Context: an optimization exercise on an open-source flow, tuned for small area. The choices shown serve that exercise and are no tape-out recipe.
At most, simulation tests tie the RTL to the original design; equivalence was not proved.
Not every run is shown, and edits may drop behaviour that the tests do not exercise.
For runs 2 to 5, only the layout was checked, not whether the RTL still works.
No driver is modelled on the clock port, so clocking that relies on it looks cheaper here than on a real chip.
Power is estimated from default activity; no workload was simulated.

==> config.mk <==
export PLATFORM = sky130hd
export DESIGN_NAME = Control_unit
export DESIGN_NICKNAME = Control_unit
export VERILOG_FILES = /design/flow/design.v
export SDC_FILE = /design/flow/constraint.sdc
export NUM_CORES = 4
export LEC_CHECK = 0
export CAP_MARGIN = 20
export CORE_MARGIN = 2
export CORE_UTILIZATION = 40
export PLACE_DENSITY = 0.6
export SLEW_MARGIN = 20
==> design.v <==
`timescale 1ns / 1ps
module encryption(
input [7:0] bin,
output [7:0] G);
assign G[7] = bin[7];
assign G[6] = bin[7] ^ bin[6];
assign G[5] = bin[6] ^ bin[5];
assign G[4] = bin[5] ^ bin[4];
assign G[3] = bin[4] ^ bin[3];
assign G[2] = bin[3] ^ bin[2];
assign G[1] = bin[2] ^ bin[1];
assign G[0] = bin[1] ^ bin[0];
endmodule
`timescale 1ns / 1ps
module decryption(
input [7:0] G,  
output [7:0] bin    
        );
assign bin[7] =  G[7];
assign bin[6] =  G[7] ^ G[6];
assign bin[5] =  G[7] ^ G[6] ^ G[5];
assign bin[4] =  G[7] ^ G[6] ^ G[5] ^ G[4];
assign bin[3] =  G[7] ^ G[6] ^ G[5] ^ G[4] ^ G[3];
assign bin[2] =  G[7] ^ G[6] ^ G[5] ^ G[4] ^ G[3] ^ G[2];
assign bin[1] =  G[7] ^ G[6] ^ G[5] ^ G[4] ^ G[3] ^ G[2] ^ G[1];
assign bin[0] =  G[7] ^ G[6] ^ G[5] ^ G[4] ^ G[3] ^ G[2] ^ G[1] ^ G[0];
endmodule
`timescale 1ns / 1ps
module winner(votecount1,votecount2,votecount3,votecount4,winner); 
input [7:0]  votecount1,votecount2,votecount3,votecount4;  
output reg [2:0] winner;
always @ (votecount1 or votecount2 or votecount3 or votecount4)
begin 
if((votecount1>votecount2)&(votecount1>votecount3)&(votecount1>votecount4))
winner=3'b001;
else if((votecount2>votecount3)&(votecount2>votecount4)&(votecount2>votecount1))
winner=3'b010;
else if((votecount3>votecount1)&(votecount3>votecount4)&(votecount3>votecount2))
winner=3'b011;
else if((votecount4>votecount1)&(votecount4>votecount2)&(votecount4>votecount3))
winner=3'b100;
else
winner=3'b111;
end 
endmodule
`timescale 1ns / 1ps
module debouncing(
    input clock,
    input Reset,
    input en,
    input din,
    output dout,
    output drise
    );
 reg A, B,C;
always@(posedge clock)
begin
    if(Reset==1)
        begin
            A<=0;
            B<=0;
            C<=0;
        end
    else if(en)
        begin
            A<=din;
            B<=A;
            C<=B;
        end
    end
assign dout=A & B & ~C;
assign drise=en & din & A & ~B;
endmodule
`timescale 1ns / 1ps
module validate_vote(clk,rst,en,person,valid);
input clk,rst,en,person;
output valid;
wire unused_rise;
debouncing ak(clk,rst,en,person,valid,unused_rise);
endmodule
`timescale 1ns / 1ps
module clockdivision(
    input nClk,
    input Reset,
    output Clk190
    );
reg [2:0] Clk_Div;
    always@(posedge nClk)
    begin
        if(Reset==1)
            Clk_Div<=0;
        else
            Clk_Div<=Clk_Div+1;
        end
assign Clk190=(Clk_Div==3'b011);
endmodule
`timescale 1ns / 1ps
module clockdivision_1(
    input clock,
    input reset,
    output Clk2
    );
reg [3:0] Clk_Div;
    always@(posedge clock)
    begin
        if(reset==1)
            Clk_Div<=0;
        else
            Clk_Div<=Clk_Div+1;
        end
assign Clk2=(Clk_Div==4'b0111);
endmodule
`timescale 1ns / 1ps
module balloting_unit(
input clock,
input reset,
input candidate1,
input candidate2,
input candidate3,
input candidate4,
output validvote1,
output validvote2,
output validvote3,
output validvote4);
wire Clk2;
clockdivision_1 da(clock,reset,Clk2);
validate_vote v1(clock,reset,Clk2,candidate1,validvote1);
validate_vote v2(clock,reset,Clk2,candidate2,validvote2);
validate_vote v3(clock,reset,Clk2,candidate3,validvote3);
validate_vote v4(clock,reset,Clk2,candidate4,validvote4);
endmodule
`timescale 1ns / 1ps
module lock(
    input clock,
    input Reset,
    input en,
    input B,
    output reg Correct,
    output reg Incorrect
    );
    reg[3:0] present_state,next_state;
    parameter S0=4'b0000,S1=4'b0001,S2=4'b0010,S3=4'b0011,S4=4'b0100,E1=4'b0101,E2=4'b0110,E3=4'b0111,E4=4'b1000;
    always@(posedge clock)
    begin
    if(Reset==1)
    present_state<=S0;
    else if(en)
    present_state<=next_state;
    end
    always@(*)
    begin
    case (present_state)
    S0:if(B==1)
        next_state=S1;
        else
        next_state=E1;
    S1: if(B==0)
        next_state=S2;
        else
        next_state=E2;
    S2: if(B==1)
        next_state=S3;
        else
        next_state=E3;
    S3: if(B==0)
        next_state=S4;
        else
        next_state=E4;
    S4:next_state=S0;
    E1:next_state=E2;
    E2:next_state=E3;
    E3:next_state=E4;
    E4:next_state=S0;
    default: next_state=S0;
    endcase
    end
    always@(present_state)
    begin
    if(present_state==S4)
    begin
    Correct=1'b1;
    Incorrect=1'b0;
    end
    else if(present_state==E4)
    begin
    Incorrect=1'b1;
    Correct=1'b0;
    end
    else
    begin
    Correct=1'b0;
    Incorrect=1'b0;
    end
    end
endmodule
`timescale 1ns / 1ps
module password(
input clock,
input Reset,
input B0,
input B1,
output Correct,
output Incorrect
    );
    wire Clk190;
    wire ClkFSM;
    wire ClkFSM_rise;
    wire B;
    assign B=B0|B1;
    clockdivision n1(clock, Reset, Clk190);
    debouncing n2(clock,Reset,Clk190,B,ClkFSM,ClkFSM_rise);
    lock n3(clock,Reset,ClkFSM_rise,B1,Correct,Incorrect);
endmodule
`timescale 1ns / 1ps
module Control_unit(clock,reset,candidate1,candidate2,candidate3,candidate4,mode,UID,enter,B0,B1,led,votecount,result,totalvotes,vvpat_votedfor,pwrst,e_total_votes_casted);
input clock,reset,candidate1,candidate2,candidate3,candidate4,mode,B0,B1,enter;
input [5:0] UID;
input pwrst;
output reg [7:0] led;
output reg [3:0]votecount;
output reg [2:0] result;
output reg [7:0] totalvotes;
output reg [7:0] vvpat_votedfor;
output [7:0]e_total_votes_casted;
parameter s0=8'b00000001,s1=8'b00000010,s2=8'b00000011,s3=8'b00000100;
reg open;
reg [63:0]count; 
reg validvoter;
reg [3:0] votecount1,votecount2,votecount3,votecount4;
wire validvote1,validvote2,validvote3,validvote4,validvote;
wire [7:0] e_UID;
wire [7:0]d_total_votes_casted;
wire [7:0] total_votes_casted;
wire [2:0] winner;
wire Clk2;
wire flag,flag2;
clockdivision_1 da(clock,reset,Clk2); 
balloting_unit BU(clock,reset,candidate1,candidate2,candidate3,candidate4,validvote1,validvote2,validvote3,validvote4);
assign validvote=validvote1|validvote2|validvote3|validvote4;
always@(*) 
begin
if(validvote & mode==1 & count[UID]==0 & validvoter)
led[0]<=1'b1;
else
led[0]<=1'b0;
end
always@(*) 
begin
if(mode==1'b1)
led[7]<=1'b1;
else
led[7]<=1'b0;
led[5:1]<=5'b00000; 
end
always@(posedge clock) 
begin
if(reset==1)
begin
 votecount1<=0;
 votecount2<=0;
 votecount3<=0;
 votecount4<=0;
 count<=0;
end
else if(Clk2 && mode==1)
begin
if(validvoter)
begin
if(count[UID]==0)
begin
if(validvote1)
begin
votecount1<=votecount1+1;
count[UID]<=1;
end
else if(validvote2)
begin
votecount2<=votecount2+1;
count[UID]<=1;
end
else if(validvote3)
begin
votecount3<=votecount3+1;
count[UID]<=1;
end
else if(validvote4)
begin
votecount4<=votecount4+1;
count[UID]<=1;
end
end
end
end
end
assign total_votes_casted=votecount1+votecount2+votecount3+votecount4;
encryption e1(total_votes_casted,e_total_votes_casted); 
decryption d1(e_total_votes_casted,d_total_votes_casted);
password pw(clock,pwrst,B0,B1,flag,flag2); 
winner win(votecount1,votecount2,votecount3,votecount4,winner); 
always@(*) 
begin 
if(mode==0 && flag==1)
begin
led[6]<=1'b1;
open<=1;
end
else
begin
led[6]<=1'b0;
open<=0;
end
end
always@(*) 
begin
if(mode==1'b0 && open==1)
begin
result<=winner;
totalvotes=d_total_votes_casted;
if(reset==1)
votecount<=0;
else if(candidate1==1)
votecount<=votecount1;
else if(candidate2==1)
votecount<=votecount2;
else if(candidate3==1)
votecount<=votecount3;
else if(candidate4==1)
votecount<=votecount4;
else 
votecount<=0;
end
else 
begin
result<=0;
totalvotes<=0;
votecount<=0;
end
end
encryption e3({2'b00,UID},e_UID); 
always @(*) 
    begin
    if(reset==1)
    begin
        validvoter=0;
    end
    else if(enter)
      begin
      validvoter=0;
        case(e_UID)
             8'h03:begin validvoter=1; end
             8'h06:begin validvoter=1; end
             8'h05:begin validvoter=1; end
             8'h0C:begin validvoter=1; end
             8'h0F:begin validvoter=1; end
             8'h04:begin validvoter=1; end
             8'h0A:begin validvoter=1; end
             8'h09:begin validvoter=1; end
             8'h18:begin validvoter=1; end
             8'h1B:begin validvoter=1; end
             8'h1E:begin validvoter=1; end
             8'h19:begin validvoter=1; end
             8'h1A:begin validvoter=1; end
             8'h1F:begin validvoter=1; end
             8'h17:begin validvoter=1; end
             8'h22:begin validvoter=1; end
             8'h11:begin validvoter=1; end
             8'h20:begin validvoter=1; end
             8'h13:begin validvoter=1; end
             8'h30:begin validvoter=1; end
             8'h33:begin validvoter=1; end
             8'h23:begin validvoter=1; end
             8'h35:begin validvoter=1; end
             8'h31:begin validvoter=1; end
             8'h32:begin validvoter=1; end
             8'h37:begin validvoter=1; end
             8'h24:begin validvoter=1; end
             8'h34:begin validvoter=1; end
             8'h3F:begin validvoter=1; end
             8'h3A:begin validvoter=1; end
             8'h39:begin validvoter=1; end
             8'h3E:begin validvoter=1; end
             8'h3B:begin validvoter=1; end
             8'h28:begin validvoter=1; end
             8'h29:begin validvoter=1; end
             8'h2A:begin validvoter=1; end 
         default:validvoter=0;                               
      endcase
      end
      else
      validvoter=0;
      end
always@(*) 
begin
if(mode)
begin
if(reset)
vvpat_votedfor<=0;
else if(validvote1 & count[UID]==0 & validvoter)
vvpat_votedfor<=s0;
else if(validvote2 & count[UID]==0 & validvoter)
vvpat_votedfor<=s1;
else if(validvote3 & count[UID]==0 & validvoter)
vvpat_votedfor<=s2;
else if(validvote4 & count[UID]==0 & validvoter)
vvpat_votedfor<=s3;
else 
vvpat_votedfor<=0;
end
else
vvpat_votedfor<=0;
end
endmodule
==> run.sh <==
#!/bin/bash
# synth_recipe.tcl (not shown) runs the flow's synth.tcl, then flattens the netlist and writes it again
# the make line also repeats each setting of config.mk as NAME=value (left out here)
make -C /OpenROAD-flow-scripts/flow DESIGN_CONFIG=/design/flow/config.mk WORK_HOME=/design/flow/orfs CLKGATE_MAP_FILE= SYNTH_SCRIPT=/design/flow/synth_recipe.tcl finish
==> constraint.sdc <==
create_clock -name core_clock -period 6.0 [get_ports {clock}]
set_input_delay 1.2000 -clock core_clock [delete_from_list [all_inputs] [get_ports {clock}]]
set_output_delay 1.2000 -clock core_clock [all_outputs]
set_load 0.01 [all_outputs]
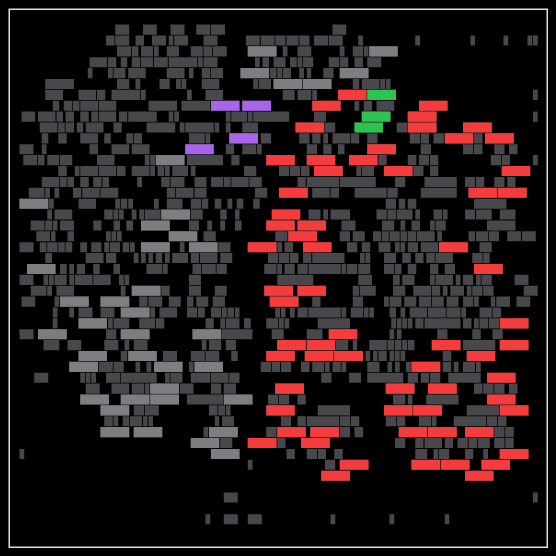
(run_1/registers.png)
(4 px per um) Other sequential cells in the stronger gray, the rest of the logic in the fainter gray.
Red shows count, placed flops 64. Green shows pw.n1.Clk_Div, placed flops 3. Purple shows votecount4, placed flops 4, where north.
Another 38 sequential cells are not colored.

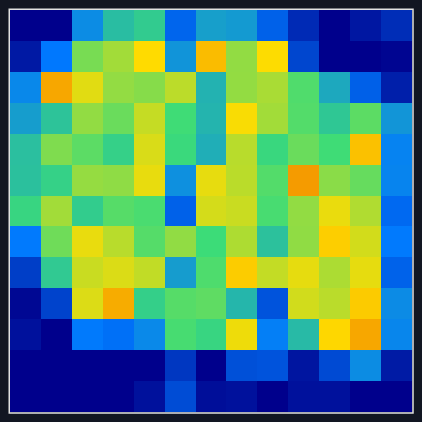
(run_1/density.png)
(3 px per um) 13 x 13 tiles, from dark blue (low) to red (high), 0 to 100% covered.
The emptiest ninth of the die: south-west. 12% of the tiles are nearly empty. The mean over all tiles is 41%.

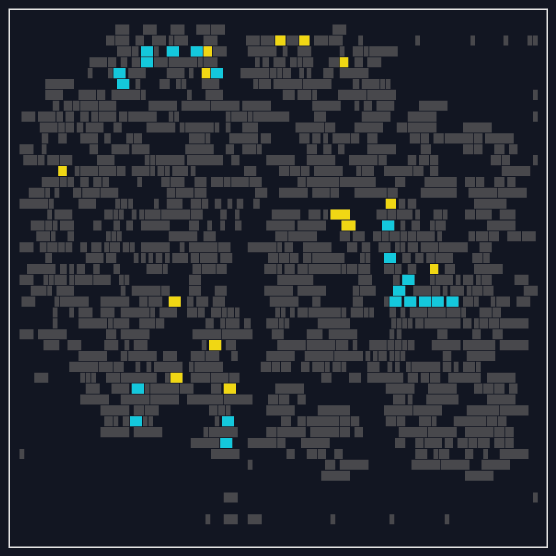
(run_1/gate_families.png)
(4 px per um)
Cyan shows XOR/XNOR gates, cells 20. Yellow shows AND and OR gates, cells 14.

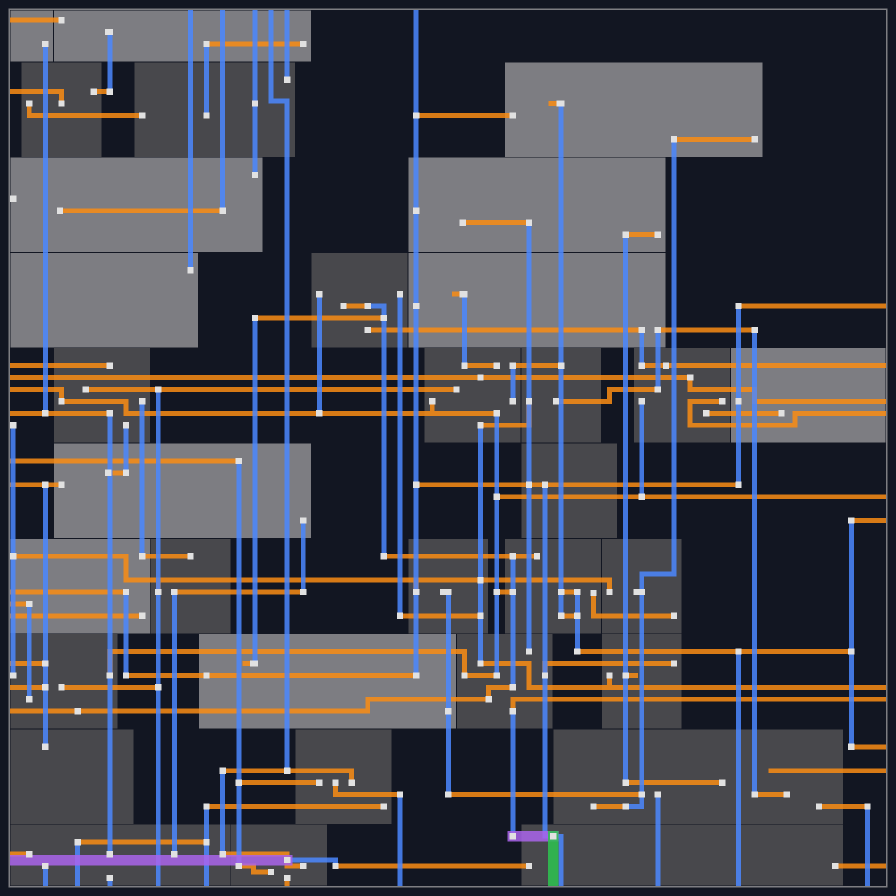
(run_1/zoom.png)
Window x 88 to 113, y 88 to 113 um. Cells in gray, sequential cells in the stronger gray; small squares are vias.
Blue shows met2. Purple shows met3. Green shows met4. Orange shows met1.
Netlist names of flops here include count (7), pw.n1.Clk_Div (3). Most frequent: dfxtp_1 (10), o31ai_1 (6), nand2b_1 (5). 30 logic cells have their middle in the window. Sequential cells in the window: 10.

==> summary.txt, run 1 <==
Run status
  • Status: no timing/DRC/antenna violations

Place
  • Placed inst area: 7289 um2
  • Gp weighted congestion: 0.9192

CTS
  • Worst-Skew Late Latency: 360 ps
  • Inserted Clock Buffers: 9
  • Worst-case clock buffer depth: 2
  • Worst-path clk slew: 70 ps
  • Post-CTS Setup Bufs: 0
  • PostCTS Resize Cnt: 1
  • CTS tree: built
  • H-tree levels: 3

Critical path
  • CP Cell Sequence: clkdlybuf4s50_1, buf_12, inv_1, ha_1, a21o_1, a21oi_1, o211ai_1, o31a_1, or4b_4, a211oi_1, clkdlybuf4s50_1
  • Critical path class: in -> out
  • Startpoint Class: primary input
  • Nature of the critical path endpoint: output pin
  • Worst r2r dst: count[8]$_SDFFE_PP0P_
  • Critical path origin: UID[0]
  • Crit-path max FO: 25
  • Critical Path Most Common Cell: clkdlybuf4s50_1
  • CP Depth: 11

Detailed routing
  • DRT Wirelength: 16.16 mm
  • Total number of vias: 5410
  • DR vias/cell: 5.426
  • DR pass1 iterations: 5
  • DRC viols: 0
  • WL met1: 7.234 mm
  • Post-DRT Antenna Nets: 0

Synth
  • Synth top area share: 32.23%
  • XOR/XNOR share of the synthesized area: 2.587%
  • Most numerous cell in the Yosys netlist: dfxtp_1
  • Synth Flop Type: dfxtp_1
  • Synth Area in Adders: 10.68%
  • Cells after Synth: 754
  • Most frequent cells after synthesis: dfxtp_1 (109), nor2_1 (75), nand2b_1 (67)
  • Yosys warnings: 10
  • Simple logic cell fraction of the synthesized area: 21.60%
  • Post-synthesis mux area share: 10.31%
  • #FFs+latches synth: 109
  • Mean Syn Cell Area: 8.979 um2

Floorplan
  • Tap Count: 220
  • Core area: 16580 um2
  • Initial core utilization: 40.83%
  • Die Ht: 134.1 um
  • Die extent in x: 134.1 um

Pwr
  • Logic pwr share: 9.8%
  • P_seq: 0.000732 W
  • Clock Power Share: 39.6%
  • Sequential Power Share: 50.6%
  • Worst vdd ir: 0.0001454 V
  • Clock net power: 0.000572 W
  • Overall power: 0.001446 W
  • Sw Share: 25.25%
  • Switching power total: 0.0003650 W

Cells and area
  • Register area: 2182 um2
  • Post-layout instance area: 7597 um2
  • Finished Core Util: 45.81%
  • Non-clock inverter count: 51
  • Largest Register: count
  • Most frequent cells in the layout: dfxtp_1 (109), nor2_1 (75), nand2b_1 (67)
  • Layout Cells excl Fill: 997
  • Total Nets Final: 842
  • Max FFs per register: 64
  • Fraction of area in registers: 28.72%
  • Share of post-route cells with drive strength above 1: 9.524%

Global routing
  • Vias in the first global route: 5365
  • Initial antenna violation count: 0
  • All-layer global routing usage: 18.64%
  • GRT busiest layer: met2
  • Largest net degree at the start of global routing: 77
  • Total grt overflow: 0

STA
  • Slew HR: 45.88%
  • Final setup violation count: 0
  • Slew Limit Fails: 0
  • Final Cycle Share: 96.21%
  • Final hold violation count: 0
  • Clock skew: 8.858 ps
  • Fin worst setup slack: 227.3 ps
  • Setup TNS after final layout: 0 ps

Min path
  • Hold_sp: pw.n1.Clk_Div[0]$_SDFF_PP0_
==> run_1/final_congestion.png <==
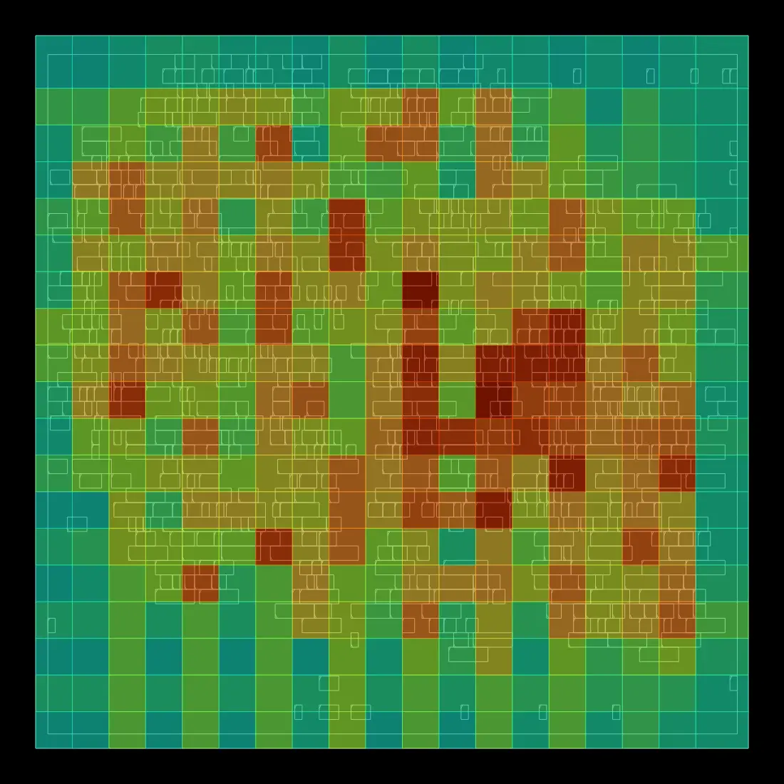

--- run 2 (changed files replaced; the others as in run 1) ---
==> design.v <==
`timescale 1ns / 1ps
module Control_unit(clock,reset,candidate1,candidate2,candidate3,candidate4,mode,UID,enter,B0,B1,led,votecount,result,totalvotes,vvpat_votedfor,pwrst,e_total_votes_casted);
input clock,reset,candidate1,candidate2,candidate3,candidate4,mode,B0,B1,enter;
input [5:0] UID;
input pwrst;
output [7:0] led;
output [3:0] votecount;
output [2:0] result;
output [7:0] totalvotes;
output [7:0] vvpat_votedfor;
output [7:0] e_total_votes_casted;
function [3:0] inc4(input [3:0] v);
  inc4 = {v[3] ^ (v[2] & v[1] & v[0]), v[2] ^ (v[1] & v[0]), v[1] ^ v[0], ~v[0]};
endfunction
function gt4(input [3:0] a, input [3:0] b);
  reg c; integer i;
  begin
    c = a[0] & ~b[0];
    for (i = 1; i < 4; i = i + 1) c = (a[i] & ~b[i]) | ((a[i] | ~b[i]) & c);
    gt4 = c;
  end
endfunction
reg [3:0] vdiv;
always @(posedge clock)
  if (reset) vdiv <= 4'd0;
  else       vdiv <= inc4(vdiv);
wire vtick = (vdiv == 4'd7);
reg [3:0] dA, dB, dC;
always @(posedge clock) begin
  if (reset)      dA <= 4'd0;
  else if (vtick) dA <= {candidate4, candidate3, candidate2, candidate1};
  if (vtick) begin
    dB <= dA;
    dC <= dB;
  end
end
wire [3:0] vv = dA & dB & ~dC;
wire anyvote = |vv;
localparam [63:0] VALID = 64'hB10B_7CEF_643F_55D4;
wire [7:0] H, L;
genvar gi, gj;
generate for (gi = 0; gi < 8; gi = gi + 1) begin : g_dec
  assign H[gi] = (UID[5:3] == gi);
  assign L[gi] = (UID[2:0] == gi);
end endgenerate
wire cast;                        
wire [7:0] hc = H & {8{cast}};
wire [7:0] rd;                    
wire [7:0] kn;                    
generate for (gi = 0; gi < 8; gi = gi + 1) begin : g_hi
  wire [7:0] fq;
  for (gj = 0; gj < 8; gj = gj + 1) begin : g_lo
    if (VALID[gi*8+gj]) begin : g_v
      reg f;
      always @(posedge clock)
        f <= (f & ~reset) | (hc[gi] & L[gj]);
      assign fq[gj] = f;
    end else begin : g_n
      assign fq[gj] = 1'b0;
    end
  end
  assign rd[gi] = |(fq & L);
  assign kn[gi] = |(VALID[gi*8 +: 8] & L);
end endgenerate
wire voted = |(rd & H);
wire known = |(kn & H);
wire validvoter = enter & ~reset & known;
wire ok = mode & validvoter & ~voted;
assign cast = vtick & ok & anyvote;
reg [3:0] vc1, vc2, vc3, vc4;
always @(posedge clock)
  if (reset) begin
    vc1 <= 4'd0; vc2 <= 4'd0; vc3 <= 4'd0; vc4 <= 4'd0;
  end else if (cast) begin
    if (vv[0])      vc1 <= inc4(vc1);
    else if (vv[1]) vc2 <= inc4(vc2);
    else if (vv[2]) vc3 <= inc4(vc3);
    else            vc4 <= inc4(vc4);
  end
wire [5:0] total = vc1 + vc2 + vc3 + vc4;
assign e_total_votes_casted = {2'b00, total ^ (total >> 1)};
wire g12 = gt4(vc1, vc2), l12 = gt4(vc2, vc1);
wire g34 = gt4(vc3, vc4), l34 = gt4(vc4, vc3);
wire [3:0] m12 = l12 ? vc2 : vc1;
wire [3:0] m34 = l34 ? vc4 : vc3;
wire gf = gt4(m12, m34), lf = gt4(m34, m12);
wire w1 = gf & g12;
wire w2 = gf & l12;
wire w3 = lf & g34;
wire w4 = lf & l34;
wire [2:0] win = w1 ? 3'd1 : w2 ? 3'd2 : w3 ? 3'd3 : w4 ? 3'd4 : 3'd7;
reg [2:0] pdiv;
always @(posedge clock)
  if (pwrst) pdiv <= 3'd0;
  else       pdiv <= {pdiv[2] ^ (pdiv[1] & pdiv[0]), pdiv[1] ^ pdiv[0], ~pdiv[0]};
wire ptick = (pdiv == 3'd3);
reg pA, pB;
always @(posedge clock) begin
  if (pwrst)      pA <= 1'b0;
  else if (ptick) pA <= B0 | B1;
  if (ptick) pB <= pA;
end
wire press = ptick & (B0 | B1) & pA & ~pB;
reg [2:0] lp;
reg le;
always @(posedge clock)
  if (pwrst) begin
    lp <= 3'd0; le <= 1'b0;
  end else if (press) begin
    lp <= {lp[1] & lp[0], lp[1] ^ lp[0], ~lp[2] & ~lp[0]};
    le <= ~lp[2] & (le | (B1 == lp[0]));
  end
wire unlocked = lp[2] & ~le;
wire open = ~mode & unlocked;
assign led = {mode, open, 5'b00000, ok & anyvote};
assign result = open ? win : 3'd0;
assign totalvotes = open ? {2'b00, total} : 8'd0;
assign votecount = (open & ~reset) ?
                   (candidate1 ? vc1 : candidate2 ? vc2 : candidate3 ? vc3 : candidate4 ? vc4 : 4'd0) : 4'd0;
assign vvpat_votedfor = ok ? {5'b00000, vv[0] ? 3'd1 : vv[1] ? 3'd2 : vv[2] ? 3'd3 : vv[3] ? 3'd4 : 3'd0} : 8'd0;
endmodule
==> config.mk <==
export PLATFORM = sky130hd
export DESIGN_NAME = Control_unit
export DESIGN_NICKNAME = Control_unit
export VERILOG_FILES = /design/flow/design.v
export SDC_FILE = /design/flow/constraint.sdc
export NUM_CORES = 4
export LEC_CHECK = 0
export ABC_AREA = 1
export CAP_MARGIN = 20
export CORE_MARGIN = 2
export CORE_UTILIZATION = 40
export PLACE_DENSITY = 0.6
export SLEW_MARGIN = 20
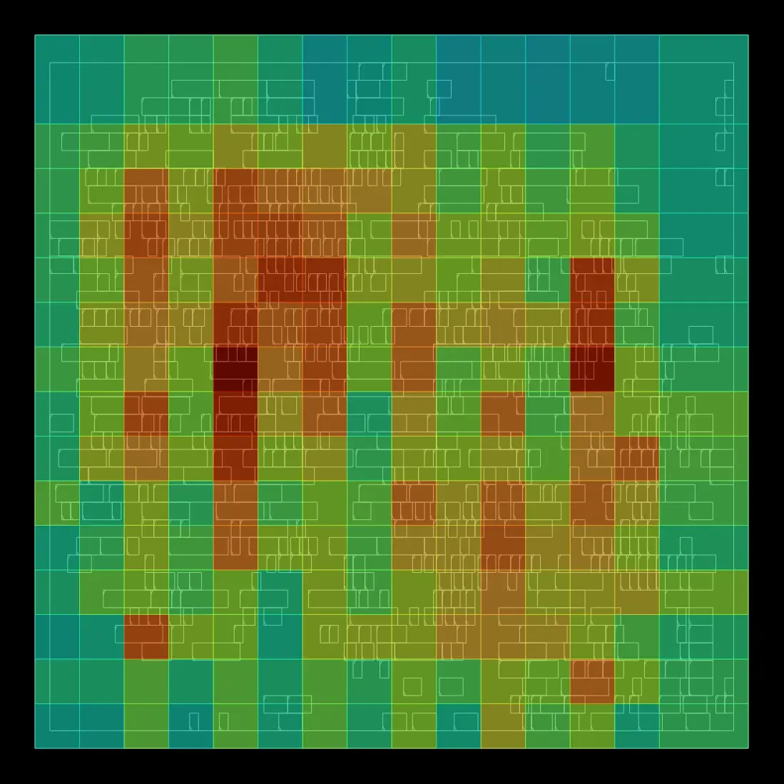
(run_2/final_congestion.png)
DR WL/cell: 13.19 um
all-layer global routing usage: 18.96%
GRT busiest layer: met2
met2 global-route usage: 31.64%

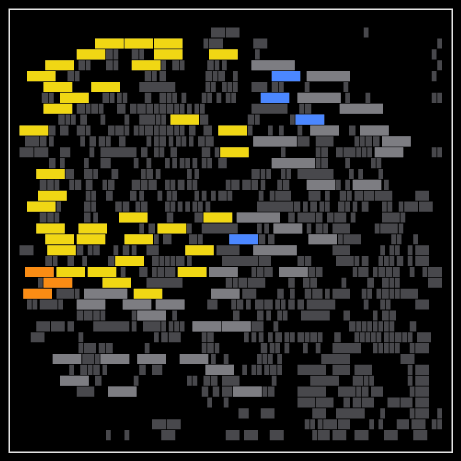
(run_2/registers.png)
(4 px per um) Other sequential cells in the stronger gray, the rest of the logic in the fainter gray.
fraction of area in registers: 30.77%
Finished Core Util: 48.49%
register area: 1632 um2
P_seq: 0.000526 W

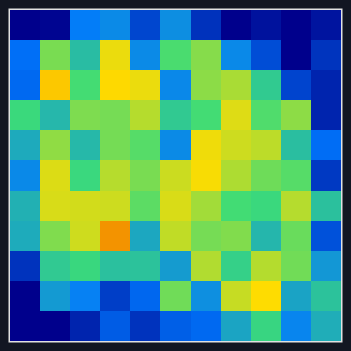
(run_2/density.png)
(3 px per um) 11 x 11 tiles, from dark blue (low) to red (high), 0 to 100% covered.
2.5% of the tiles are over 75% full. The emptiest ninth of the die: north-east. The densest ninth of the die: center. The fullest tile reaches 83%. 6.6% of the tiles are nearly empty.

==> run 2 against run 1 <==
Compared with the run above: flip-flop and latch count fell by 32; sequential power fell by 28%; total power fell by 21%; wire length fell by 32%; via count fell by 24%; fmax rose by 10%; combinational power fell by 52%; register-to-register slack improved by 230 ps; critical path depth rose by 1; non-clock buffer count fell by 12; clock skew rose by 0.64 ps; highest routed layer unchanged.
==> summary.txt, run 2 <==
Pwr
  • Switching power total: 0.0002945 W
  • Overall power: 0.001136 W
  • Sequential Power Share: 46.3%
  • Logic pwr share: 6.0%
  • Sw Share: 25.93%
  • Clock net power: 0.000542 W
  • Comb group: 0.0000682 W
  • Clock Power Share: 47.7%

STA
  • Final setup violation count: 0
  • Slew HR: 50.42%
  • Fmax: 191.1 MHz
  • Slew Limit Fails: 0
  • Fin worst setup slack: 767.5 ps
  • Final Cycle Share: 87.21%
  • Setup TNS after final layout: 0 ps
  • Clock skew: 9.501 ps
  • Final hold violation count: 0

Synth
  • Most frequent cells after synthesis: nand2_1 (158), nor2_1 (77), inv_1 (75)
  • Most numerous cell in the Yosys netlist: nand2_1
  • Yosys warnings: 1
  • Synthesized area: 4526 um2
  • Cells after Synth: 647
  • Mean Syn Cell Area: 6.995 um2
  • Synth top area share: 30.08%
  • Synth Flop Type: dfxtp_1
  • #FFs+latches synth: 77
  • XOR/XNOR share of the synthesized area: 2.903%
  • Post-synthesis mux area share: 0%

Floorplan
  • Tap Count: 140
  • Die Ht: 110.4 um
  • Initial core utilization: 41.38%
  • Die extent in x: 110.4 um
  • Core area: 10940 um2

Critical path
  • Critical path class: in -> out
  • CP Depth: 12
  • Startpoint Class: primary input
  • Max stage delay on crit path: 820 ps
  • Critical path origin: UID[0]
  • Worst r2r dst: vc1[0]$_SDFFE_PP0P_
  • Nature of the critical path endpoint: output pin
  • CP Cell Sequence: clkdlybuf4s50_1, inv_2, nand2_1, nor2_1, nand2_1, nand3_1, o21ai_0, inv_1, nor2_2, inv_1, nor4_1, clkdlybuf4s50_1

Global routing
  • Largest net degree at the start of global routing: 39
  • Vias in the first global route: 3738
  • Total grt overflow: 0
  • Initial antenna violation count: 0

Cells and area
  • Non-clock inverter count: 78
  • Post-layout instance area: 5303 um2
  • Largest Register: g_hi.g_lo.g_v.f
  • Max FFs per register: 36
  • Share of post-route cells with drive strength above 1: 4.203%
  • Repair and plain buffers: 46
  • Most frequent cells in the layout: nand2_1 (158), nor2_1 (77), inv_1 (75)
  • Total Nets Final: 732
  • Number of diodes: 0
  • Layout Cells excl Fill: 830

Place
  • Gp weighted congestion: 0.9522
  • Placed inst area: 5002 um2

Detailed routing
  • Post-DRT Antenna Nets: 0
  • DRC viols: 0
  • Total number of vias: 4130
  • WL met1: 5.234 mm
  • DRT Wirelength: 10.95 mm
  • DR pass1 iterations: 5
  • DR vias/cell: 4.976

Min path
  • Hold path depth: 1
  • Hold_sp: pdiv[0]$_SDFF_PP0_

CTS
  • CTS tree: built
  • Worst-case clock buffer depth: 2
  • PostCTS Resize Cnt: 0
  • H-tree levels: 3
  • Worst-path clk slew: 70 ps
  • Post-CTS Setup Bufs: 0

Run status
  • Status: no timing/DRC/antenna violations
==> run_2/zoom.png <==
Window x 70 to 95, y 70 to 95 um. Cells in gray, sequential cells in the stronger gray; small squares are vias.
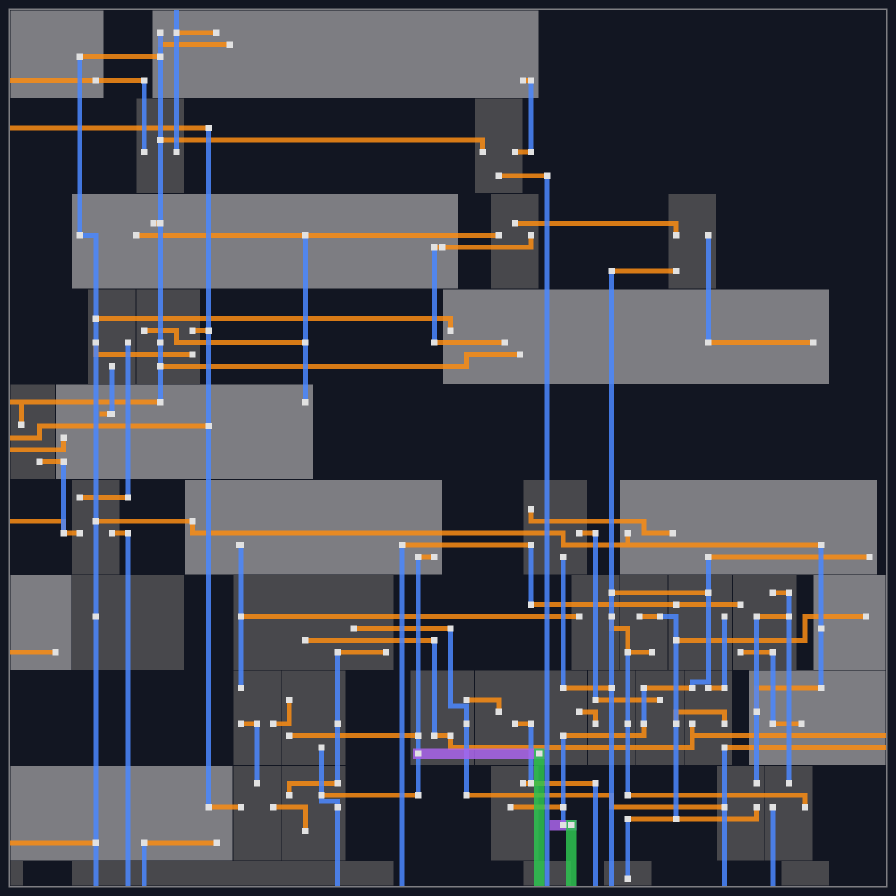

==> inputs of run 3 (changes only) <==
==> flow/run.sh (new file) <==
#!/bin/bash
# Standard ORFS layout, but synthesis maps the logic with an area-oriented
# ABC script (flow/abc_area.script) instead of ORFS's default one.
# Everything else (yosys passes, register mapping, flatten, renames) is the
# standard synthesis, so the registers keep their names and cells.
set -euo pipefail
WORK=$(pwd)
rm -rf "$WORK/myscripts"
cp -r "$FLOW_HOME/scripts" "$WORK/myscripts"
cp "$WORK/flow/abc_area.script" "$WORK/myscripts/abc_area.script"
bash standard.sh synth SCRIPTS_DIR="$WORK/myscripts" > "$WORK/synth.log" 2>&1
bash standard.sh > "$WORK/layout.log" 2>&1
==> flow/abc_area.script (new file) <==
strash
dch -f
map -a
mfs2
strash
dch -f
map -a
mfs2
strash
dch -f
map -a
topo
==> standard.sh (new file) <==
#!/bin/bash
# synth_recipe.tcl (not shown) runs the flow's synth.tcl, then flattens the netlist and writes it again
# the make line also repeats each setting of config.mk as NAME=value (left out here)
make -C /OpenROAD-flow-scripts/flow DESIGN_CONFIG=/design/flow/config.mk WORK_HOME=/design/flow/orfs CLKGATE_MAP_FILE= SYNTH_SCRIPT=/design/flow/synth_recipe.tcl "${@:-finish}"
removed: run.sh
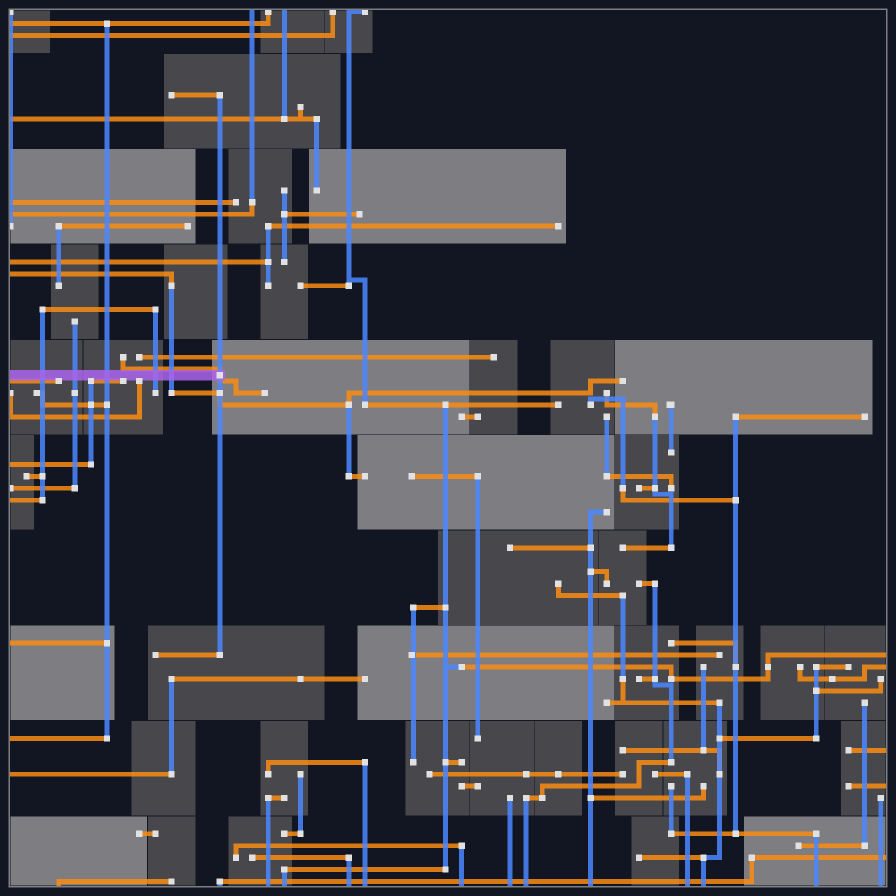
(run_3/zoom.png)
Window x 66 to 91, y 66 to 91 um. Cells in gray, sequential cells in the stronger gray; small squares are vias.
Purple shows met3. Orange shows met1. Blue shows met2.
Sequential cells in the window: 8. 36 logic cells have their middle in the window. Netlist names of flops here include g_hi.g_lo.g_v.f (4), vc1 (4). Most frequent: dfxtp_1 (8), o21ai_0 (6), clkinv_1 (5).

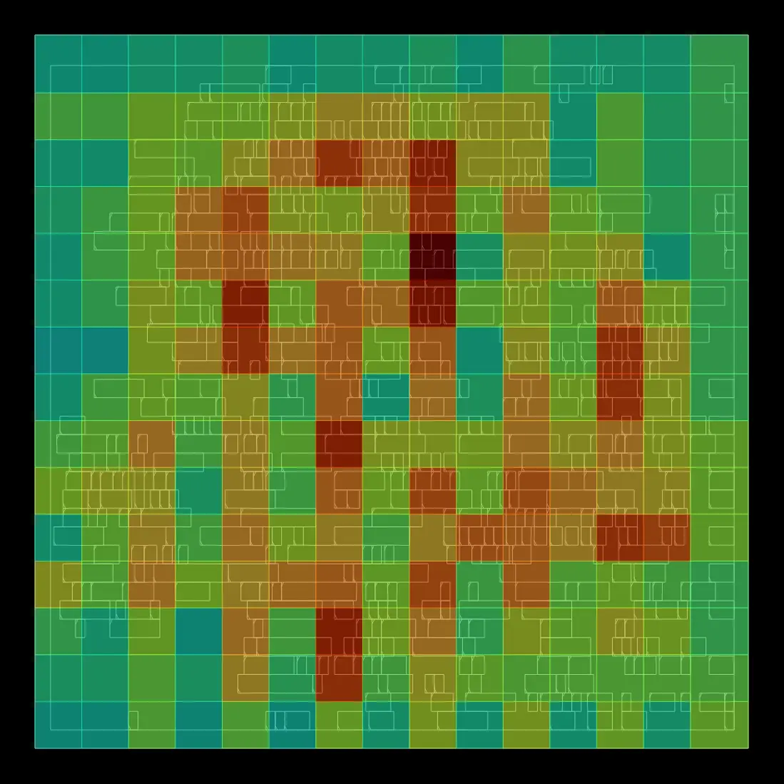
(run_3/final_congestion.png)
DR WL/cell: 13.79 um
met1 GRT Util: 23.79%
all-layer global routing usage: 17.84%
grt met3 use: 4.554%

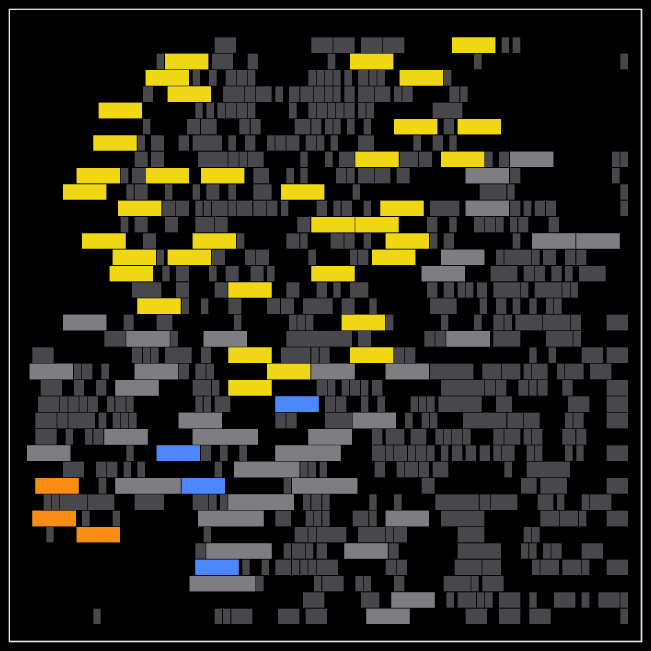
(run_3/registers.png)
(6 px per um) Other sequential cells in the stronger gray, the rest of the logic in the fainter gray.
Yellow shows g_hi.g_lo.g_v.f, placed flops 36. Orange shows pdiv, placed flops 3. Blue shows dA, placed flops 4.
Another 34 sequential cells are not colored.

==> run 3 against run 2 <==
Compared with the run above: fmax is 0.51% lower; final cell count is 14% lower; total power is 15% lower; die area is 9.3% lower; global-route usage is 1.1 points lower; flip-flop and latch count stayed put; register-to-register slack worse by 530 ps; clock skew is 4.8 ps lower; synthesized area is 9.6% lower; sequential power hardly changed; clock power is 29% lower; wire length is 10% lower.
==> summary.txt, run 3 <==
Run status
  • Status: no timing/DRC/antenna violations

STA
  • Clock skew: 4.679 ps
  • Final hold violation count: 0
  • Slew HR: 37.41%
  • Fmax: 190.1 MHz
  • Final setup violation count: 0
  • Fin worst setup slack: 740.8 ps
  • Slew Limit Fails: 0
  • Setup TNS after final layout: 0 ps

Global routing
  • Vias in the first global route: 3295
  • Initial antenna violation count: 0
  • Met2 global-route usage: 28.06%
  • GRT busiest layer: met2
  • Largest net degree at the start of global routing: 34

Pwr
  • Logic pwr share: 6.1%
  • Internal power: 0.0007337 W
  • Comb group: 0.0000596 W
  • Overall power: 0.0009705 W
  • Sw Share: 24.40%
  • Clock Power Share: 39.7%
  • Clock net power: 0.000385 W
  • Switching power total: 0.0002369 W
  • Worst vdd ir: 0.0001173 V
  • Sequential Power Share: 54.2%
  • P_seq: 0.000526 W

Critical path
  • Worst r2r dst: vc2[3]$_SDFFE_PP0P_
  • CP Cell Sequence: clkdlybuf4s50_1, clkinv_1, nor2_1, clkinv_1, nand2_1, a21oi_1, nand4_1, nand3_1, nor2_1, clkinv_1, a211oi_1, clkdlybuf4s50_1
  • Nature of the critical path endpoint: output pin
  • CP Depth: 12
  • Critical Path Most Common Cell: clkinv_1
  • Max stage delay on crit path: 570 ps
  • Startpoint Class: primary input

Detailed routing
  • DRT Wirelength: 9.815 mm
  • Post-DRT Antenna Nets: 0
  • DRT iter0 DRCs: 275
  • DR pass1 iterations: 4
  • DRC viols: 0
  • DR vias/cell: 5.170
  • Total number of vias: 3681
  • WL met1: 4.597 mm

Cells and area
  • Register area: 1632 um2
  • Seq_cells: 77
  • CLK BUF: 9
  • Repair and plain buffers: 44
  • Number of diodes: 0
  • Max FFs per register: 36
  • Non-clock inverter count: 91
  • Layout Cells excl Fill: 712
  • Total Nets Final: 621
  • Finished Core Util: 48.76%
  • Fraction of area in registers: 33.92%
  • Share of post-route cells with drive strength above 1: 3.454%
  • Largest Register: g_hi.g_lo.g_v.f

Synth
  • Ys async rst share: 0%
  • Mean Syn Cell Area: 7.838 um2
  • Yosys warnings: 1
  • XOR/XNOR share of the synthesized area: 1.713%
  • Synth Area in Adders: 10.64%
  • Simple logic cell fraction of the synthesized area: 16.09%
  • Cells after Synth: 522
  • Synthesized area: 4091 um2
  • Post-synthesis mux area share: 0%
  • Most numerous cell in the Yosys netlist: clkinv_1

CTS
  • PostCTS Resize Cnt: 0
  • Worst-Skew Late Latency: 360 ps
  • Worst-path clk slew: 80 ps
  • Inserted Clock Buffers: 9
  • H-tree levels: 3
  • Worst-case clock buffer depth: 2
  • CTS tree: built
  • Post-CTS Setup Bufs: 0

Floorplan
  • Die extent in x: 105.1 um
  • Die Ht: 105.1 um
  • Initial core utilization: 41.48%
  • Tap Count: 133

Place
  • Placed inst area: 4619 um2
  • Gp weighted congestion: 0.9039

Min path
  • Hold_sp: pdiv[0]$_SDFF_PP0_
  • Hold path depth: 1
==> inputs of run 4 (changes only) <==
==> flow/run.sh (replaced) <==
#!/bin/bash
# Own layout flow: the standard ORFS flow (standard.sh) with these changes:
#  - synthesis maps the logic with an area-oriented ABC script
#    (flow/abc_area.script) and lets ABC pick only the smallest drive strength;
#    the yosys passes, register mapping, flatten and renames are the standard
#    synthesis, so the registers keep their names and cells;
#  - every port still gets a buffer, but the smallest one (buf_1);
#  - CTS uses small clock buffers and no dummy loads.
# Each tool's full output goes to a log of its own in this folder.
set -euo pipefail
WORK=$(pwd)
LIB=$FLOW_HOME/platforms/sky130hd/lib/sky130_fd_sc_hd__tt_025C_1v80.lib

rm -rf "$WORK/myscripts"
cp -r "$FLOW_HOME/scripts" "$WORK/myscripts"
cp "$WORK/flow/abc_area.script" "$WORK/myscripts/abc_area.script"

# Synthesis: drive strengths above 1 are don't-use for ABC only; the layout
# steps may still size cells up.
DU=$(grep -oE 'cell \("?sky130_fd_sc_hd__[a-z0-9_]+' "$LIB" | sed -E 's/cell \("?//' | grep -vE '_(0|1)$' | tr '\n' ' ')
DU="$DU sky130_fd_sc_hd__probe_p_8 sky130_fd_sc_hd__probec_p_8 sky130_fd_sc_hd__lpflow_bleeder_1 sky130_fd_sc_hd__lpflow_clkbufkapwr_1 sky130_fd_sc_hd__lpflow_clkinvkapwr_1 sky130_fd_sc_hd__lpflow_inputiso0n_1 sky130_fd_sc_hd__lpflow_inputiso0p_1 sky130_fd_sc_hd__lpflow_inputiso1n_1 sky130_fd_sc_hd__lpflow_inputiso1p_1 sky130_fd_sc_hd__lpflow_inputisolatch_1 sky130_fd_sc_hd__lpflow_isobufsrc_1 sky130_fd_sc_hd__lpflow_lsbuf_lh_hl_isowell_tap_1 sky130_fd_sc_hd__lpflow_lsbuf_lh_isowell_tap_1"
bash standard.sh synth SCRIPTS_DIR="$WORK/myscripts" "DONT_USE_CELLS=$DU" > "$WORK/synth.log" 2>&1

bash standard.sh \
  "BUFFER_PORTS_ARGS=-buffer_cell sky130_fd_sc_hd__buf_1" \
  "CTS_ARGS=-sink_clustering_enable -repair_clock_nets -buf_list sky130_fd_sc_hd__clkbuf_4 -root_buf sky130_fd_sc_hd__clkbuf_4 -dont_use_dummy_load" \
  > "$WORK/layout.log" 2>&1
==> run 4 against run 3 <==
Compared with the run above: the flow now stops in synthesis.
==> summary.txt, run 4 <==
Synth
  • Yosys warnings: 1

Run status
  • Status: did not finish
  • Log Error: ERROR: TCL interpreter returned an error: The step that buffers pass-through wires placed cells that are on DONT_USE_CELLS: 16 sky130_fd_sc_hd__buf_4 (a module's cells...
  • Exit stage: synthesis
==> inputs of run 5 (changes only) <==
--- a/flow/run.sh
+++ b/flow/run.sh
@@ -20,5 +20,5 @@
 DU=$(grep -oE 'cell \("?sky130_fd_sc_hd__[a-z0-9_]+' "$LIB" | sed -E 's/cell \("?//' | grep -vE '_(0|1)$' | tr '\n' ' ')
 DU="$DU sky130_fd_sc_hd__probe_p_8 sky130_fd_sc_hd__probec_p_8 sky130_fd_sc_hd__lpflow_bleeder_1 sky130_fd_sc_hd__lpflow_clkbufkapwr_1 sky130_fd_sc_hd__lpflow_clkinvkapwr_1 sky130_fd_sc_hd__lpflow_inputiso0n_1 sky130_fd_sc_hd__lpflow_inputiso0p_1 sky130_fd_sc_hd__lpflow_inputiso1n_1 sky130_fd_sc_hd__lpflow_inputiso1p_1 sky130_fd_sc_hd__lpflow_inputisolatch_1 sky130_fd_sc_hd__lpflow_isobufsrc_1 sky130_fd_sc_hd__lpflow_lsbuf_lh_hl_isowell_tap_1 sky130_fd_sc_hd__lpflow_lsbuf_lh_isowell_tap_1"
-bash standard.sh synth SCRIPTS_DIR="$WORK/myscripts" "DONT_USE_CELLS=$DU" > "$WORK/synth.log" 2>&1
+bash standard.sh synth SCRIPTS_DIR="$WORK/myscripts" "DONT_USE_CELLS=$DU" "MIN_BUF_CELL_AND_PORTS=sky130_fd_sc_hd__buf_1 A X" > "$WORK/synth.log" 2>&1
 
 bash standard.sh \
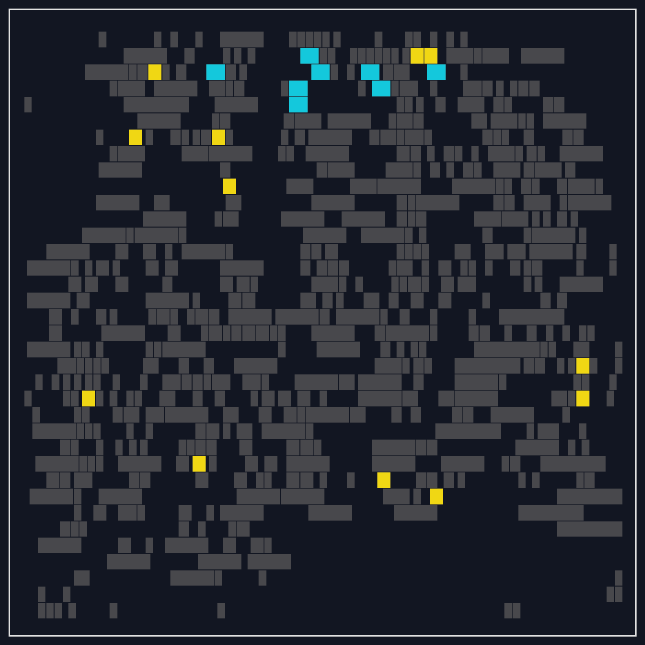
(run_5/gate_families.png)
(6 px per um)
Layout Cells excl Fill: 693
most common cell after layout, fill and taps aside: clkinv_1

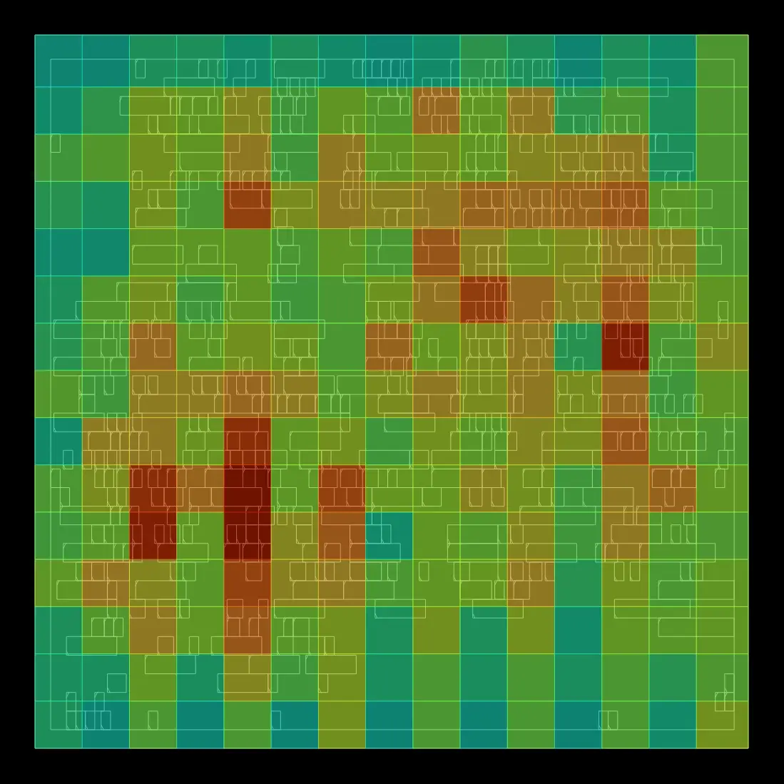
(run_5/final_congestion.png)
grt met3 use: 4.637%
met1 GRT Util: 22.06%
Finished Core Util: 45.16%
DR WL/cell: 13.27 um

==> run 5 against run 4 <==
Compared with the run above: now clean on timing, DRC and antenna.
==> summary.txt, run 5 <==
Run status
  • Status: no timing/DRC/antenna violations

Synth
  • Seq/Total Area, Yosys: 40.64%
  • #FFs+latches synth: 77
  • Synth unique cells: 36
  • Complex-gate fraction of the synthesized area: 21.16%
  • Synth Flop Type: dfxtp_1
  • XOR/XNOR share of the synthesized area: 1.745%
  • Largest area contributor in the netlist: dfxtp_1
  • Synthesized area: 4015 um2
  • Ys async rst share: 0%
  • Synth top area share: 33.90%
  • Cells after Synth: 510
  • Mean Syn Cell Area: 7.873 um2
  • Synth Area in Adders: 10.84%
  • Most numerous cell in the Yosys netlist: clkinv_1
  • Yosys warnings: 1
  • Most frequent cells after synthesis: clkinv_1 (92), dfxtp_1 (68), nand2_1 (54)
  • Top post-synthesis cells by area: dfxtp_1 (34%), clkinv_1 (8.6%), o22ai_1 (7.3%)
  • Simple logic cell fraction of the synthesized area: 15.18%
  • Post-synthesis mux area share: 0.2493%

Cells and area
  • Seq_cells: 77
  • Non-clock inverter count: 92
  • Max FFs per register: 36
  • Most frequent cells in the layout: clkinv_1 (92), dfxtp_1 (68), nand2_1 (54)
  • Number of diodes: 0
  • Clock network area share: 1.531%
  • Non-Clock Buffer Area Fraction: 3.997%
  • Largest Register: g_hi.g_lo.g_v.f
  • Fraction of area in registers: 36.96%
  • Multi-input combinational area share: 45.92%
  • Repair and plain buffers: 44
  • Filler instances: 1055
  • Register area: 1632 um2
  • Total Nets Final: 609
  • Share of post-route cells with drive strength above 1: 2.143%
  • Post-layout instance area: 4414 um2
  • Area grow syn2layout: 9.941%
  • CLK BUF: 9

STA
  • Slew HR: 49.39%
  • Slew Limit Fails: 0
  • Fmax: 205.5 MHz
  • Setup TNS after final layout: 0 ps
  • RSZ-0062 raised after global routing: false
  • Final Cycle Share: 81.09%
  • Final setup violation count: 0
  • Fin worst setup slack: 1135 ps
  • Final hold violation count: 0
  • Hold_ws: 427.2 ps
  • Clock skew: 39.05 ps
  • Tmin final: 4865 ps

Pwr
  • Logic pwr share: 6.4%
  • P_seq: 0.000526 W
  • Worst vdd ir: 0.0001007 V
  • Switching power total: 0.0001916 W
  • Comb group: 0.0000509 W
  • Internal power: 0.0006071 W
  • Overall power: 0.0007987 W
  • Clock Power Share: 27.8%
  • Biggest consumer: registers
  • Clock net power: 0.000222 W
  • Sequential Power Share: 65.9%
  • Sw Share: 23.98%

Detailed routing
  • DR pass1 iterations: 5
  • Total number of vias: 3527
  • DRT iter0 DRCs: 111
  • DRC viols: 0
  • WL met1: 4.340 mm
  • DRT Wirelength: 9.199 mm
  • Post-DRT Antenna Nets: 0
  • DR vias/cell: 5.089
  • Wire length on met3: 223 um

CTS
  • Post-CTS Setup Bufs: 0
  • PostCTS Resize Cnt: 0
  • H-tree levels: 3
  • Root Buffer: clkbuf_4
  • Worst-Skew Late Latency: 420 ps
  • Clock Sinks: 77
  • Inserted Clock Buffers: 9
  • Worst-case clock buffer depth: 2
  • CTS tree: built
  • Worst-path clk slew: 120 ps

Floorplan
  • Core area: 9774 um2
  • Initial core utilization: 41.08%
  • Rows: 36
  • Full die area: 10860 um2
  • Die extent in x: 104.2 um
  • Die Ht: 104.2 um
  • Tap Count: 133

Critical path
  • Nature of the critical path endpoint: output pin
  • Critical path class: reg -> out
  • Crit Reg-Reg Startpoint: g_hi[4].g_lo[7].g_v.f$_DFF_P_
  • CP bufs+invs: 4
  • CP Depth: 15
  • CP delay by family, top: compound AO/OA/AOI/OAI gates
  • Crit-path max FO: 8
  • Startpoint Class: flip-flop
  • Critical path origin: vc2[1]$_SDFFE_PP0P_
  • Worst r2r dst: vc2[3]$_SDFFE_PP0P_
  • Critical Path Most Common Cell: o21ai_0
  • CP Cell Sequence: clkinv_1, ha_1, o21ai_0, a21oi_1, o21ai_0, o21ai_0, o21ai_0, clkinv_1, a21o_1, nand2_1, clkinv_1, o21ai_0, nand2_1, a221oi_1, buf_1
  • Critical Path RT: 4800 ps
  • Max stage delay on crit path: 600 ps

Global routing
  • All-layer global routing usage: 17.52%
  • First-pass GRT wire length: 15.66 mm
  • Largest net degree at the start of global routing: 38
  • GRT busiest layer: met2
  • Vias in the first global route: 3361
  • Initial antenna violation count: 0
  • Met2 global-route usage: 29.79%
  • Total grt overflow: 0

Run
  • MaxCap Viol Count: 0

Place
  • Placed cells: 684
  • Gp weighted congestion: 0.8914
  • Placed inst area: 4347 um2

Min path
  • Hold path depth: 1
  • Hold_sp: pdiv[0]$_SDFF_PP0_
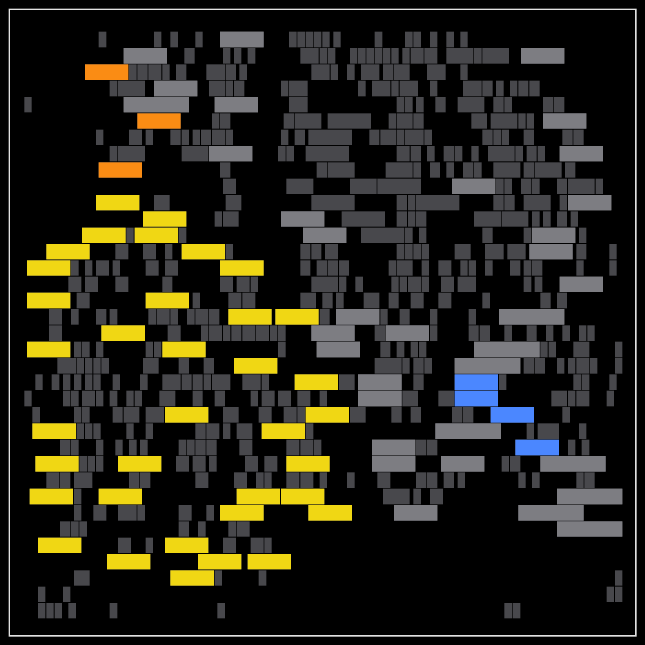
(run_5/registers.png)
(6 px per um) Other sequential cells in the stronger gray, the rest of the logic in the fainter gray.
Orange shows pdiv, placed flops 3. Yellow shows g_hi.g_lo.g_v.f, placed flops 36. Blue shows dA, placed flops 4.
Another 34 sequential cells are not colored.

==> run_5/zoom.png <==
Window x 66 to 91, y 66 to 91 um. Cells in gray, sequential cells in the stronger gray; small squares are vias.
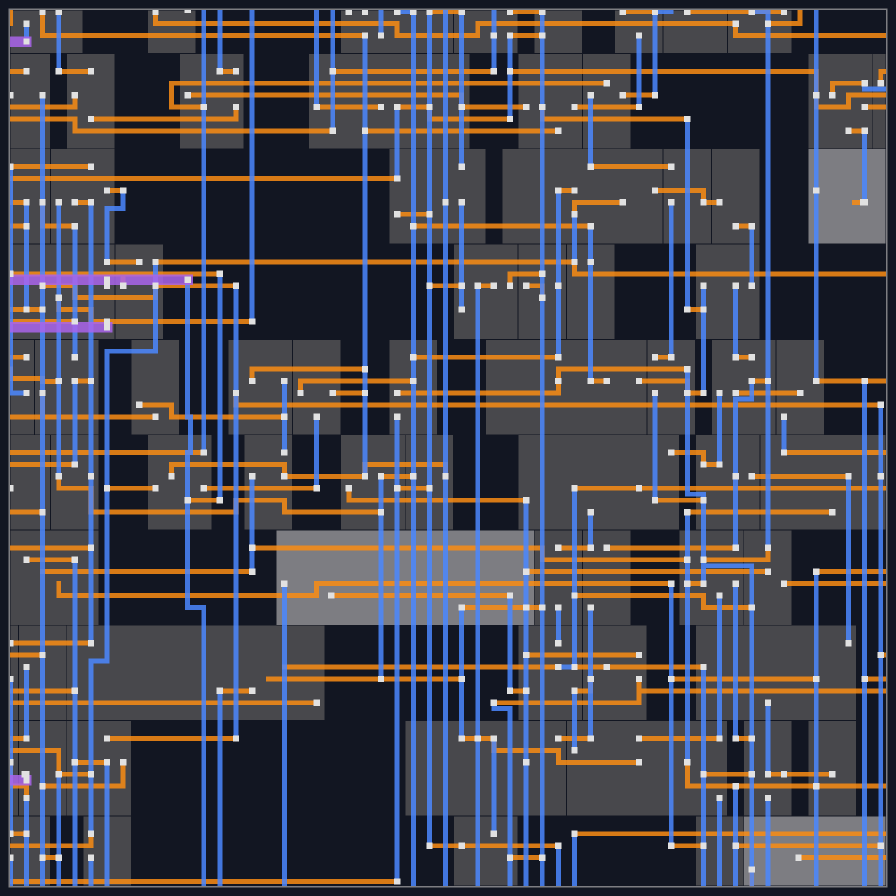

==> inputs of run 6 (changes only) <==
--- a/design.v
+++ b/design.v
@@ -47,5 +47,4 @@
 wire [7:0] hc = H & {8{cast}};
 wire [7:0] rd;                    
-wire [7:0] kn;                    
 generate for (gi = 0; gi < 8; gi = gi + 1) begin : g_hi
   wire [7:0] fq;
@@ -57,14 +56,11 @@
       assign fq[gj] = f;
     end else begin : g_n
-      assign fq[gj] = 1'b0;
+      assign fq[gj] = 1'b1;
     end
   end
   assign rd[gi] = |(fq & L);
-  assign kn[gi] = |(VALID[gi*8 +: 8] & L);
 end endgenerate
-wire voted = |(rd & H);
-wire known = |(kn & H);
-wire validvoter = enter & ~reset & known;
-wire ok = mode & validvoter & ~voted;
+wire blocked = |(rd & H);          
+wire ok = mode & enter & ~reset & ~blocked;
 assign cast = vtick & ok & anyvote;
 reg [3:0] vc1, vc2, vc3, vc4;
==> flow/run.sh (replaced) <==
#!/bin/bash
# Own layout flow: the standard ORFS flow (standard.sh) with these changes:
#  - synthesis maps the logic with an area-oriented ABC script
#    (flow/abc_area.script), lets ABC pick only the smallest drive strength,
#    and leaves adders to ABC instead of mapping them to full/half-adder cells;
#    the yosys passes, register mapping, flatten and renames are the standard
#    synthesis, so the registers keep their names and cells;
#  - every port still gets a buffer, but the smallest one (buf_1);
#  - CTS uses the clock buffers in flow/cts_args.txt and no dummy loads.
# Each tool's full output goes to a log of its own in this folder.
set -euo pipefail
WORK=$(pwd)
LIB=$FLOW_HOME/platforms/sky130hd/lib/sky130_fd_sc_hd__tt_025C_1v80.lib

rm -rf "$WORK/myscripts"
cp -r "$FLOW_HOME/scripts" "$WORK/myscripts"
cp "$WORK/flow/abc_area.script" "$WORK/myscripts/abc_area.script"

# Synthesis: drive strengths above 1 are don't-use for ABC only; the layout
# steps may still size cells up.
DU=$(grep -oE 'cell \("?sky130_fd_sc_hd__[a-z0-9_]+' "$LIB" | sed -E 's/cell \("?//' | grep -vE '_(0|1)$' | tr '\n' ' ')
DU="$DU sky130_fd_sc_hd__probe_p_8 sky130_fd_sc_hd__probec_p_8 sky130_fd_sc_hd__lpflow_bleeder_1 sky130_fd_sc_hd__lpflow_clkbufkapwr_1 sky130_fd_sc_hd__lpflow_clkinvkapwr_1 sky130_fd_sc_hd__lpflow_inputiso0n_1 sky130_fd_sc_hd__lpflow_inputiso0p_1 sky130_fd_sc_hd__lpflow_inputiso1n_1 sky130_fd_sc_hd__lpflow_inputiso1p_1 sky130_fd_sc_hd__lpflow_inputisolatch_1 sky130_fd_sc_hd__lpflow_isobufsrc_1 sky130_fd_sc_hd__lpflow_lsbuf_lh_hl_isowell_tap_1 sky130_fd_sc_hd__lpflow_lsbuf_lh_isowell_tap_1"
bash standard.sh synth SCRIPTS_DIR="$WORK/myscripts" "DONT_USE_CELLS=$DU" "MIN_BUF_CELL_AND_PORTS=sky130_fd_sc_hd__buf_1 A X" ADDER_MAP_FILE= > "$WORK/synth.log" 2>&1

bash standard.sh \
  "BUFFER_PORTS_ARGS=-buffer_cell sky130_fd_sc_hd__buf_1" \
  SKIP_REPAIR_TIE_FANOUT=1 \
  "CTS_ARGS=$(cat "$WORK/flow/cts_args.txt")" \
  > "$WORK/layout.log" 2>&1
==> flow/cts_args.txt (new file) <==
-sink_clustering_enable -repair_clock_nets -buf_list sky130_fd_sc_hd__clkbuf_16 -root_buf sky130_fd_sc_hd__clkbuf_8 -dont_use_dummy_load -sink_clustering_size 20
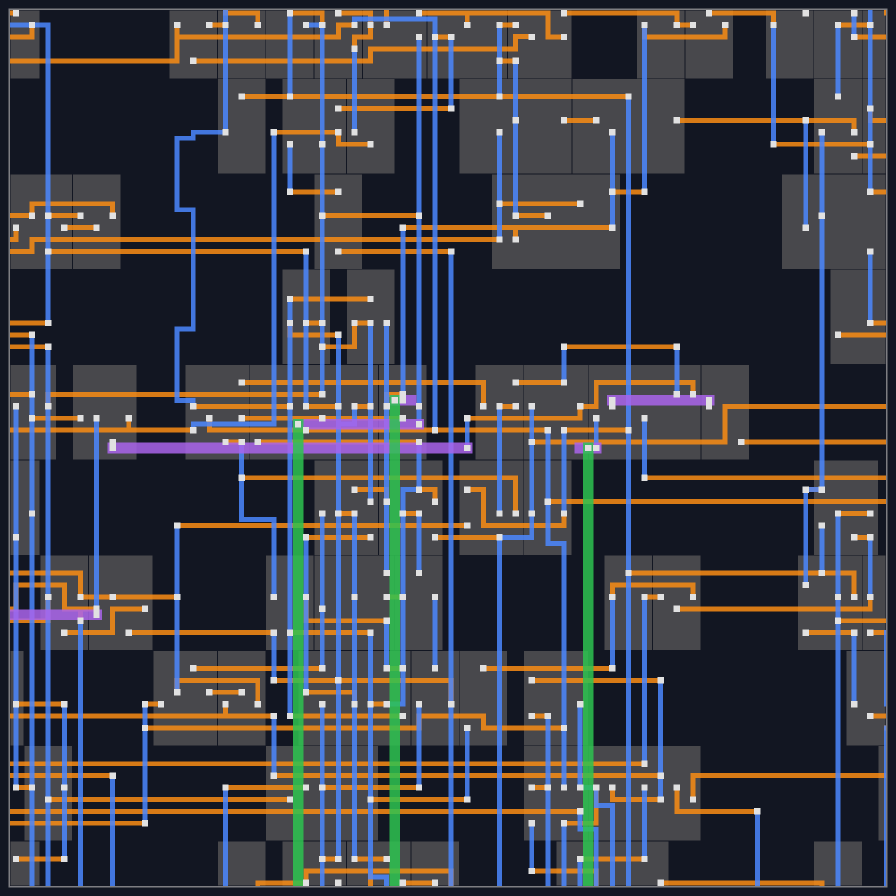
(run_6/zoom.png)
Window x 64 to 89, y 64 to 89 um. Cells in gray, sequential cells in the stronger gray; small squares are vias.
Blue shows met2. Orange shows met1. Green shows met4. Purple shows met3.
60 logic cells have their middle in the window. Most frequent: nand2_1 (15), o21ai_0 (9). Sequential cells in the window: 0.

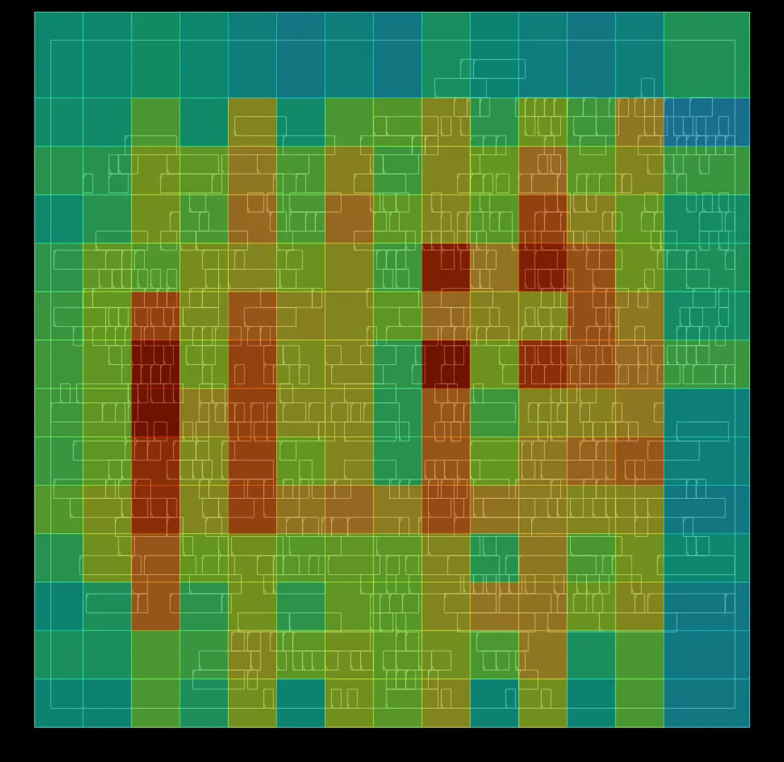
(run_6/final_congestion.png)
grt met3 use: 4.446%
met2 global-route usage: 31.78%
Finished Core Util: 45.73%
met1 GRT Util: 23.68%
all-layer global routing usage: 18.86%

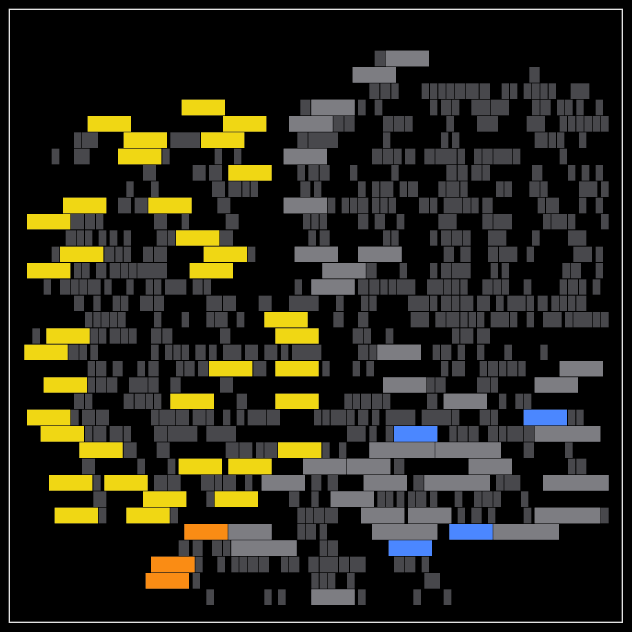
(run_6/registers.png)
(6 px per um) Other sequential cells in the stronger gray, the rest of the logic in the fainter gray.
Blue shows dA, placed flops 4. Yellow shows g_hi.g_lo.g_v.f, placed flops 36. Orange shows pdiv, placed flops 3.
Another 34 sequential cells are not colored.

==> run 6 against run 5 <==
Compared with the run above: still clean; first-iteration DRC count increased by 33%; non-clock buffer count increased by 1; synthesized cell count increased by 6.1%; core utilization increased by 0.57 points; critical path type is now in -> out; critical endpoint is now vvpat_votedfor[1].
==> summary.txt, run 6 <==
Run status
  • Status: no timing/DRC/antenna violations

Synth
  • Most numerous cell in the Yosys netlist: clkinv_1
  • Synth top area share: 35.49%
  • Largest family of logic cells by synthesized area: compound AO/OA/AOI/OAI gates
  • Post-synthesis mux area share: 0%
  • Number of synthesized flops with an enable pin: 9
  • Simple logic cell fraction of the synthesized area: 19.28%
  • Cells after Synth: 541
  • XOR/XNOR share of the synthesized area: 3.196%
  • Most frequent cells after synthesis: clkinv_1 (96), nand2_1 (78), dfxtp_1 (68)
  • Synthesized area: 3836 um2
  • Synth Area in Adders: 0.5219%
  • Largest area contributor in the netlist: dfxtp_1
  • Top post-synthesis cells by area: dfxtp_1 (35%), clkinv_1 (9.4%), nand2_1 (7.6%)
  • Mean Syn Cell Area: 7.091 um2
  • #FFs+latches synth: 77
  • Seq/Total Area, Yosys: 42.53%
  • Complex-gate fraction of the synthesized area: 23.42%
  • Yosys warnings: 1
  • Ys async rst share: 0%
  • Synth unique cells: 33
  • Synth Flop Type: dfxtp_1

Critical path
  • Crit path capture: vvpat_votedfor[1]
  • Crit-path max FO: 8
  • CP Cell Sequence: buf_1, clkinv_1, nor2_1, clkinv_1, nor2_1, clkinv_1, o21ai_0, o21ai_0, nand2_1, nand4_1, a2111oi_0, buf_1
  • CP Depth: 12
  • Critical Path Most Common Cell: clkinv_1
  • Critical path origin: UID[0]
  • R2R setup slack: 3240 ps
  • Critical Path RT: 4800 ps
  • CP bufs+invs: 5
  • Cell depth of the worst flop-to-flop path: 14
  • Critical Path AT: 3590 ps
  • Slowest CP cell: a2111oi_0
  • Max stage delay on crit path: 510 ps
  • Startpoint Class: primary input
  • CP delay by family, top: buffers and inverters
  • Critical path class: in -> out
  • Worst r2r dst: vc2[3]$_SDFFE_PP0P_
  • Crit Reg-Reg Startpoint: g_hi[5].g_lo[3].g_v.f$_DFF_P_
  • Nature of the critical path endpoint: output pin

STA
  • Final hold violation count: 0
  • Setup TNS after final layout: 0 ps
  • Fmax: 208.8 MHz
  • Final Cycle Share: 79.81%
  • Slew of the pin with the lowest slew margin: 635.5 ps
  • Tmin final: 4789 ps
  • Fin worst setup slack: 1211 ps
  • RSZ-0062 raised after global routing: false
  • Slew Limit Fails: 0
  • Clock skew: 31.16 ps
  • Hold_ws: 432.1 ps
  • Slew HR: 57.18%
  • Final setup violation count: 0

Global routing
  • Largest net degree at the start of global routing: 36
  • Vias in the first global route: 3333
  • Initial antenna violation count: 0
  • Total grt overflow: 0
  • GRT busiest layer: met2
  • First-pass GRT wire length: 15.35 mm

Cells and area
  • Total Nets Final: 598
  • Fraction of area in registers: 38.43%
  • Number of diodes: 0
  • Repair and plain buffers: 45
  • Leading cell kind: multi-input gates
  • Multi-input logic area: 1784 um2
  • Max FFs per register: 36
  • Layout Cells excl Fill: 708
  • Most frequent cells in the layout: clkinv_1 (96), nand2_1 (78), dfxtp_1 (68)
  • Most common cell after layout, fill and taps aside: clkinv_1
  • Share of post-route cells with drive strength above 1: 2.245%
  • Seq_cells: 77
  • Post-layout instance area: 4245 um2
  • Clock network area share: 2.918%
  • Largest Register: g_hi.g_lo.g_v.f
  • Register area: 1632 um2
  • Area grow syn2layout: 10.67%
  • Non-Clock Buffer Area Fraction: 4.332%
  • Filler instances: 954
  • CLK BUF: 9
  • Comb_multi_in: 352
  • Multi-input combinational area share: 42.03%
  • Non-clock inverter count: 96

Detailed routing
  • Total number of vias: 3670
  • Wire length on met3: 532 um
  • Uppermost routed layer: met4
  • DRT Wirelength: 9.370 mm
  • WL met1: 4.327 mm
  • DRC viols: 0
  • Post-DRT Antenna Nets: 0
  • DRT iter0 DRCs: 148
  • DR pass1 iterations: 5
  • DR WL met2: 4.266 mm
  • DR vias/cell: 5.184
  • DR WL/cell: 13.23 um

CTS
  • Inserted Clock Buffers: 9
  • CTS tree: built
  • Worst-path clk slew: 80 ps
  • Worst-Skew Late Latency: 340 ps
  • Worst-case clock buffer depth: 2
  • Root Buffer: clkbuf_8
  • Clock Sinks: 77
  • Cts hold-fix bufs: 0
  • Post-CTS Setup Bufs: 0
  • H-tree levels: 3
  • PostCTS Resize Cnt: 0

Place
  • Hpwl dp: 7.205 mm
  • Placed inst area: 4121 um2
  • PortBufs: 41
  • Gp weighted congestion: 1.032
  • Setup WS pre-CTS: 1217 ps
  • Placed cells: 699

Floorplan
  • Core area: 9284 um2
  • Rows: 35
  • Die Ht: 101.9 um
  • Io pins: 56
  • Tap Count: 129
  • Initial core utilization: 41.32%
  • Die extent in x: 101.9 um
  • Full die area: 10390 um2

Pwr
  • Sw Share: 22.59%
  • Clock Power Share: 33.5%
  • Biggest consumer: registers
  • P_seq: 0.000526 W
  • Leakage power: 1.379 nW
  • Internal power: 0.0006696 W
  • Logic pwr share: 5.7%
  • Pwr dens: 203.8 nW/um2
  • Sequential Power Share: 60.8%
  • Clock net power: 0.000290 W
  • Overall power: 0.0008650 W
  • Switching power total: 0.0001954 W
  • Comb group: 0.0000495 W
  • Worst vdd ir: 0.0001224 V

Min path
  • Hold Path End: vdiv[0]$_SDFF_PP0_
  • Min-Delay Path Class: reg -> reg
  • Hold path depth: 1
  • Hold_sp: vdiv[0]$_SDFF_PP0_

Run
  • MaxCap Viol Count: 0
==> inputs of run 7 (changes only) <==
==> flow/cts_args.txt (replaced) <==
-sink_clustering_enable -repair_clock_nets -buf_list sky130_fd_sc_hd__clkbuf_4 -root_buf sky130_fd_sc_hd__clkbuf_8 -dont_use_dummy_load -sink_clustering_size 5 -sink_clustering_max_diameter 20 -sink_clustering_levels 2
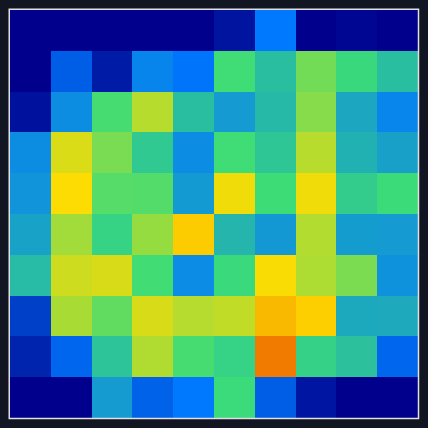
(run_7/density.png)
(4 px per um) 10 x 10 tiles, from dark blue (low) to red (high), 0 to 100% covered.
core area: 9284 um2
initial core utilization: 41.32%

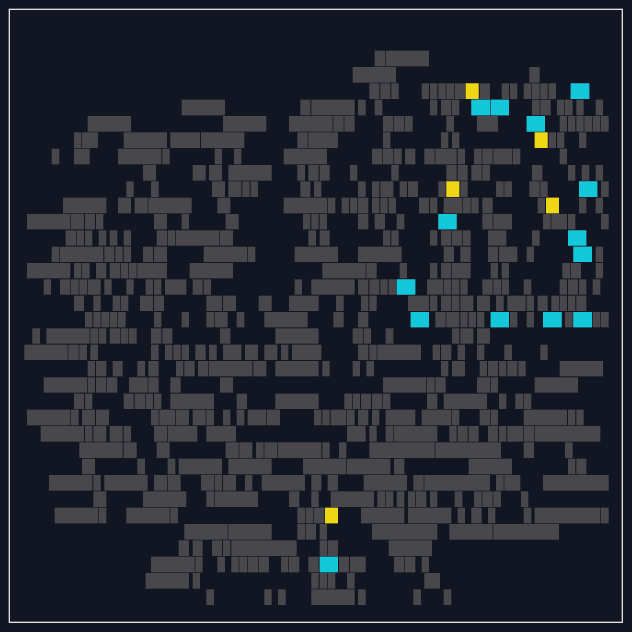
(run_7/gate_families.png)
(6 px per um)
Cyan shows XOR/XNOR gates, cells 14. Yellow shows AND and OR gates, cells 5.

==> run 7 against run 6 <==
Compared with the run above: total power unchanged; combinational power about the same; final cell count unchanged; sequential power hardly changed; core utilization stayed put; synthesized area did not move; synthesized cell count unchanged; via count is the same; setup slack is the same; critical path type unchanged; critical endpoint unchanged; largest cell class unchanged.
==> summary.txt, run 7 <==
Run status
  • Status: no timing/DRC/antenna violations

Detailed routing
  • Total number of vias: 3670
  • DR WL/cell: 13.23 um
  • DR WL met2: 4.266 mm
  • DRT iter0 DRCs: 148
  • DR pass1 iterations: 5
  • DRC viols: 0

Global routing
  • All-layer global routing usage: 18.86%
  • Total grt overflow: 0
  • Initial antenna violation count: 0
  • Met2 global-route usage: 31.78%
  • Grt met3 use: 4.446%
  • Met1 GRT Util: 23.68%

Synth
  • Mean Syn Cell Area: 7.091 um2
  • Synth Area in Adders: 0.5219%
  • Yosys warnings: 1
  • Complex-gate fraction of the synthesized area: 23.42%
  • Seq/Total Area, Yosys: 42.53%
  • Most frequent cells after synthesis: clkinv_1 (96), nand2_1 (78), dfxtp_1 (68)
  • Synth unique cells: 33
  • Synth Flop Type: dfxtp_1
  • Ys async rst share: 0%
  • Most numerous cell in the Yosys netlist: clkinv_1

Pwr
  • Logic pwr share: 5.7%
  • Leakage power: 1.379 nW
  • Pwr dens: 203.8 nW/um2
  • Biggest consumer: registers
  • Clock net power: 0.000290 W
  • Worst vdd ir: 0.0001224 V
  • Overall power: 0.0008650 W
  • Sw Share: 22.59%
  • Comb group: 0.0000495 W

Floorplan
  • Full die area: 10390 um2
  • Die extent in x: 101.9 um
  • Io pins: 56
  • Die Ht: 101.9 um

Critical path
  • CP bufs+invs: 5
  • Critical path class: in -> out
  • Crit path capture: vvpat_votedfor[1]
  • Critical Path RT: 4800 ps
  • Startpoint Class: primary input
  • CP delay by family, top: buffers and inverters
  • Worst r2r dst: vc2[3]$_SDFFE_PP0P_
  • Slowest CP cell: a2111oi_0
  • Critical Path AT: 3590 ps
  • Max stage delay on crit path: 510 ps
  • Nature of the critical path endpoint: output pin
  • R2R setup slack: 3240 ps

CTS
  • Worst-case clock buffer depth: 2
  • Worst-path clk slew: 80 ps
  • Worst-Skew Late Latency: 340 ps
  • Root Buffer: clkbuf_8
  • Clock Sinks: 77

STA
  • Tmin final: 4789 ps
  • Fin worst setup slack: 1211 ps
  • Hold_ws: 432.1 ps
  • Setup TNS after final layout: 0 ps
  • Final setup violation count: 0
  • RSZ-0062 raised after global routing: false
  • Final hold violation count: 0
  • Slew Limit Fails: 0

Cells and area
  • Area grow syn2layout: 10.67%
  • Multi-input logic area: 1784 um2
  • Most common cell after layout, fill and taps aside: clkinv_1
  • Register area: 1632 um2
  • Max FFs per register: 36
  • Repair and plain buffers: 45
  • Layout Cells excl Fill: 708

Run
  • MaxCap Viol Count: 0

Place
  • PortBufs: 41
  • Placed inst area: 4121 um2
  • Placed cells: 699

Min path
  • Min-Delay Path Class: reg -> reg
==> inputs of run 8 (changes only) <==
--- a/flow/run.sh
+++ b/flow/run.sh
@@ -25,5 +25,4 @@
 bash standard.sh \
   "BUFFER_PORTS_ARGS=-buffer_cell sky130_fd_sc_hd__buf_1" \
-  SKIP_REPAIR_TIE_FANOUT=1 \
   "CTS_ARGS=$(cat "$WORK/flow/cts_args.txt")" \
   > "$WORK/layout.log" 2>&1
==> flow/cts_args.txt (replaced) <==
-sink_clustering_enable -repair_clock_nets -buf_list sky130_fd_sc_hd__clkbuf_4 -root_buf sky130_fd_sc_hd__clkbuf_8 -dont_use_dummy_load -sink_clustering_size 8
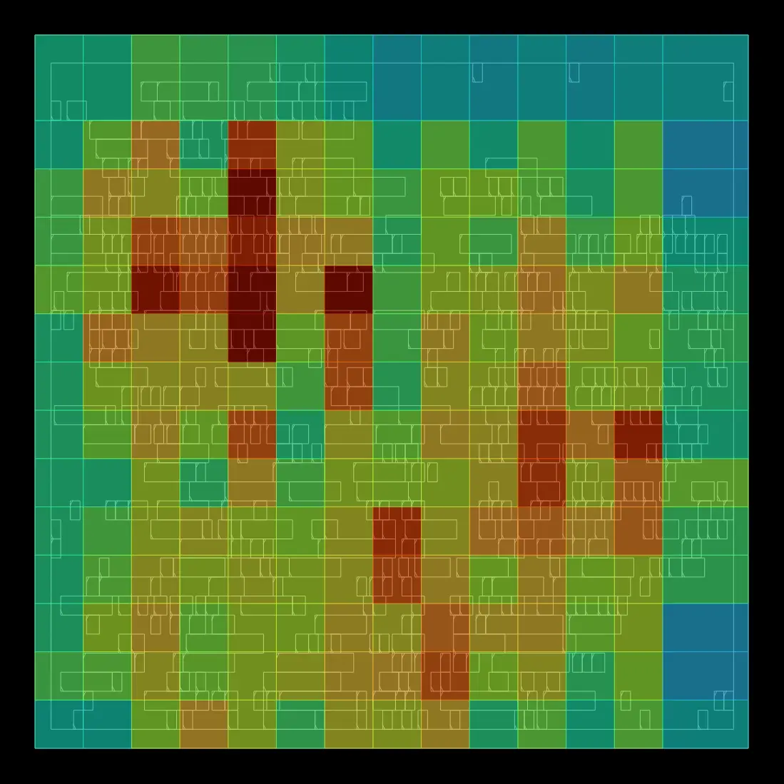
(run_8/final_congestion.png)
DR WL/cell: 13.35 um
Finished Core Util: 46.25%
grt met3 use: 3.488%

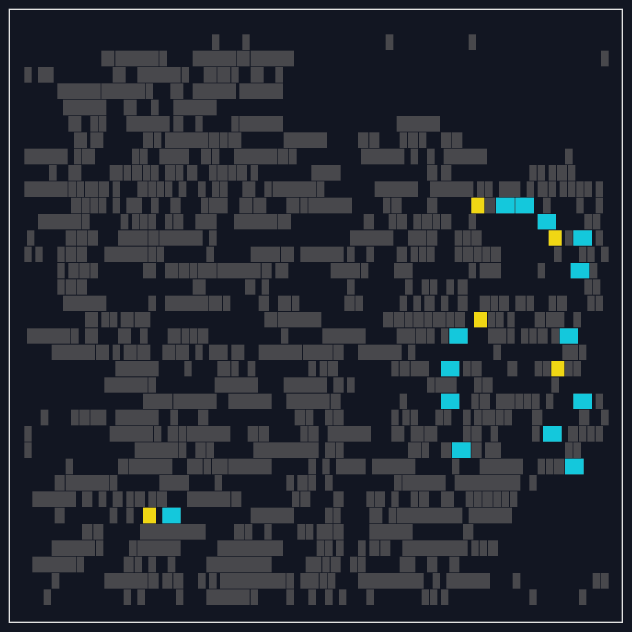
(run_8/gate_families.png)
(6 px per um)
Cyan shows XOR/XNOR gates, cells 14. Yellow shows AND and OR gates, cells 5.

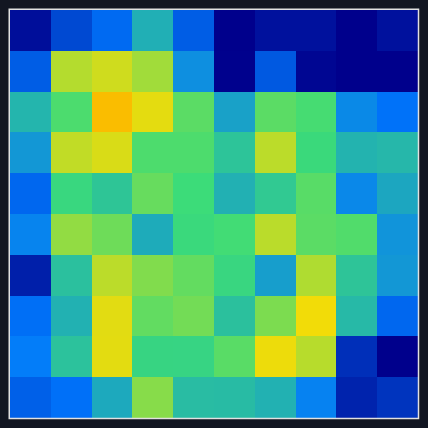
(run_8/density.png)
(4 px per um) 10 x 10 tiles, from dark blue (low) to red (high), 0 to 100% covered.

==> run 8 against run 7 <==
Compared with the run above: flip-flop and latch count did not move; sequential power about the same; first-iteration DRC count is 43% higher; via count up 0.68%; total power up 1.3%; setup slack gained 94 ps; worst hold slack worse by 6.6 ps; clock skew fell by 1.4 ps.
==> summary.txt, run 8 <==
CTS
  • Worst-path clk slew: 60 ps
  • CTS tree: built
  • H-tree levels: 3
  • Clock Sinks: 77

Cells and area
  • Most common cell after layout, fill and taps aside: clkinv_1
  • Register area: 1632 um2
  • Layout Cells excl Fill: 721
  • Fraction of area in registers: 38.00%
  • Area grow syn2layout: 11.94%
  • Leading cell kind: multi-input gates
  • Largest Register: g_hi.g_lo.g_v.f
  • Total Nets Final: 611
  • Multi-input logic area: 1833 um2
  • Repair and plain buffers: 45
  • Non-clock inverter count: 96

STA
  • Hold_ws: 425.5 ps
  • Final setup violation count: 0
  • Slew HR: 55.23%
  • Setup TNS after final layout: 0 ps
  • Final Cycle Share: 78.24%
  • RSZ-0062 raised after global routing: false
  • Slew Limit Fails: 0
  • Fin worst setup slack: 1306 ps
  • Fmax: 213.0 MHz

Pwr
  • Biggest consumer: registers
  • Overall power: 0.0008758 W
  • Internal power: 0.0006697 W
  • Comb group: 0.0000502 W
  • Clock Power Share: 34.3%
  • Logic pwr share: 5.7%
  • Switching power total: 0.0002061 W
  • Pwr dens: 204.0 nW/um2

Place
  • PortBufs: 41
  • Gp weighted congestion: 0.9128
  • Setup WS pre-CTS: 1321 ps
  • Placed inst area: 4170 um2

Synth
  • Synth unique cells: 33
  • Top post-synthesis cells by area: dfxtp_1 (35%), clkinv_1 (9.4%), nand2_1 (7.6%)
  • Synthesized area: 3836 um2
  • Largest family of logic cells by synthesized area: compound AO/OA/AOI/OAI gates
  • Synth Flop Type: dfxtp_1
  • XOR/XNOR share of the synthesized area: 3.196%
  • Most frequent cells after synthesis: clkinv_1 (96), nand2_1 (78), dfxtp_1 (68)
  • Ys async rst share: 0%
  • Complex-gate fraction of the synthesized area: 23.42%

Detailed routing
  • Total number of vias: 3695
  • Wire length on met3: 487 um
  • DRT Wirelength: 9.622 mm
  • DR pass1 iterations: 5
  • DRT iter0 DRCs: 212
  • Post-DRT Antenna Nets: 0

Global routing
  • Total grt overflow: 0
  • Met2 global-route usage: 32.95%
  • All-layer global routing usage: 19.31%
  • Vias in the first global route: 3353
  • First-pass GRT wire length: 15.67 mm

Floorplan
  • Io pins: 56
  • Rows: 35
  • Full die area: 10390 um2
  • Die Ht: 101.9 um

Critical path
  • CP delay by family, top: buffers and inverters
  • Critical Path AT: 3490 ps
  • Crit path capture: vvpat_votedfor[1]
  • CP Depth: 12
  • Critical path class: in -> out
  • Max stage delay on crit path: 380 ps
  • Crit-path max FO: 8
  • Slowest CP cell: a2111oi_0
  • Worst r2r dst: vc2[3]$_SDFFE_PP0P_
  • Critical Path RT: 4800 ps
  • CP Cell Sequence: buf_1, clkinv_1, nor2_1, clkinv_1, nor2_1, clkinv_1, o21ai_0, o21ai_0, nand2_1, nand4_1, a2111oi_0, buf_1

Min path
  • Hold path depth: 1

Run status
  • Status: no timing/DRC/antenna violations

Run
  • MaxCap Viol Count: 0
==> run_8/zoom.png <==
Window x 64 to 89, y 64 to 89 um. Cells in gray, sequential cells in the stronger gray; small squares are vias.
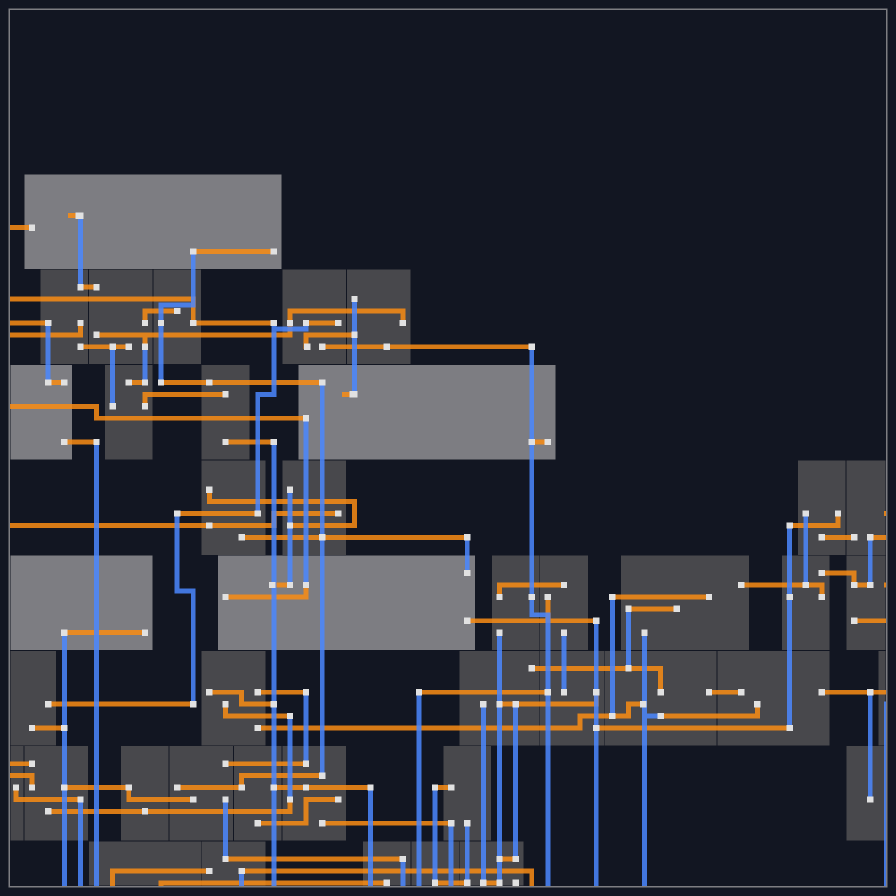

==> inputs of run 9 (changes only) <==
--- a/flow/run.sh
+++ b/flow/run.sh
@@ -7,5 +7,7 @@
 #    synthesis, so the registers keep their names and cells;
 #  - every port still gets a buffer, but the smallest one (buf_1);
-#  - CTS uses the clock buffers in flow/cts_args.txt and no dummy loads.
+#  - the constant outputs share the one tie cell synthesis gives them;
+#  - CTS uses the clock buffers in flow/cts_args.txt and no dummy loads, and
+#    flow/fix_clock.tcl then upsizes the leaf clock buffers with many sinks.
 # Each tool's full output goes to a log of its own in this folder.
 set -euo pipefail
@@ -23,6 +25,11 @@
 bash standard.sh synth SCRIPTS_DIR="$WORK/myscripts" "DONT_USE_CELLS=$DU" "MIN_BUF_CELL_AND_PORTS=sky130_fd_sc_hd__buf_1 A X" ADDER_MAP_FILE= > "$WORK/synth.log" 2>&1
 
-bash standard.sh \
-  "BUFFER_PORTS_ARGS=-buffer_cell sky130_fd_sc_hd__buf_1" \
-  "CTS_ARGS=$(cat "$WORK/flow/cts_args.txt")" \
-  > "$WORK/layout.log" 2>&1
+LAYOUT_VARS=(
+  "BUFFER_PORTS_ARGS=-buffer_cell sky130_fd_sc_hd__buf_1"
+  SKIP_REPAIR_TIE_FANOUT=1
+  "CTS_ARGS=$(cat "$WORK/flow/cts_args.txt")"
+)
+bash standard.sh "${LAYOUT_VARS[@]}" cts > "$WORK/layout_to_cts.log" 2>&1
+RES="$WORK/orfs/results/sky130hd/Control_unit/base" FIX_FANOUT=10 \
+  openroad -no_init -exit "$WORK/flow/fix_clock.tcl" > "$WORK/fix_clock.log" 2>&1
+bash standard.sh "${LAYOUT_VARS[@]}" > "$WORK/layout.log" 2>&1
==> flow/cts_args.txt (replaced) <==
-sink_clustering_enable -repair_clock_nets -buf_list sky130_fd_sc_hd__clkbuf_4 -root_buf sky130_fd_sc_hd__clkbuf_4 -dont_use_dummy_load
==> flow/fix_clock.tcl (new file) <==
# After CTS: a clkbuf_4 leaf that drives many flip-flops gives them slow clock
# edges, so swap each leaf clock buffer with a large fanout for a clkbuf_8,
# then legalise the placement again.
read_db $::env(RES)/4_cts.odb
set block [ord::get_db_block]
set big [[ord::get_db] findMaster sky130_fd_sc_hd__clkbuf_8]
foreach inst [$block getInsts] {
  if {[[$inst getMaster] getName] eq "sky130_fd_sc_hd__clkbuf_4"} {
    set net [[$inst findITerm X] getNet]
    set fanout [expr {[llength [$net getITerms]] - 1}]
    if {$fanout >= $::env(FIX_FANOUT)} {
      puts "upsizing [$inst getName] (fanout $fanout)"
      $inst swapMaster $big
    }
  }
}
detailed_placement
check_placement -verbose
write_db $::env(RES)/4_cts.odb
--- a/config.mk
+++ b/config.mk
@@ -10,4 +10,5 @@
 export CORE_MARGIN = 2
 export CORE_UTILIZATION = 40
+export GPL_TIMING_DRIVEN = 0
 export PLACE_DENSITY = 0.6
 export SLEW_MARGIN = 20
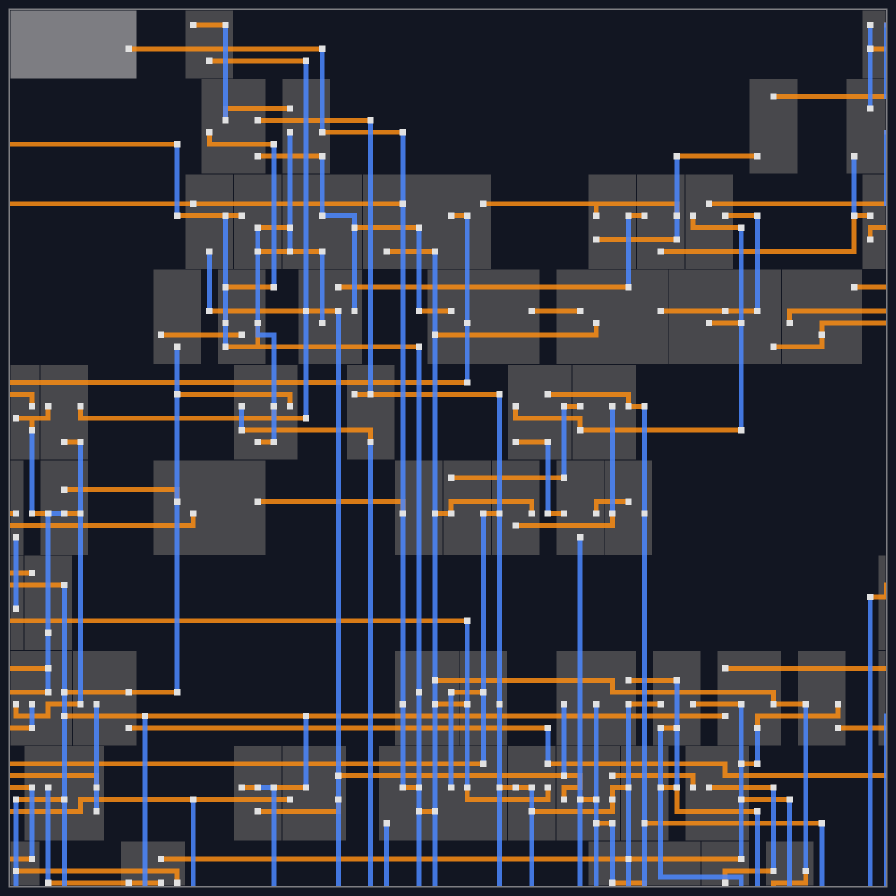
(run_9/zoom.png)
Window x 64 to 89, y 64 to 89 um. Cells in gray, sequential cells in the stronger gray; small squares are vias.
Orange shows met1. Blue shows met2.
49 logic cells have their middle in the window. Sequential cells in the window: 0. Most frequent: nand2_1 (11), clkinv_1 (9), o21ai_0 (8).

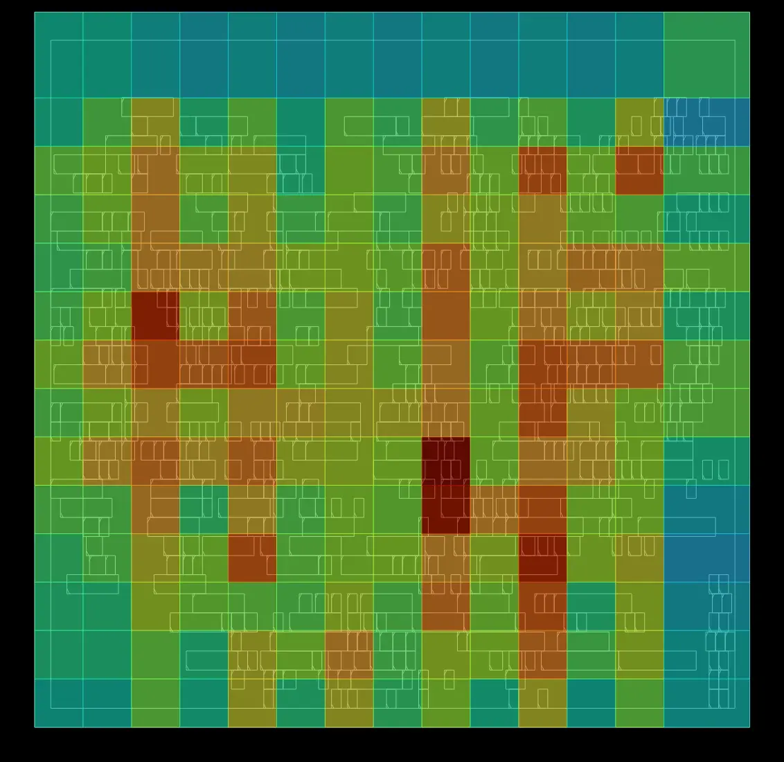
(run_9/final_congestion.png)
DR WL/cell: 12.92 um
met1 GRT Util: 23.47%

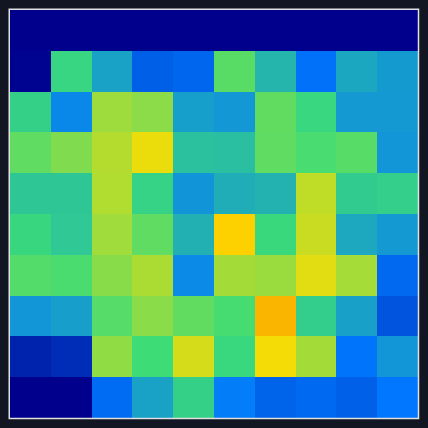
(run_9/density.png)
(4 px per um) 10 x 10 tiles, from dark blue (low) to red (high), 0 to 100% covered.
Finished Core Util: 45.66%

==> run 9 against run 8 <==
Compared with the run above: still clean; combinational power is 4.4% higher; worst hold slack better by 5.8 ps; core utilization is 0.59 points lower; via count is 0.19% lower; fmax is 5.3% lower; sequential share of layout area is 0.49 points higher; critical path depth stayed put; clock power is about 20% lower; final area is 1.3% lower; sequential power hardly changed; synthesized cell count stayed put; final cell count is 0.14% lower; largest cell class unchanged; highest routed layer unchanged.
==> summary.txt, run 9 <==
CTS
  • Clock Sinks: 77
  • Inserted Clock Buffers: 9
  • CTS tree: built
  • Worst-path clk slew: 90 ps

Floorplan
  • Die Ht: 101.9 um
  • Io pins: 56

Cells and area
  • Filler instances: 1001
  • Register area: 1632 um2
  • Number of diodes: 0
  • Non-Clock Buffer Area Fraction: 5.077%
  • Largest Register: g_hi.g_lo.g_v.f
  • Layout Cells excl Fill: 720
  • Non-clock inverter count: 96
  • Repair and plain buffers: 57
  • Total Nets Final: 610
  • Share of post-route cells with drive strength above 1: 1.692%
  • Most frequent cells in the layout: clkinv_1 (96), nand2_1 (78), dfxtp_1 (68)
  • Area grow syn2layout: 10.50%

Synth
  • Synthesized area: 3836 um2
  • Seq/Total Area, Yosys: 42.53%
  • Cells after Synth: 541
  • Most numerous cell in the Yosys netlist: clkinv_1
  • #FFs+latches synth: 77
  • Yosys warnings: 1
  • Synth top area share: 35.49%
  • Simple logic cell fraction of the synthesized area: 19.28%
  • XOR/XNOR share of the synthesized area: 3.196%
  • Synth unique cells: 33

Critical path
  • Critical Path AT: 3760 ps
  • Critical path class: in -> out
  • CP Depth: 12
  • Crit path capture: vvpat_votedfor[1]
  • Crit-path max FO: 8
  • Startpoint Class: primary input
  • Nature of the critical path endpoint: output pin
  • Critical Path Most Common Cell: clkinv_1

STA
  • Fin worst setup slack: 1041 ps
  • Hold_ws: 431.3 ps
  • Final setup violation count: 0
  • Slew Limit Fails: 0
  • Clock skew: 23.33 ps
  • RSZ-0062 raised after global routing: false
  • Slew of the pin with the lowest slew margin: 1029 ps

Global routing
  • Total grt overflow: 0
  • All-layer global routing usage: 18.69%
  • GRT busiest layer: met2
  • Grt met3 use: 3.967%
  • Met2 global-route usage: 32.89%

Pwr
  • Internal power: 0.0006277 W
  • Clock net power: 0.000241 W
  • Switching power total: 0.0001910 W
  • Comb group: 0.0000524 W
  • Pwr dens: 193.1 nW/um2

Detailed routing
  • DR vias/cell: 5.122
  • Uppermost routed layer: met4
  • DRT Wirelength: 9.299 mm
  • Wire length on met3: 413 um
  • DR WL met2: 4.414 mm
  • DRC viols: 0

Place
  • Placed cells: 711

Run status
  • Status: no timing/DRC/antenna violations
==> inputs of run 10 (changes only) <==
--- a/config.mk
+++ b/config.mk
@@ -7,8 +7,8 @@
 export LEC_CHECK = 0
 export ABC_AREA = 1
-export CAP_MARGIN = 20
+export CAP_MARGIN = 5
 export CORE_MARGIN = 2
 export CORE_UTILIZATION = 40
 export GPL_TIMING_DRIVEN = 0
 export PLACE_DENSITY = 0.6
-export SLEW_MARGIN = 20
+export SLEW_MARGIN = 5
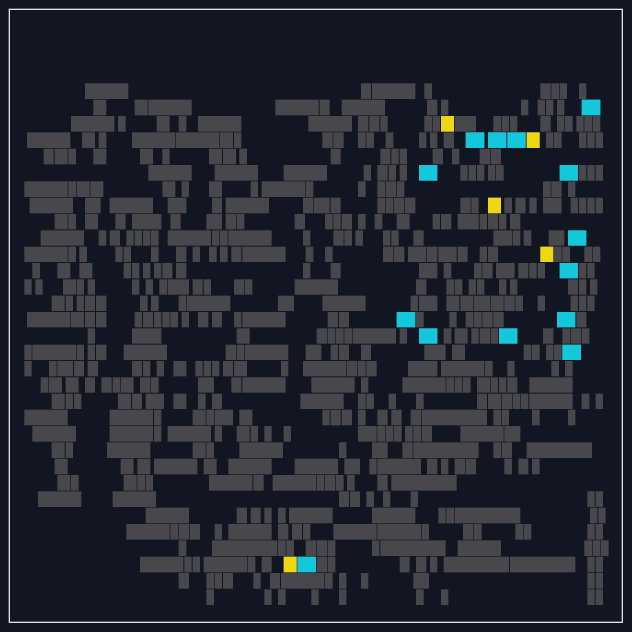
(run_10/gate_families.png)
(6 px per um)
Yellow shows AND and OR gates, cells 5. Cyan shows XOR/XNOR gates, cells 14.

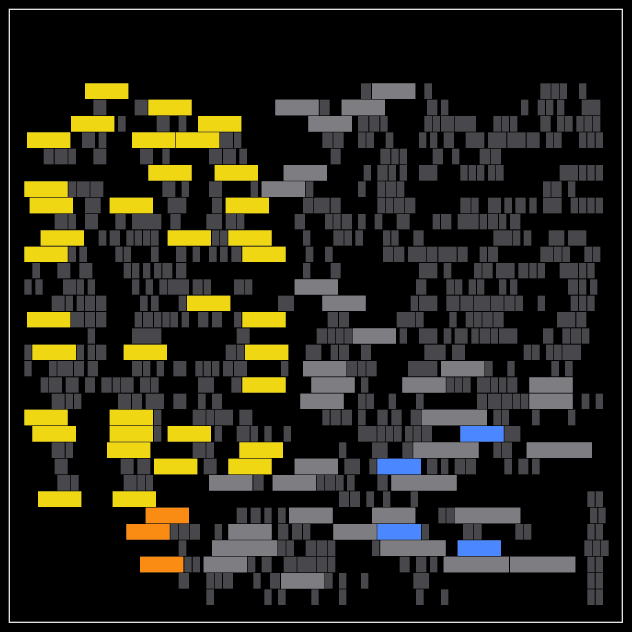
(run_10/registers.png)
(6 px per um) Other sequential cells in the stronger gray, the rest of the logic in the fainter gray.
Yellow shows g_hi.g_lo.g_v.f, placed flops 36. Orange shows pdiv, placed flops 3. Blue shows dA, placed flops 4.

==> run 10 against run 9 <==
Compared with the run above: still clean on timing, DRC and antenna; combinational power about the same; first-iteration DRC count unchanged; core utilization unchanged; die area unchanged; worst hold slack unchanged; sequential share of layout area unchanged; count of clock-buffer cells in the layout unchanged; total power unchanged; synthesized cell count unchanged; wire length unchanged; clock skew unchanged; largest cell class unchanged.
==> summary.txt, run 10 <==
Run status
  • Status: no timing/DRC/antenna violations

Global routing
  • Initial antenna violation count: 0
  • Grt met3 use: 3.967%
  • Vias in the first global route: 3234
  • Largest net degree at the start of global routing: 37
  • First-pass GRT wire length: 15.33 mm
  • Met2 global-route usage: 32.89%
  • Met1 GRT Util: 23.47%
  • GRT busiest layer: met2
  • Total grt overflow: 0

Pwr
  • Worst vdd ir: 0.0001316 V
  • Sequential Power Share: 64.2%
  • Clock net power: 0.000241 W
  • Leakage power: 1.364 nW
  • P_seq: 0.000525 W
  • Switching power total: 0.0001910 W
  • Comb group: 0.0000524 W
  • Logic pwr share: 6.4%
  • Pwr dens: 193.1 nW/um2
  • Sw Share: 23.33%
  • Clock Power Share: 29.4%

CTS
  • H-tree levels: 3
  • Worst-path clk slew: 90 ps
  • Clock Sinks: 77
  • Cts hold-fix bufs: 0
  • Root Buffer: clkbuf_4
  • Post-CTS Setup Bufs: 0
  • PostCTS Resize Cnt: 0
  • CTS tree: built
  • Worst-Skew Late Latency: 390 ps

STA
  • RSZ-0062 raised after global routing: false
  • Final setup violation count: 0
  • Slew HR: 31.14%
  • Final hold violation count: 0
  • Slew Limit Fails: 0
  • Tmin final: 4959 ps
  • Fin worst setup slack: 1041 ps
  • Clock skew: 23.33 ps

Synth
  • Most numerous cell in the Yosys netlist: clkinv_1
  • Complex-gate fraction of the synthesized area: 23.42%
  • Top post-synthesis cells by area: dfxtp_1 (35%), clkinv_1 (9.4%), nand2_1 (7.6%)
  • Synth Flop Type: dfxtp_1
  • Most frequent cells after synthesis: clkinv_1 (96), nand2_1 (78), dfxtp_1 (68)
  • Mean Syn Cell Area: 7.091 um2
  • Simple logic cell fraction of the synthesized area: 19.28%
  • Post-synthesis mux area share: 0%
  • XOR/XNOR share of the synthesized area: 3.196%
  • Synth top area share: 35.49%
  • Synth Area in Adders: 0.5219%
  • Synthesized area: 3836 um2
  • Ys async rst share: 0%
  • Cells after Synth: 541
  • Seq/Total Area, Yosys: 42.53%
  • Yosys warnings: 1

Critical path
  • Critical path origin: UID[2]
  • Worst r2r dst: vc1[3]$_SDFFE_PP0P_
  • Critical Path AT: 3760 ps
  • Cell depth of the worst flop-to-flop path: 12
  • CP Depth: 12
  • Crit-path max FO: 8
  • R2R setup slack: 3200 ps
  • Crit path capture: vvpat_votedfor[1]
  • Critical Path RT: 4800 ps
  • Nature of the critical path endpoint: output pin
  • Crit Reg-Reg Startpoint: g_hi[2].g_lo[5].g_v.f$_DFF_P_
  • Slowest CP cell: a2111oi_0
  • Critical Path Most Common Cell: clkinv_1
  • Startpoint Class: primary input
  • CP bufs+invs: 5
  • Critical path class: in -> out

Cells and area
  • Share of post-route cells with drive strength above 1: 1.692%
  • Largest Register: g_hi.g_lo.g_v.f
  • Multi-input logic area: 1784 um2
  • Filler instances: 1001
  • Post-layout instance area: 4239 um2
  • Clock network area share: 2.037%
  • Non-clock inverter count: 96
  • Finished Core Util: 45.66%
  • Area grow syn2layout: 10.50%
  • Fraction of area in registers: 38.49%
  • Number of diodes: 0
  • CLK BUF: 9
  • Most frequent cells in the layout: clkinv_1 (96), nand2_1 (78), dfxtp_1 (68)
  • Repair and plain buffers: 57
  • Seq_cells: 77
  • Max FFs per register: 36
  • Comb_multi_in: 352
  • Layout Cells excl Fill: 720
  • Register area: 1632 um2
  • Total Nets Final: 610

Detailed routing
  • DR WL/cell: 12.92 um
  • DR vias/cell: 5.122
  • WL met1: 4.407 mm
  • DRT iter0 DRCs: 109
  • DR pass1 iterations: 4
  • DRC viols: 0
  • DR WL met2: 4.414 mm
  • Post-DRT Antenna Nets: 0
  • DRT Wirelength: 9.299 mm
  • Total number of vias: 3688
  • Uppermost routed layer: met4
  • Wire length on met3: 413 um

Floorplan
  • Initial core utilization: 41.32%
  • Rows: 35
  • Tap Count: 129
  • Die extent in x: 101.9 um
  • Core area: 9284 um2
  • Full die area: 10390 um2
  • Die Ht: 101.9 um

Place
  • Gp weighted congestion: 0.9077
  • Placed inst area: 4153 um2
  • PortBufs: 41
  • Placed cells: 711
  • Hpwl dp: 7.201 mm
  • Setup WS pre-CTS: 1072 ps

Min path
  • Min-Delay Path Class: reg -> reg
  • Hold path depth: 1
  • Hold_sp: vdiv[0]$_SDFF_PP0_
  • Hold Path End: vdiv[0]$_SDFF_PP0_
==> inputs of run 11 (changes only) <==
--- a/config.mk
+++ b/config.mk
@@ -7,8 +7,7 @@
 export LEC_CHECK = 0
 export ABC_AREA = 1
-export CAP_MARGIN = 5
+export CAP_MARGIN = 0
 export CORE_MARGIN = 2
 export CORE_UTILIZATION = 40
-export GPL_TIMING_DRIVEN = 0
 export PLACE_DENSITY = 0.6
-export SLEW_MARGIN = 5
+export SLEW_MARGIN = 0
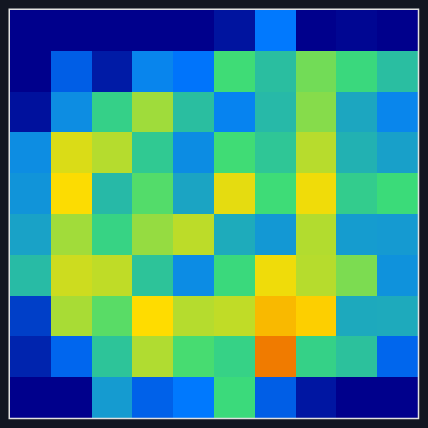
(run_11/density.png)
(4 px per um) 10 x 10 tiles, from dark blue (low) to red (high), 0 to 100% covered.
The fullest tile reaches 86%. The mean over all tiles is 39%. 3.0% of the tiles are over 75% full.

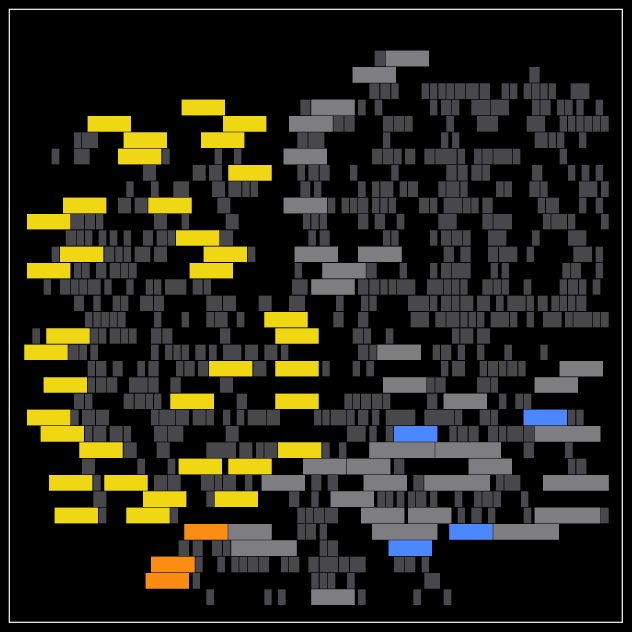
(run_11/registers.png)
(6 px per um) Other sequential cells in the stronger gray, the rest of the logic in the fainter gray.
Orange shows pdiv, placed flops 3. Yellow shows g_hi.g_lo.g_v.f, placed flops 36. Blue shows dA, placed flops 4.
Another 34 sequential cells are not colored.

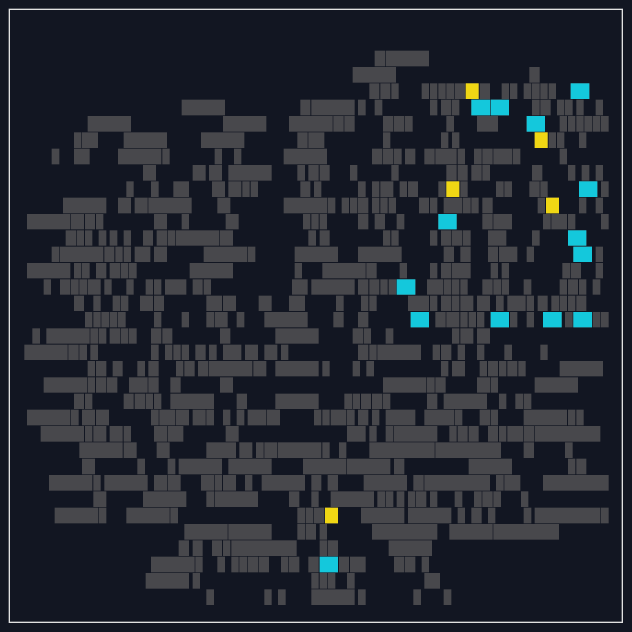
(run_11/gate_families.png)
(6 px per um)
Cyan shows XOR/XNOR gates, cells 14. Yellow shows AND and OR gates, cells 5.

==> run 11 against run 10 <==
Compared with the run above: final cell count shrank 1.7%; total power down 0.27%; via count decreased by 0.92%; die area unchanged; synthesized cell count stayed put; non-clock buffer count shrank 12; flip-flop and latch count unchanged; sequential share of layout area grew 0.29 points; final area shrank 0.74%; clock power barely moved; worst hold slack better by 0.81 ps; clock skew increased by 2.3 ps.
==> summary.txt, run 11 <==
Run status
  • Status: no timing/DRC/antenna violations

CTS
  • H-tree levels: 3
  • Root Buffer: clkbuf_4
  • PostCTS Resize Cnt: 0
  • CTS tree: built
  • Post-CTS Setup Bufs: 0
  • Clock Sinks: 77
  • Worst-path clk slew: 80 ps
  • Worst-Skew Late Latency: 410 ps
  • Inserted Clock Buffers: 9
  • Cts hold-fix bufs: 0
  • Worst-case clock buffer depth: 2

Pwr
  • Pwr dens: 194.0 nW/um2
  • Overall power: 0.0008164 W
  • Comb group: 0.0000495 W
  • Sequential Power Share: 64.3%
  • Switching power total: 0.0001902 W
  • P_seq: 0.000525 W
  • Clock Power Share: 29.6%
  • Leakage power: 1.363 nW
  • Biggest consumer: registers
  • Sw Share: 23.30%
  • Worst vdd ir: 0.0001125 V
  • Internal power: 0.0006262 W
  • Clock net power: 0.000242 W
  • Logic pwr share: 6.1%

STA
  • Hold_ws: 432.1 ps
  • Slew of the pin with the lowest slew margin: 636.6 ps
  • Final Cycle Share: 79.90%
  • Final setup violation count: 0
  • Final hold violation count: 0
  • RSZ-0062 raised after global routing: false
  • Fmax: 208.6 MHz
  • Clock skew: 25.65 ps
  • Setup TNS after final layout: 0 ps
  • Tmin final: 4794 ps
  • Fin worst setup slack: 1206 ps
  • Slew Limit Fails: 0
  • Slew HR: 57.11%

Floorplan
  • Die Ht: 101.9 um
  • Core area: 9284 um2
  • Full die area: 10390 um2
  • Initial core utilization: 41.32%
  • Die extent in x: 101.9 um
  • Rows: 35
  • Io pins: 56
  • Tap Count: 129

Synth
  • XOR/XNOR share of the synthesized area: 3.196%
  • Simple logic cell fraction of the synthesized area: 19.28%
  • Synth Flop Type: dfxtp_1
  • Complex-gate fraction of the synthesized area: 23.42%
  • Synth top area share: 35.49%
  • #FFs+latches synth: 77
  • Yosys warnings: 1
  • Synthesized area: 3836 um2
  • Largest family of logic cells by synthesized area: compound AO/OA/AOI/OAI gates
  • Synth unique cells: 33
  • Cells after Synth: 541
  • Seq/Total Area, Yosys: 42.53%
  • Mean Syn Cell Area: 7.091 um2
  • Most frequent cells after synthesis: clkinv_1 (96), nand2_1 (78), dfxtp_1 (68)
  • Synth Area in Adders: 0.5219%
  • Top post-synthesis cells by area: dfxtp_1 (35%), clkinv_1 (9.4%), nand2_1 (7.6%)
  • Ys async rst share: 0%
  • Post-synthesis mux area share: 0%
  • Most numerous cell in the Yosys netlist: clkinv_1
  • Largest area contributor in the netlist: dfxtp_1
  • Number of synthesized flops with an enable pin: 9

Cells and area
  • Fraction of area in registers: 38.77%
  • Leading cell kind: multi-input gates
  • Multi-input logic area: 1784 um2
  • Most frequent cells in the layout: clkinv_1 (96), nand2_1 (78), dfxtp_1 (68)
  • Comb_multi_in: 352
  • Clock network area share: 2.052%
  • Most common cell after layout, fill and taps aside: clkinv_1
  • Multi-input combinational area share: 42.40%
  • Repair and plain buffers: 45
  • Seq_cells: 77
  • Number of diodes: 0
  • Finished Core Util: 45.32%
  • Filler instances: 965
  • Register area: 1632 um2
  • Post-layout instance area: 4208 um2
  • Total Nets Final: 598
  • CLK BUF: 9
  • Largest Register: g_hi.g_lo.g_v.f
  • Share of post-route cells with drive strength above 1: 2.245%
  • Area grow syn2layout: 9.687%
  • Max FFs per register: 36
  • Non-Clock Buffer Area Fraction: 4.371%
  • Layout Cells excl Fill: 708
  • Non-clock inverter count: 96

Min path
  • Hold_sp: vdiv[0]$_SDFF_PP0_
  • Min-Delay Path Class: reg -> reg
  • Hold path depth: 1
  • Hold Path End: vdiv[0]$_SDFF_PP0_

Global routing
  • Largest net degree at the start of global routing: 36
  • GRT busiest layer: met2
  • Initial antenna violation count: 0
  • First-pass GRT wire length: 15.30 mm
  • All-layer global routing usage: 18.72%
  • Vias in the first global route: 3342
  • Grt met3 use: 4.241%
  • Met1 GRT Util: 23.56%
  • Total grt overflow: 0
  • Met2 global-route usage: 31.88%

Detailed routing
  • Total number of vias: 3654
  • Uppermost routed layer: met4
  • DRT Wirelength: 9.339 mm
  • Post-DRT Antenna Nets: 0
  • DR vias/cell: 5.161
  • DRT iter0 DRCs: 184
  • Wire length on met3: 537 um
  • DR pass1 iterations: 5
  • WL met1: 4.265 mm
  • DRC viols: 0
  • DR WL met2: 4.286 mm
  • DR WL/cell: 13.19 um

Critical path
  • Crit Reg-Reg Startpoint: g_hi[5].g_lo[3].g_v.f$_DFF_P_
  • Cell depth of the worst flop-to-flop path: 14
  • Critical path origin: UID[2]
  • Max stage delay on crit path: 510 ps
  • CP delay by family, top: buffers and inverters
  • Crit path capture: vvpat_votedfor[1]
  • Crit-path max FO: 8
  • Critical Path Most Common Cell: clkinv_1
  • CP bufs+invs: 5
  • Critical Path RT: 4800 ps
  • Critical Path AT: 3590 ps
  • Nature of the critical path endpoint: output pin
  • CP Depth: 12
  • R2R setup slack: 3230 ps
  • Slowest CP cell: a2111oi_0
  • Startpoint Class: primary input
  • Critical path class: in -> out
  • CP Cell Sequence: buf_1, clkinv_1, nor2_1, clkinv_1, nor2_1, clkinv_1, o21ai_0, o21ai_0, nand2_1, nand4_1, a2111oi_0, buf_1
  • Worst r2r dst: vc2[3]$_SDFFE_PP0P_

Place
  • Gp weighted congestion: 1.032
  • Placed cells: 699
  • Setup WS pre-CTS: 1217 ps
  • Hpwl dp: 7.205 mm
  • PortBufs: 41
  • Placed inst area: 4121 um2

Run
  • MaxCap Viol Count: 0

## port drivers added, routing unchanged
Ports are ideal in the flow. The routed layouts listed here were re-timed in OpenROAD. Step 1: set_driving_cell puts a clkbuf_16 on clock and a buf_2 on each other input, an assumption about the parent block. Step 2 also shifts input and output timing later by t, the mid clock arrival at the registers, as if the neighbouring blocks saw the same clock. Slacks: ideal / step 1 / step 2; pairs: ideal / step 1.
| run | shift t [ns] | setup WS [ns] | slew at the worst register clock pin (ns) | worst data-port slew with drivers (ns) | cell pins on the clock port's net |
|---|---|---|---|---|---|
| run 1 | 0.394 | 0.227 / 0.200 / 0.200 | 0.08 / 0.08 | 0.04 | 1 |
| run 2 | 0.374 | 0.768 / 0.745 / 0.745 | 0.07 / 0.07 | 0.03 | 1 |
| run 3 | 0.387 | 0.741 / 0.718 / 0.718 | 0.08 / 0.08 | 0.04 | 1 |
| run 5 | 0.423 | 1.135 / 1.107 / 1.158 | 0.13 / 0.13 | 0.03 | 1 |
| run 6 | 0.359 | 1.211 / 1.184 / 1.184 | 0.08 / 0.08 | 0.03 | 1 |
| run 7 | 0.359 | 1.211 / 1.184 / 1.184 | 0.08 / 0.08 | 0.03 | 1 |
| run 8 | 0.365 | 1.306 / 1.275 / 1.275 | 0.09 / 0.09 | 0.03 | 1 |
| run 9 | 0.410 | 1.041 / 1.018 / 1.018 | 0.10 / 0.10 | 0.03 | 1 |
| run 10 | 0.410 | 1.041 / 1.018 / 1.018 | 0.10 / 0.10 | 0.03 | 1 |
| run 11 | 0.427 | 1.206 / 1.179 / 1.179 | 0.10 / 0.10 | 0.03 | 1 |
After both steps every run listed still meets setup and hold. The setup slack of run 8, which loses most, moves by -0.031 ns with the drivers and by -0.031 ns with both steps.
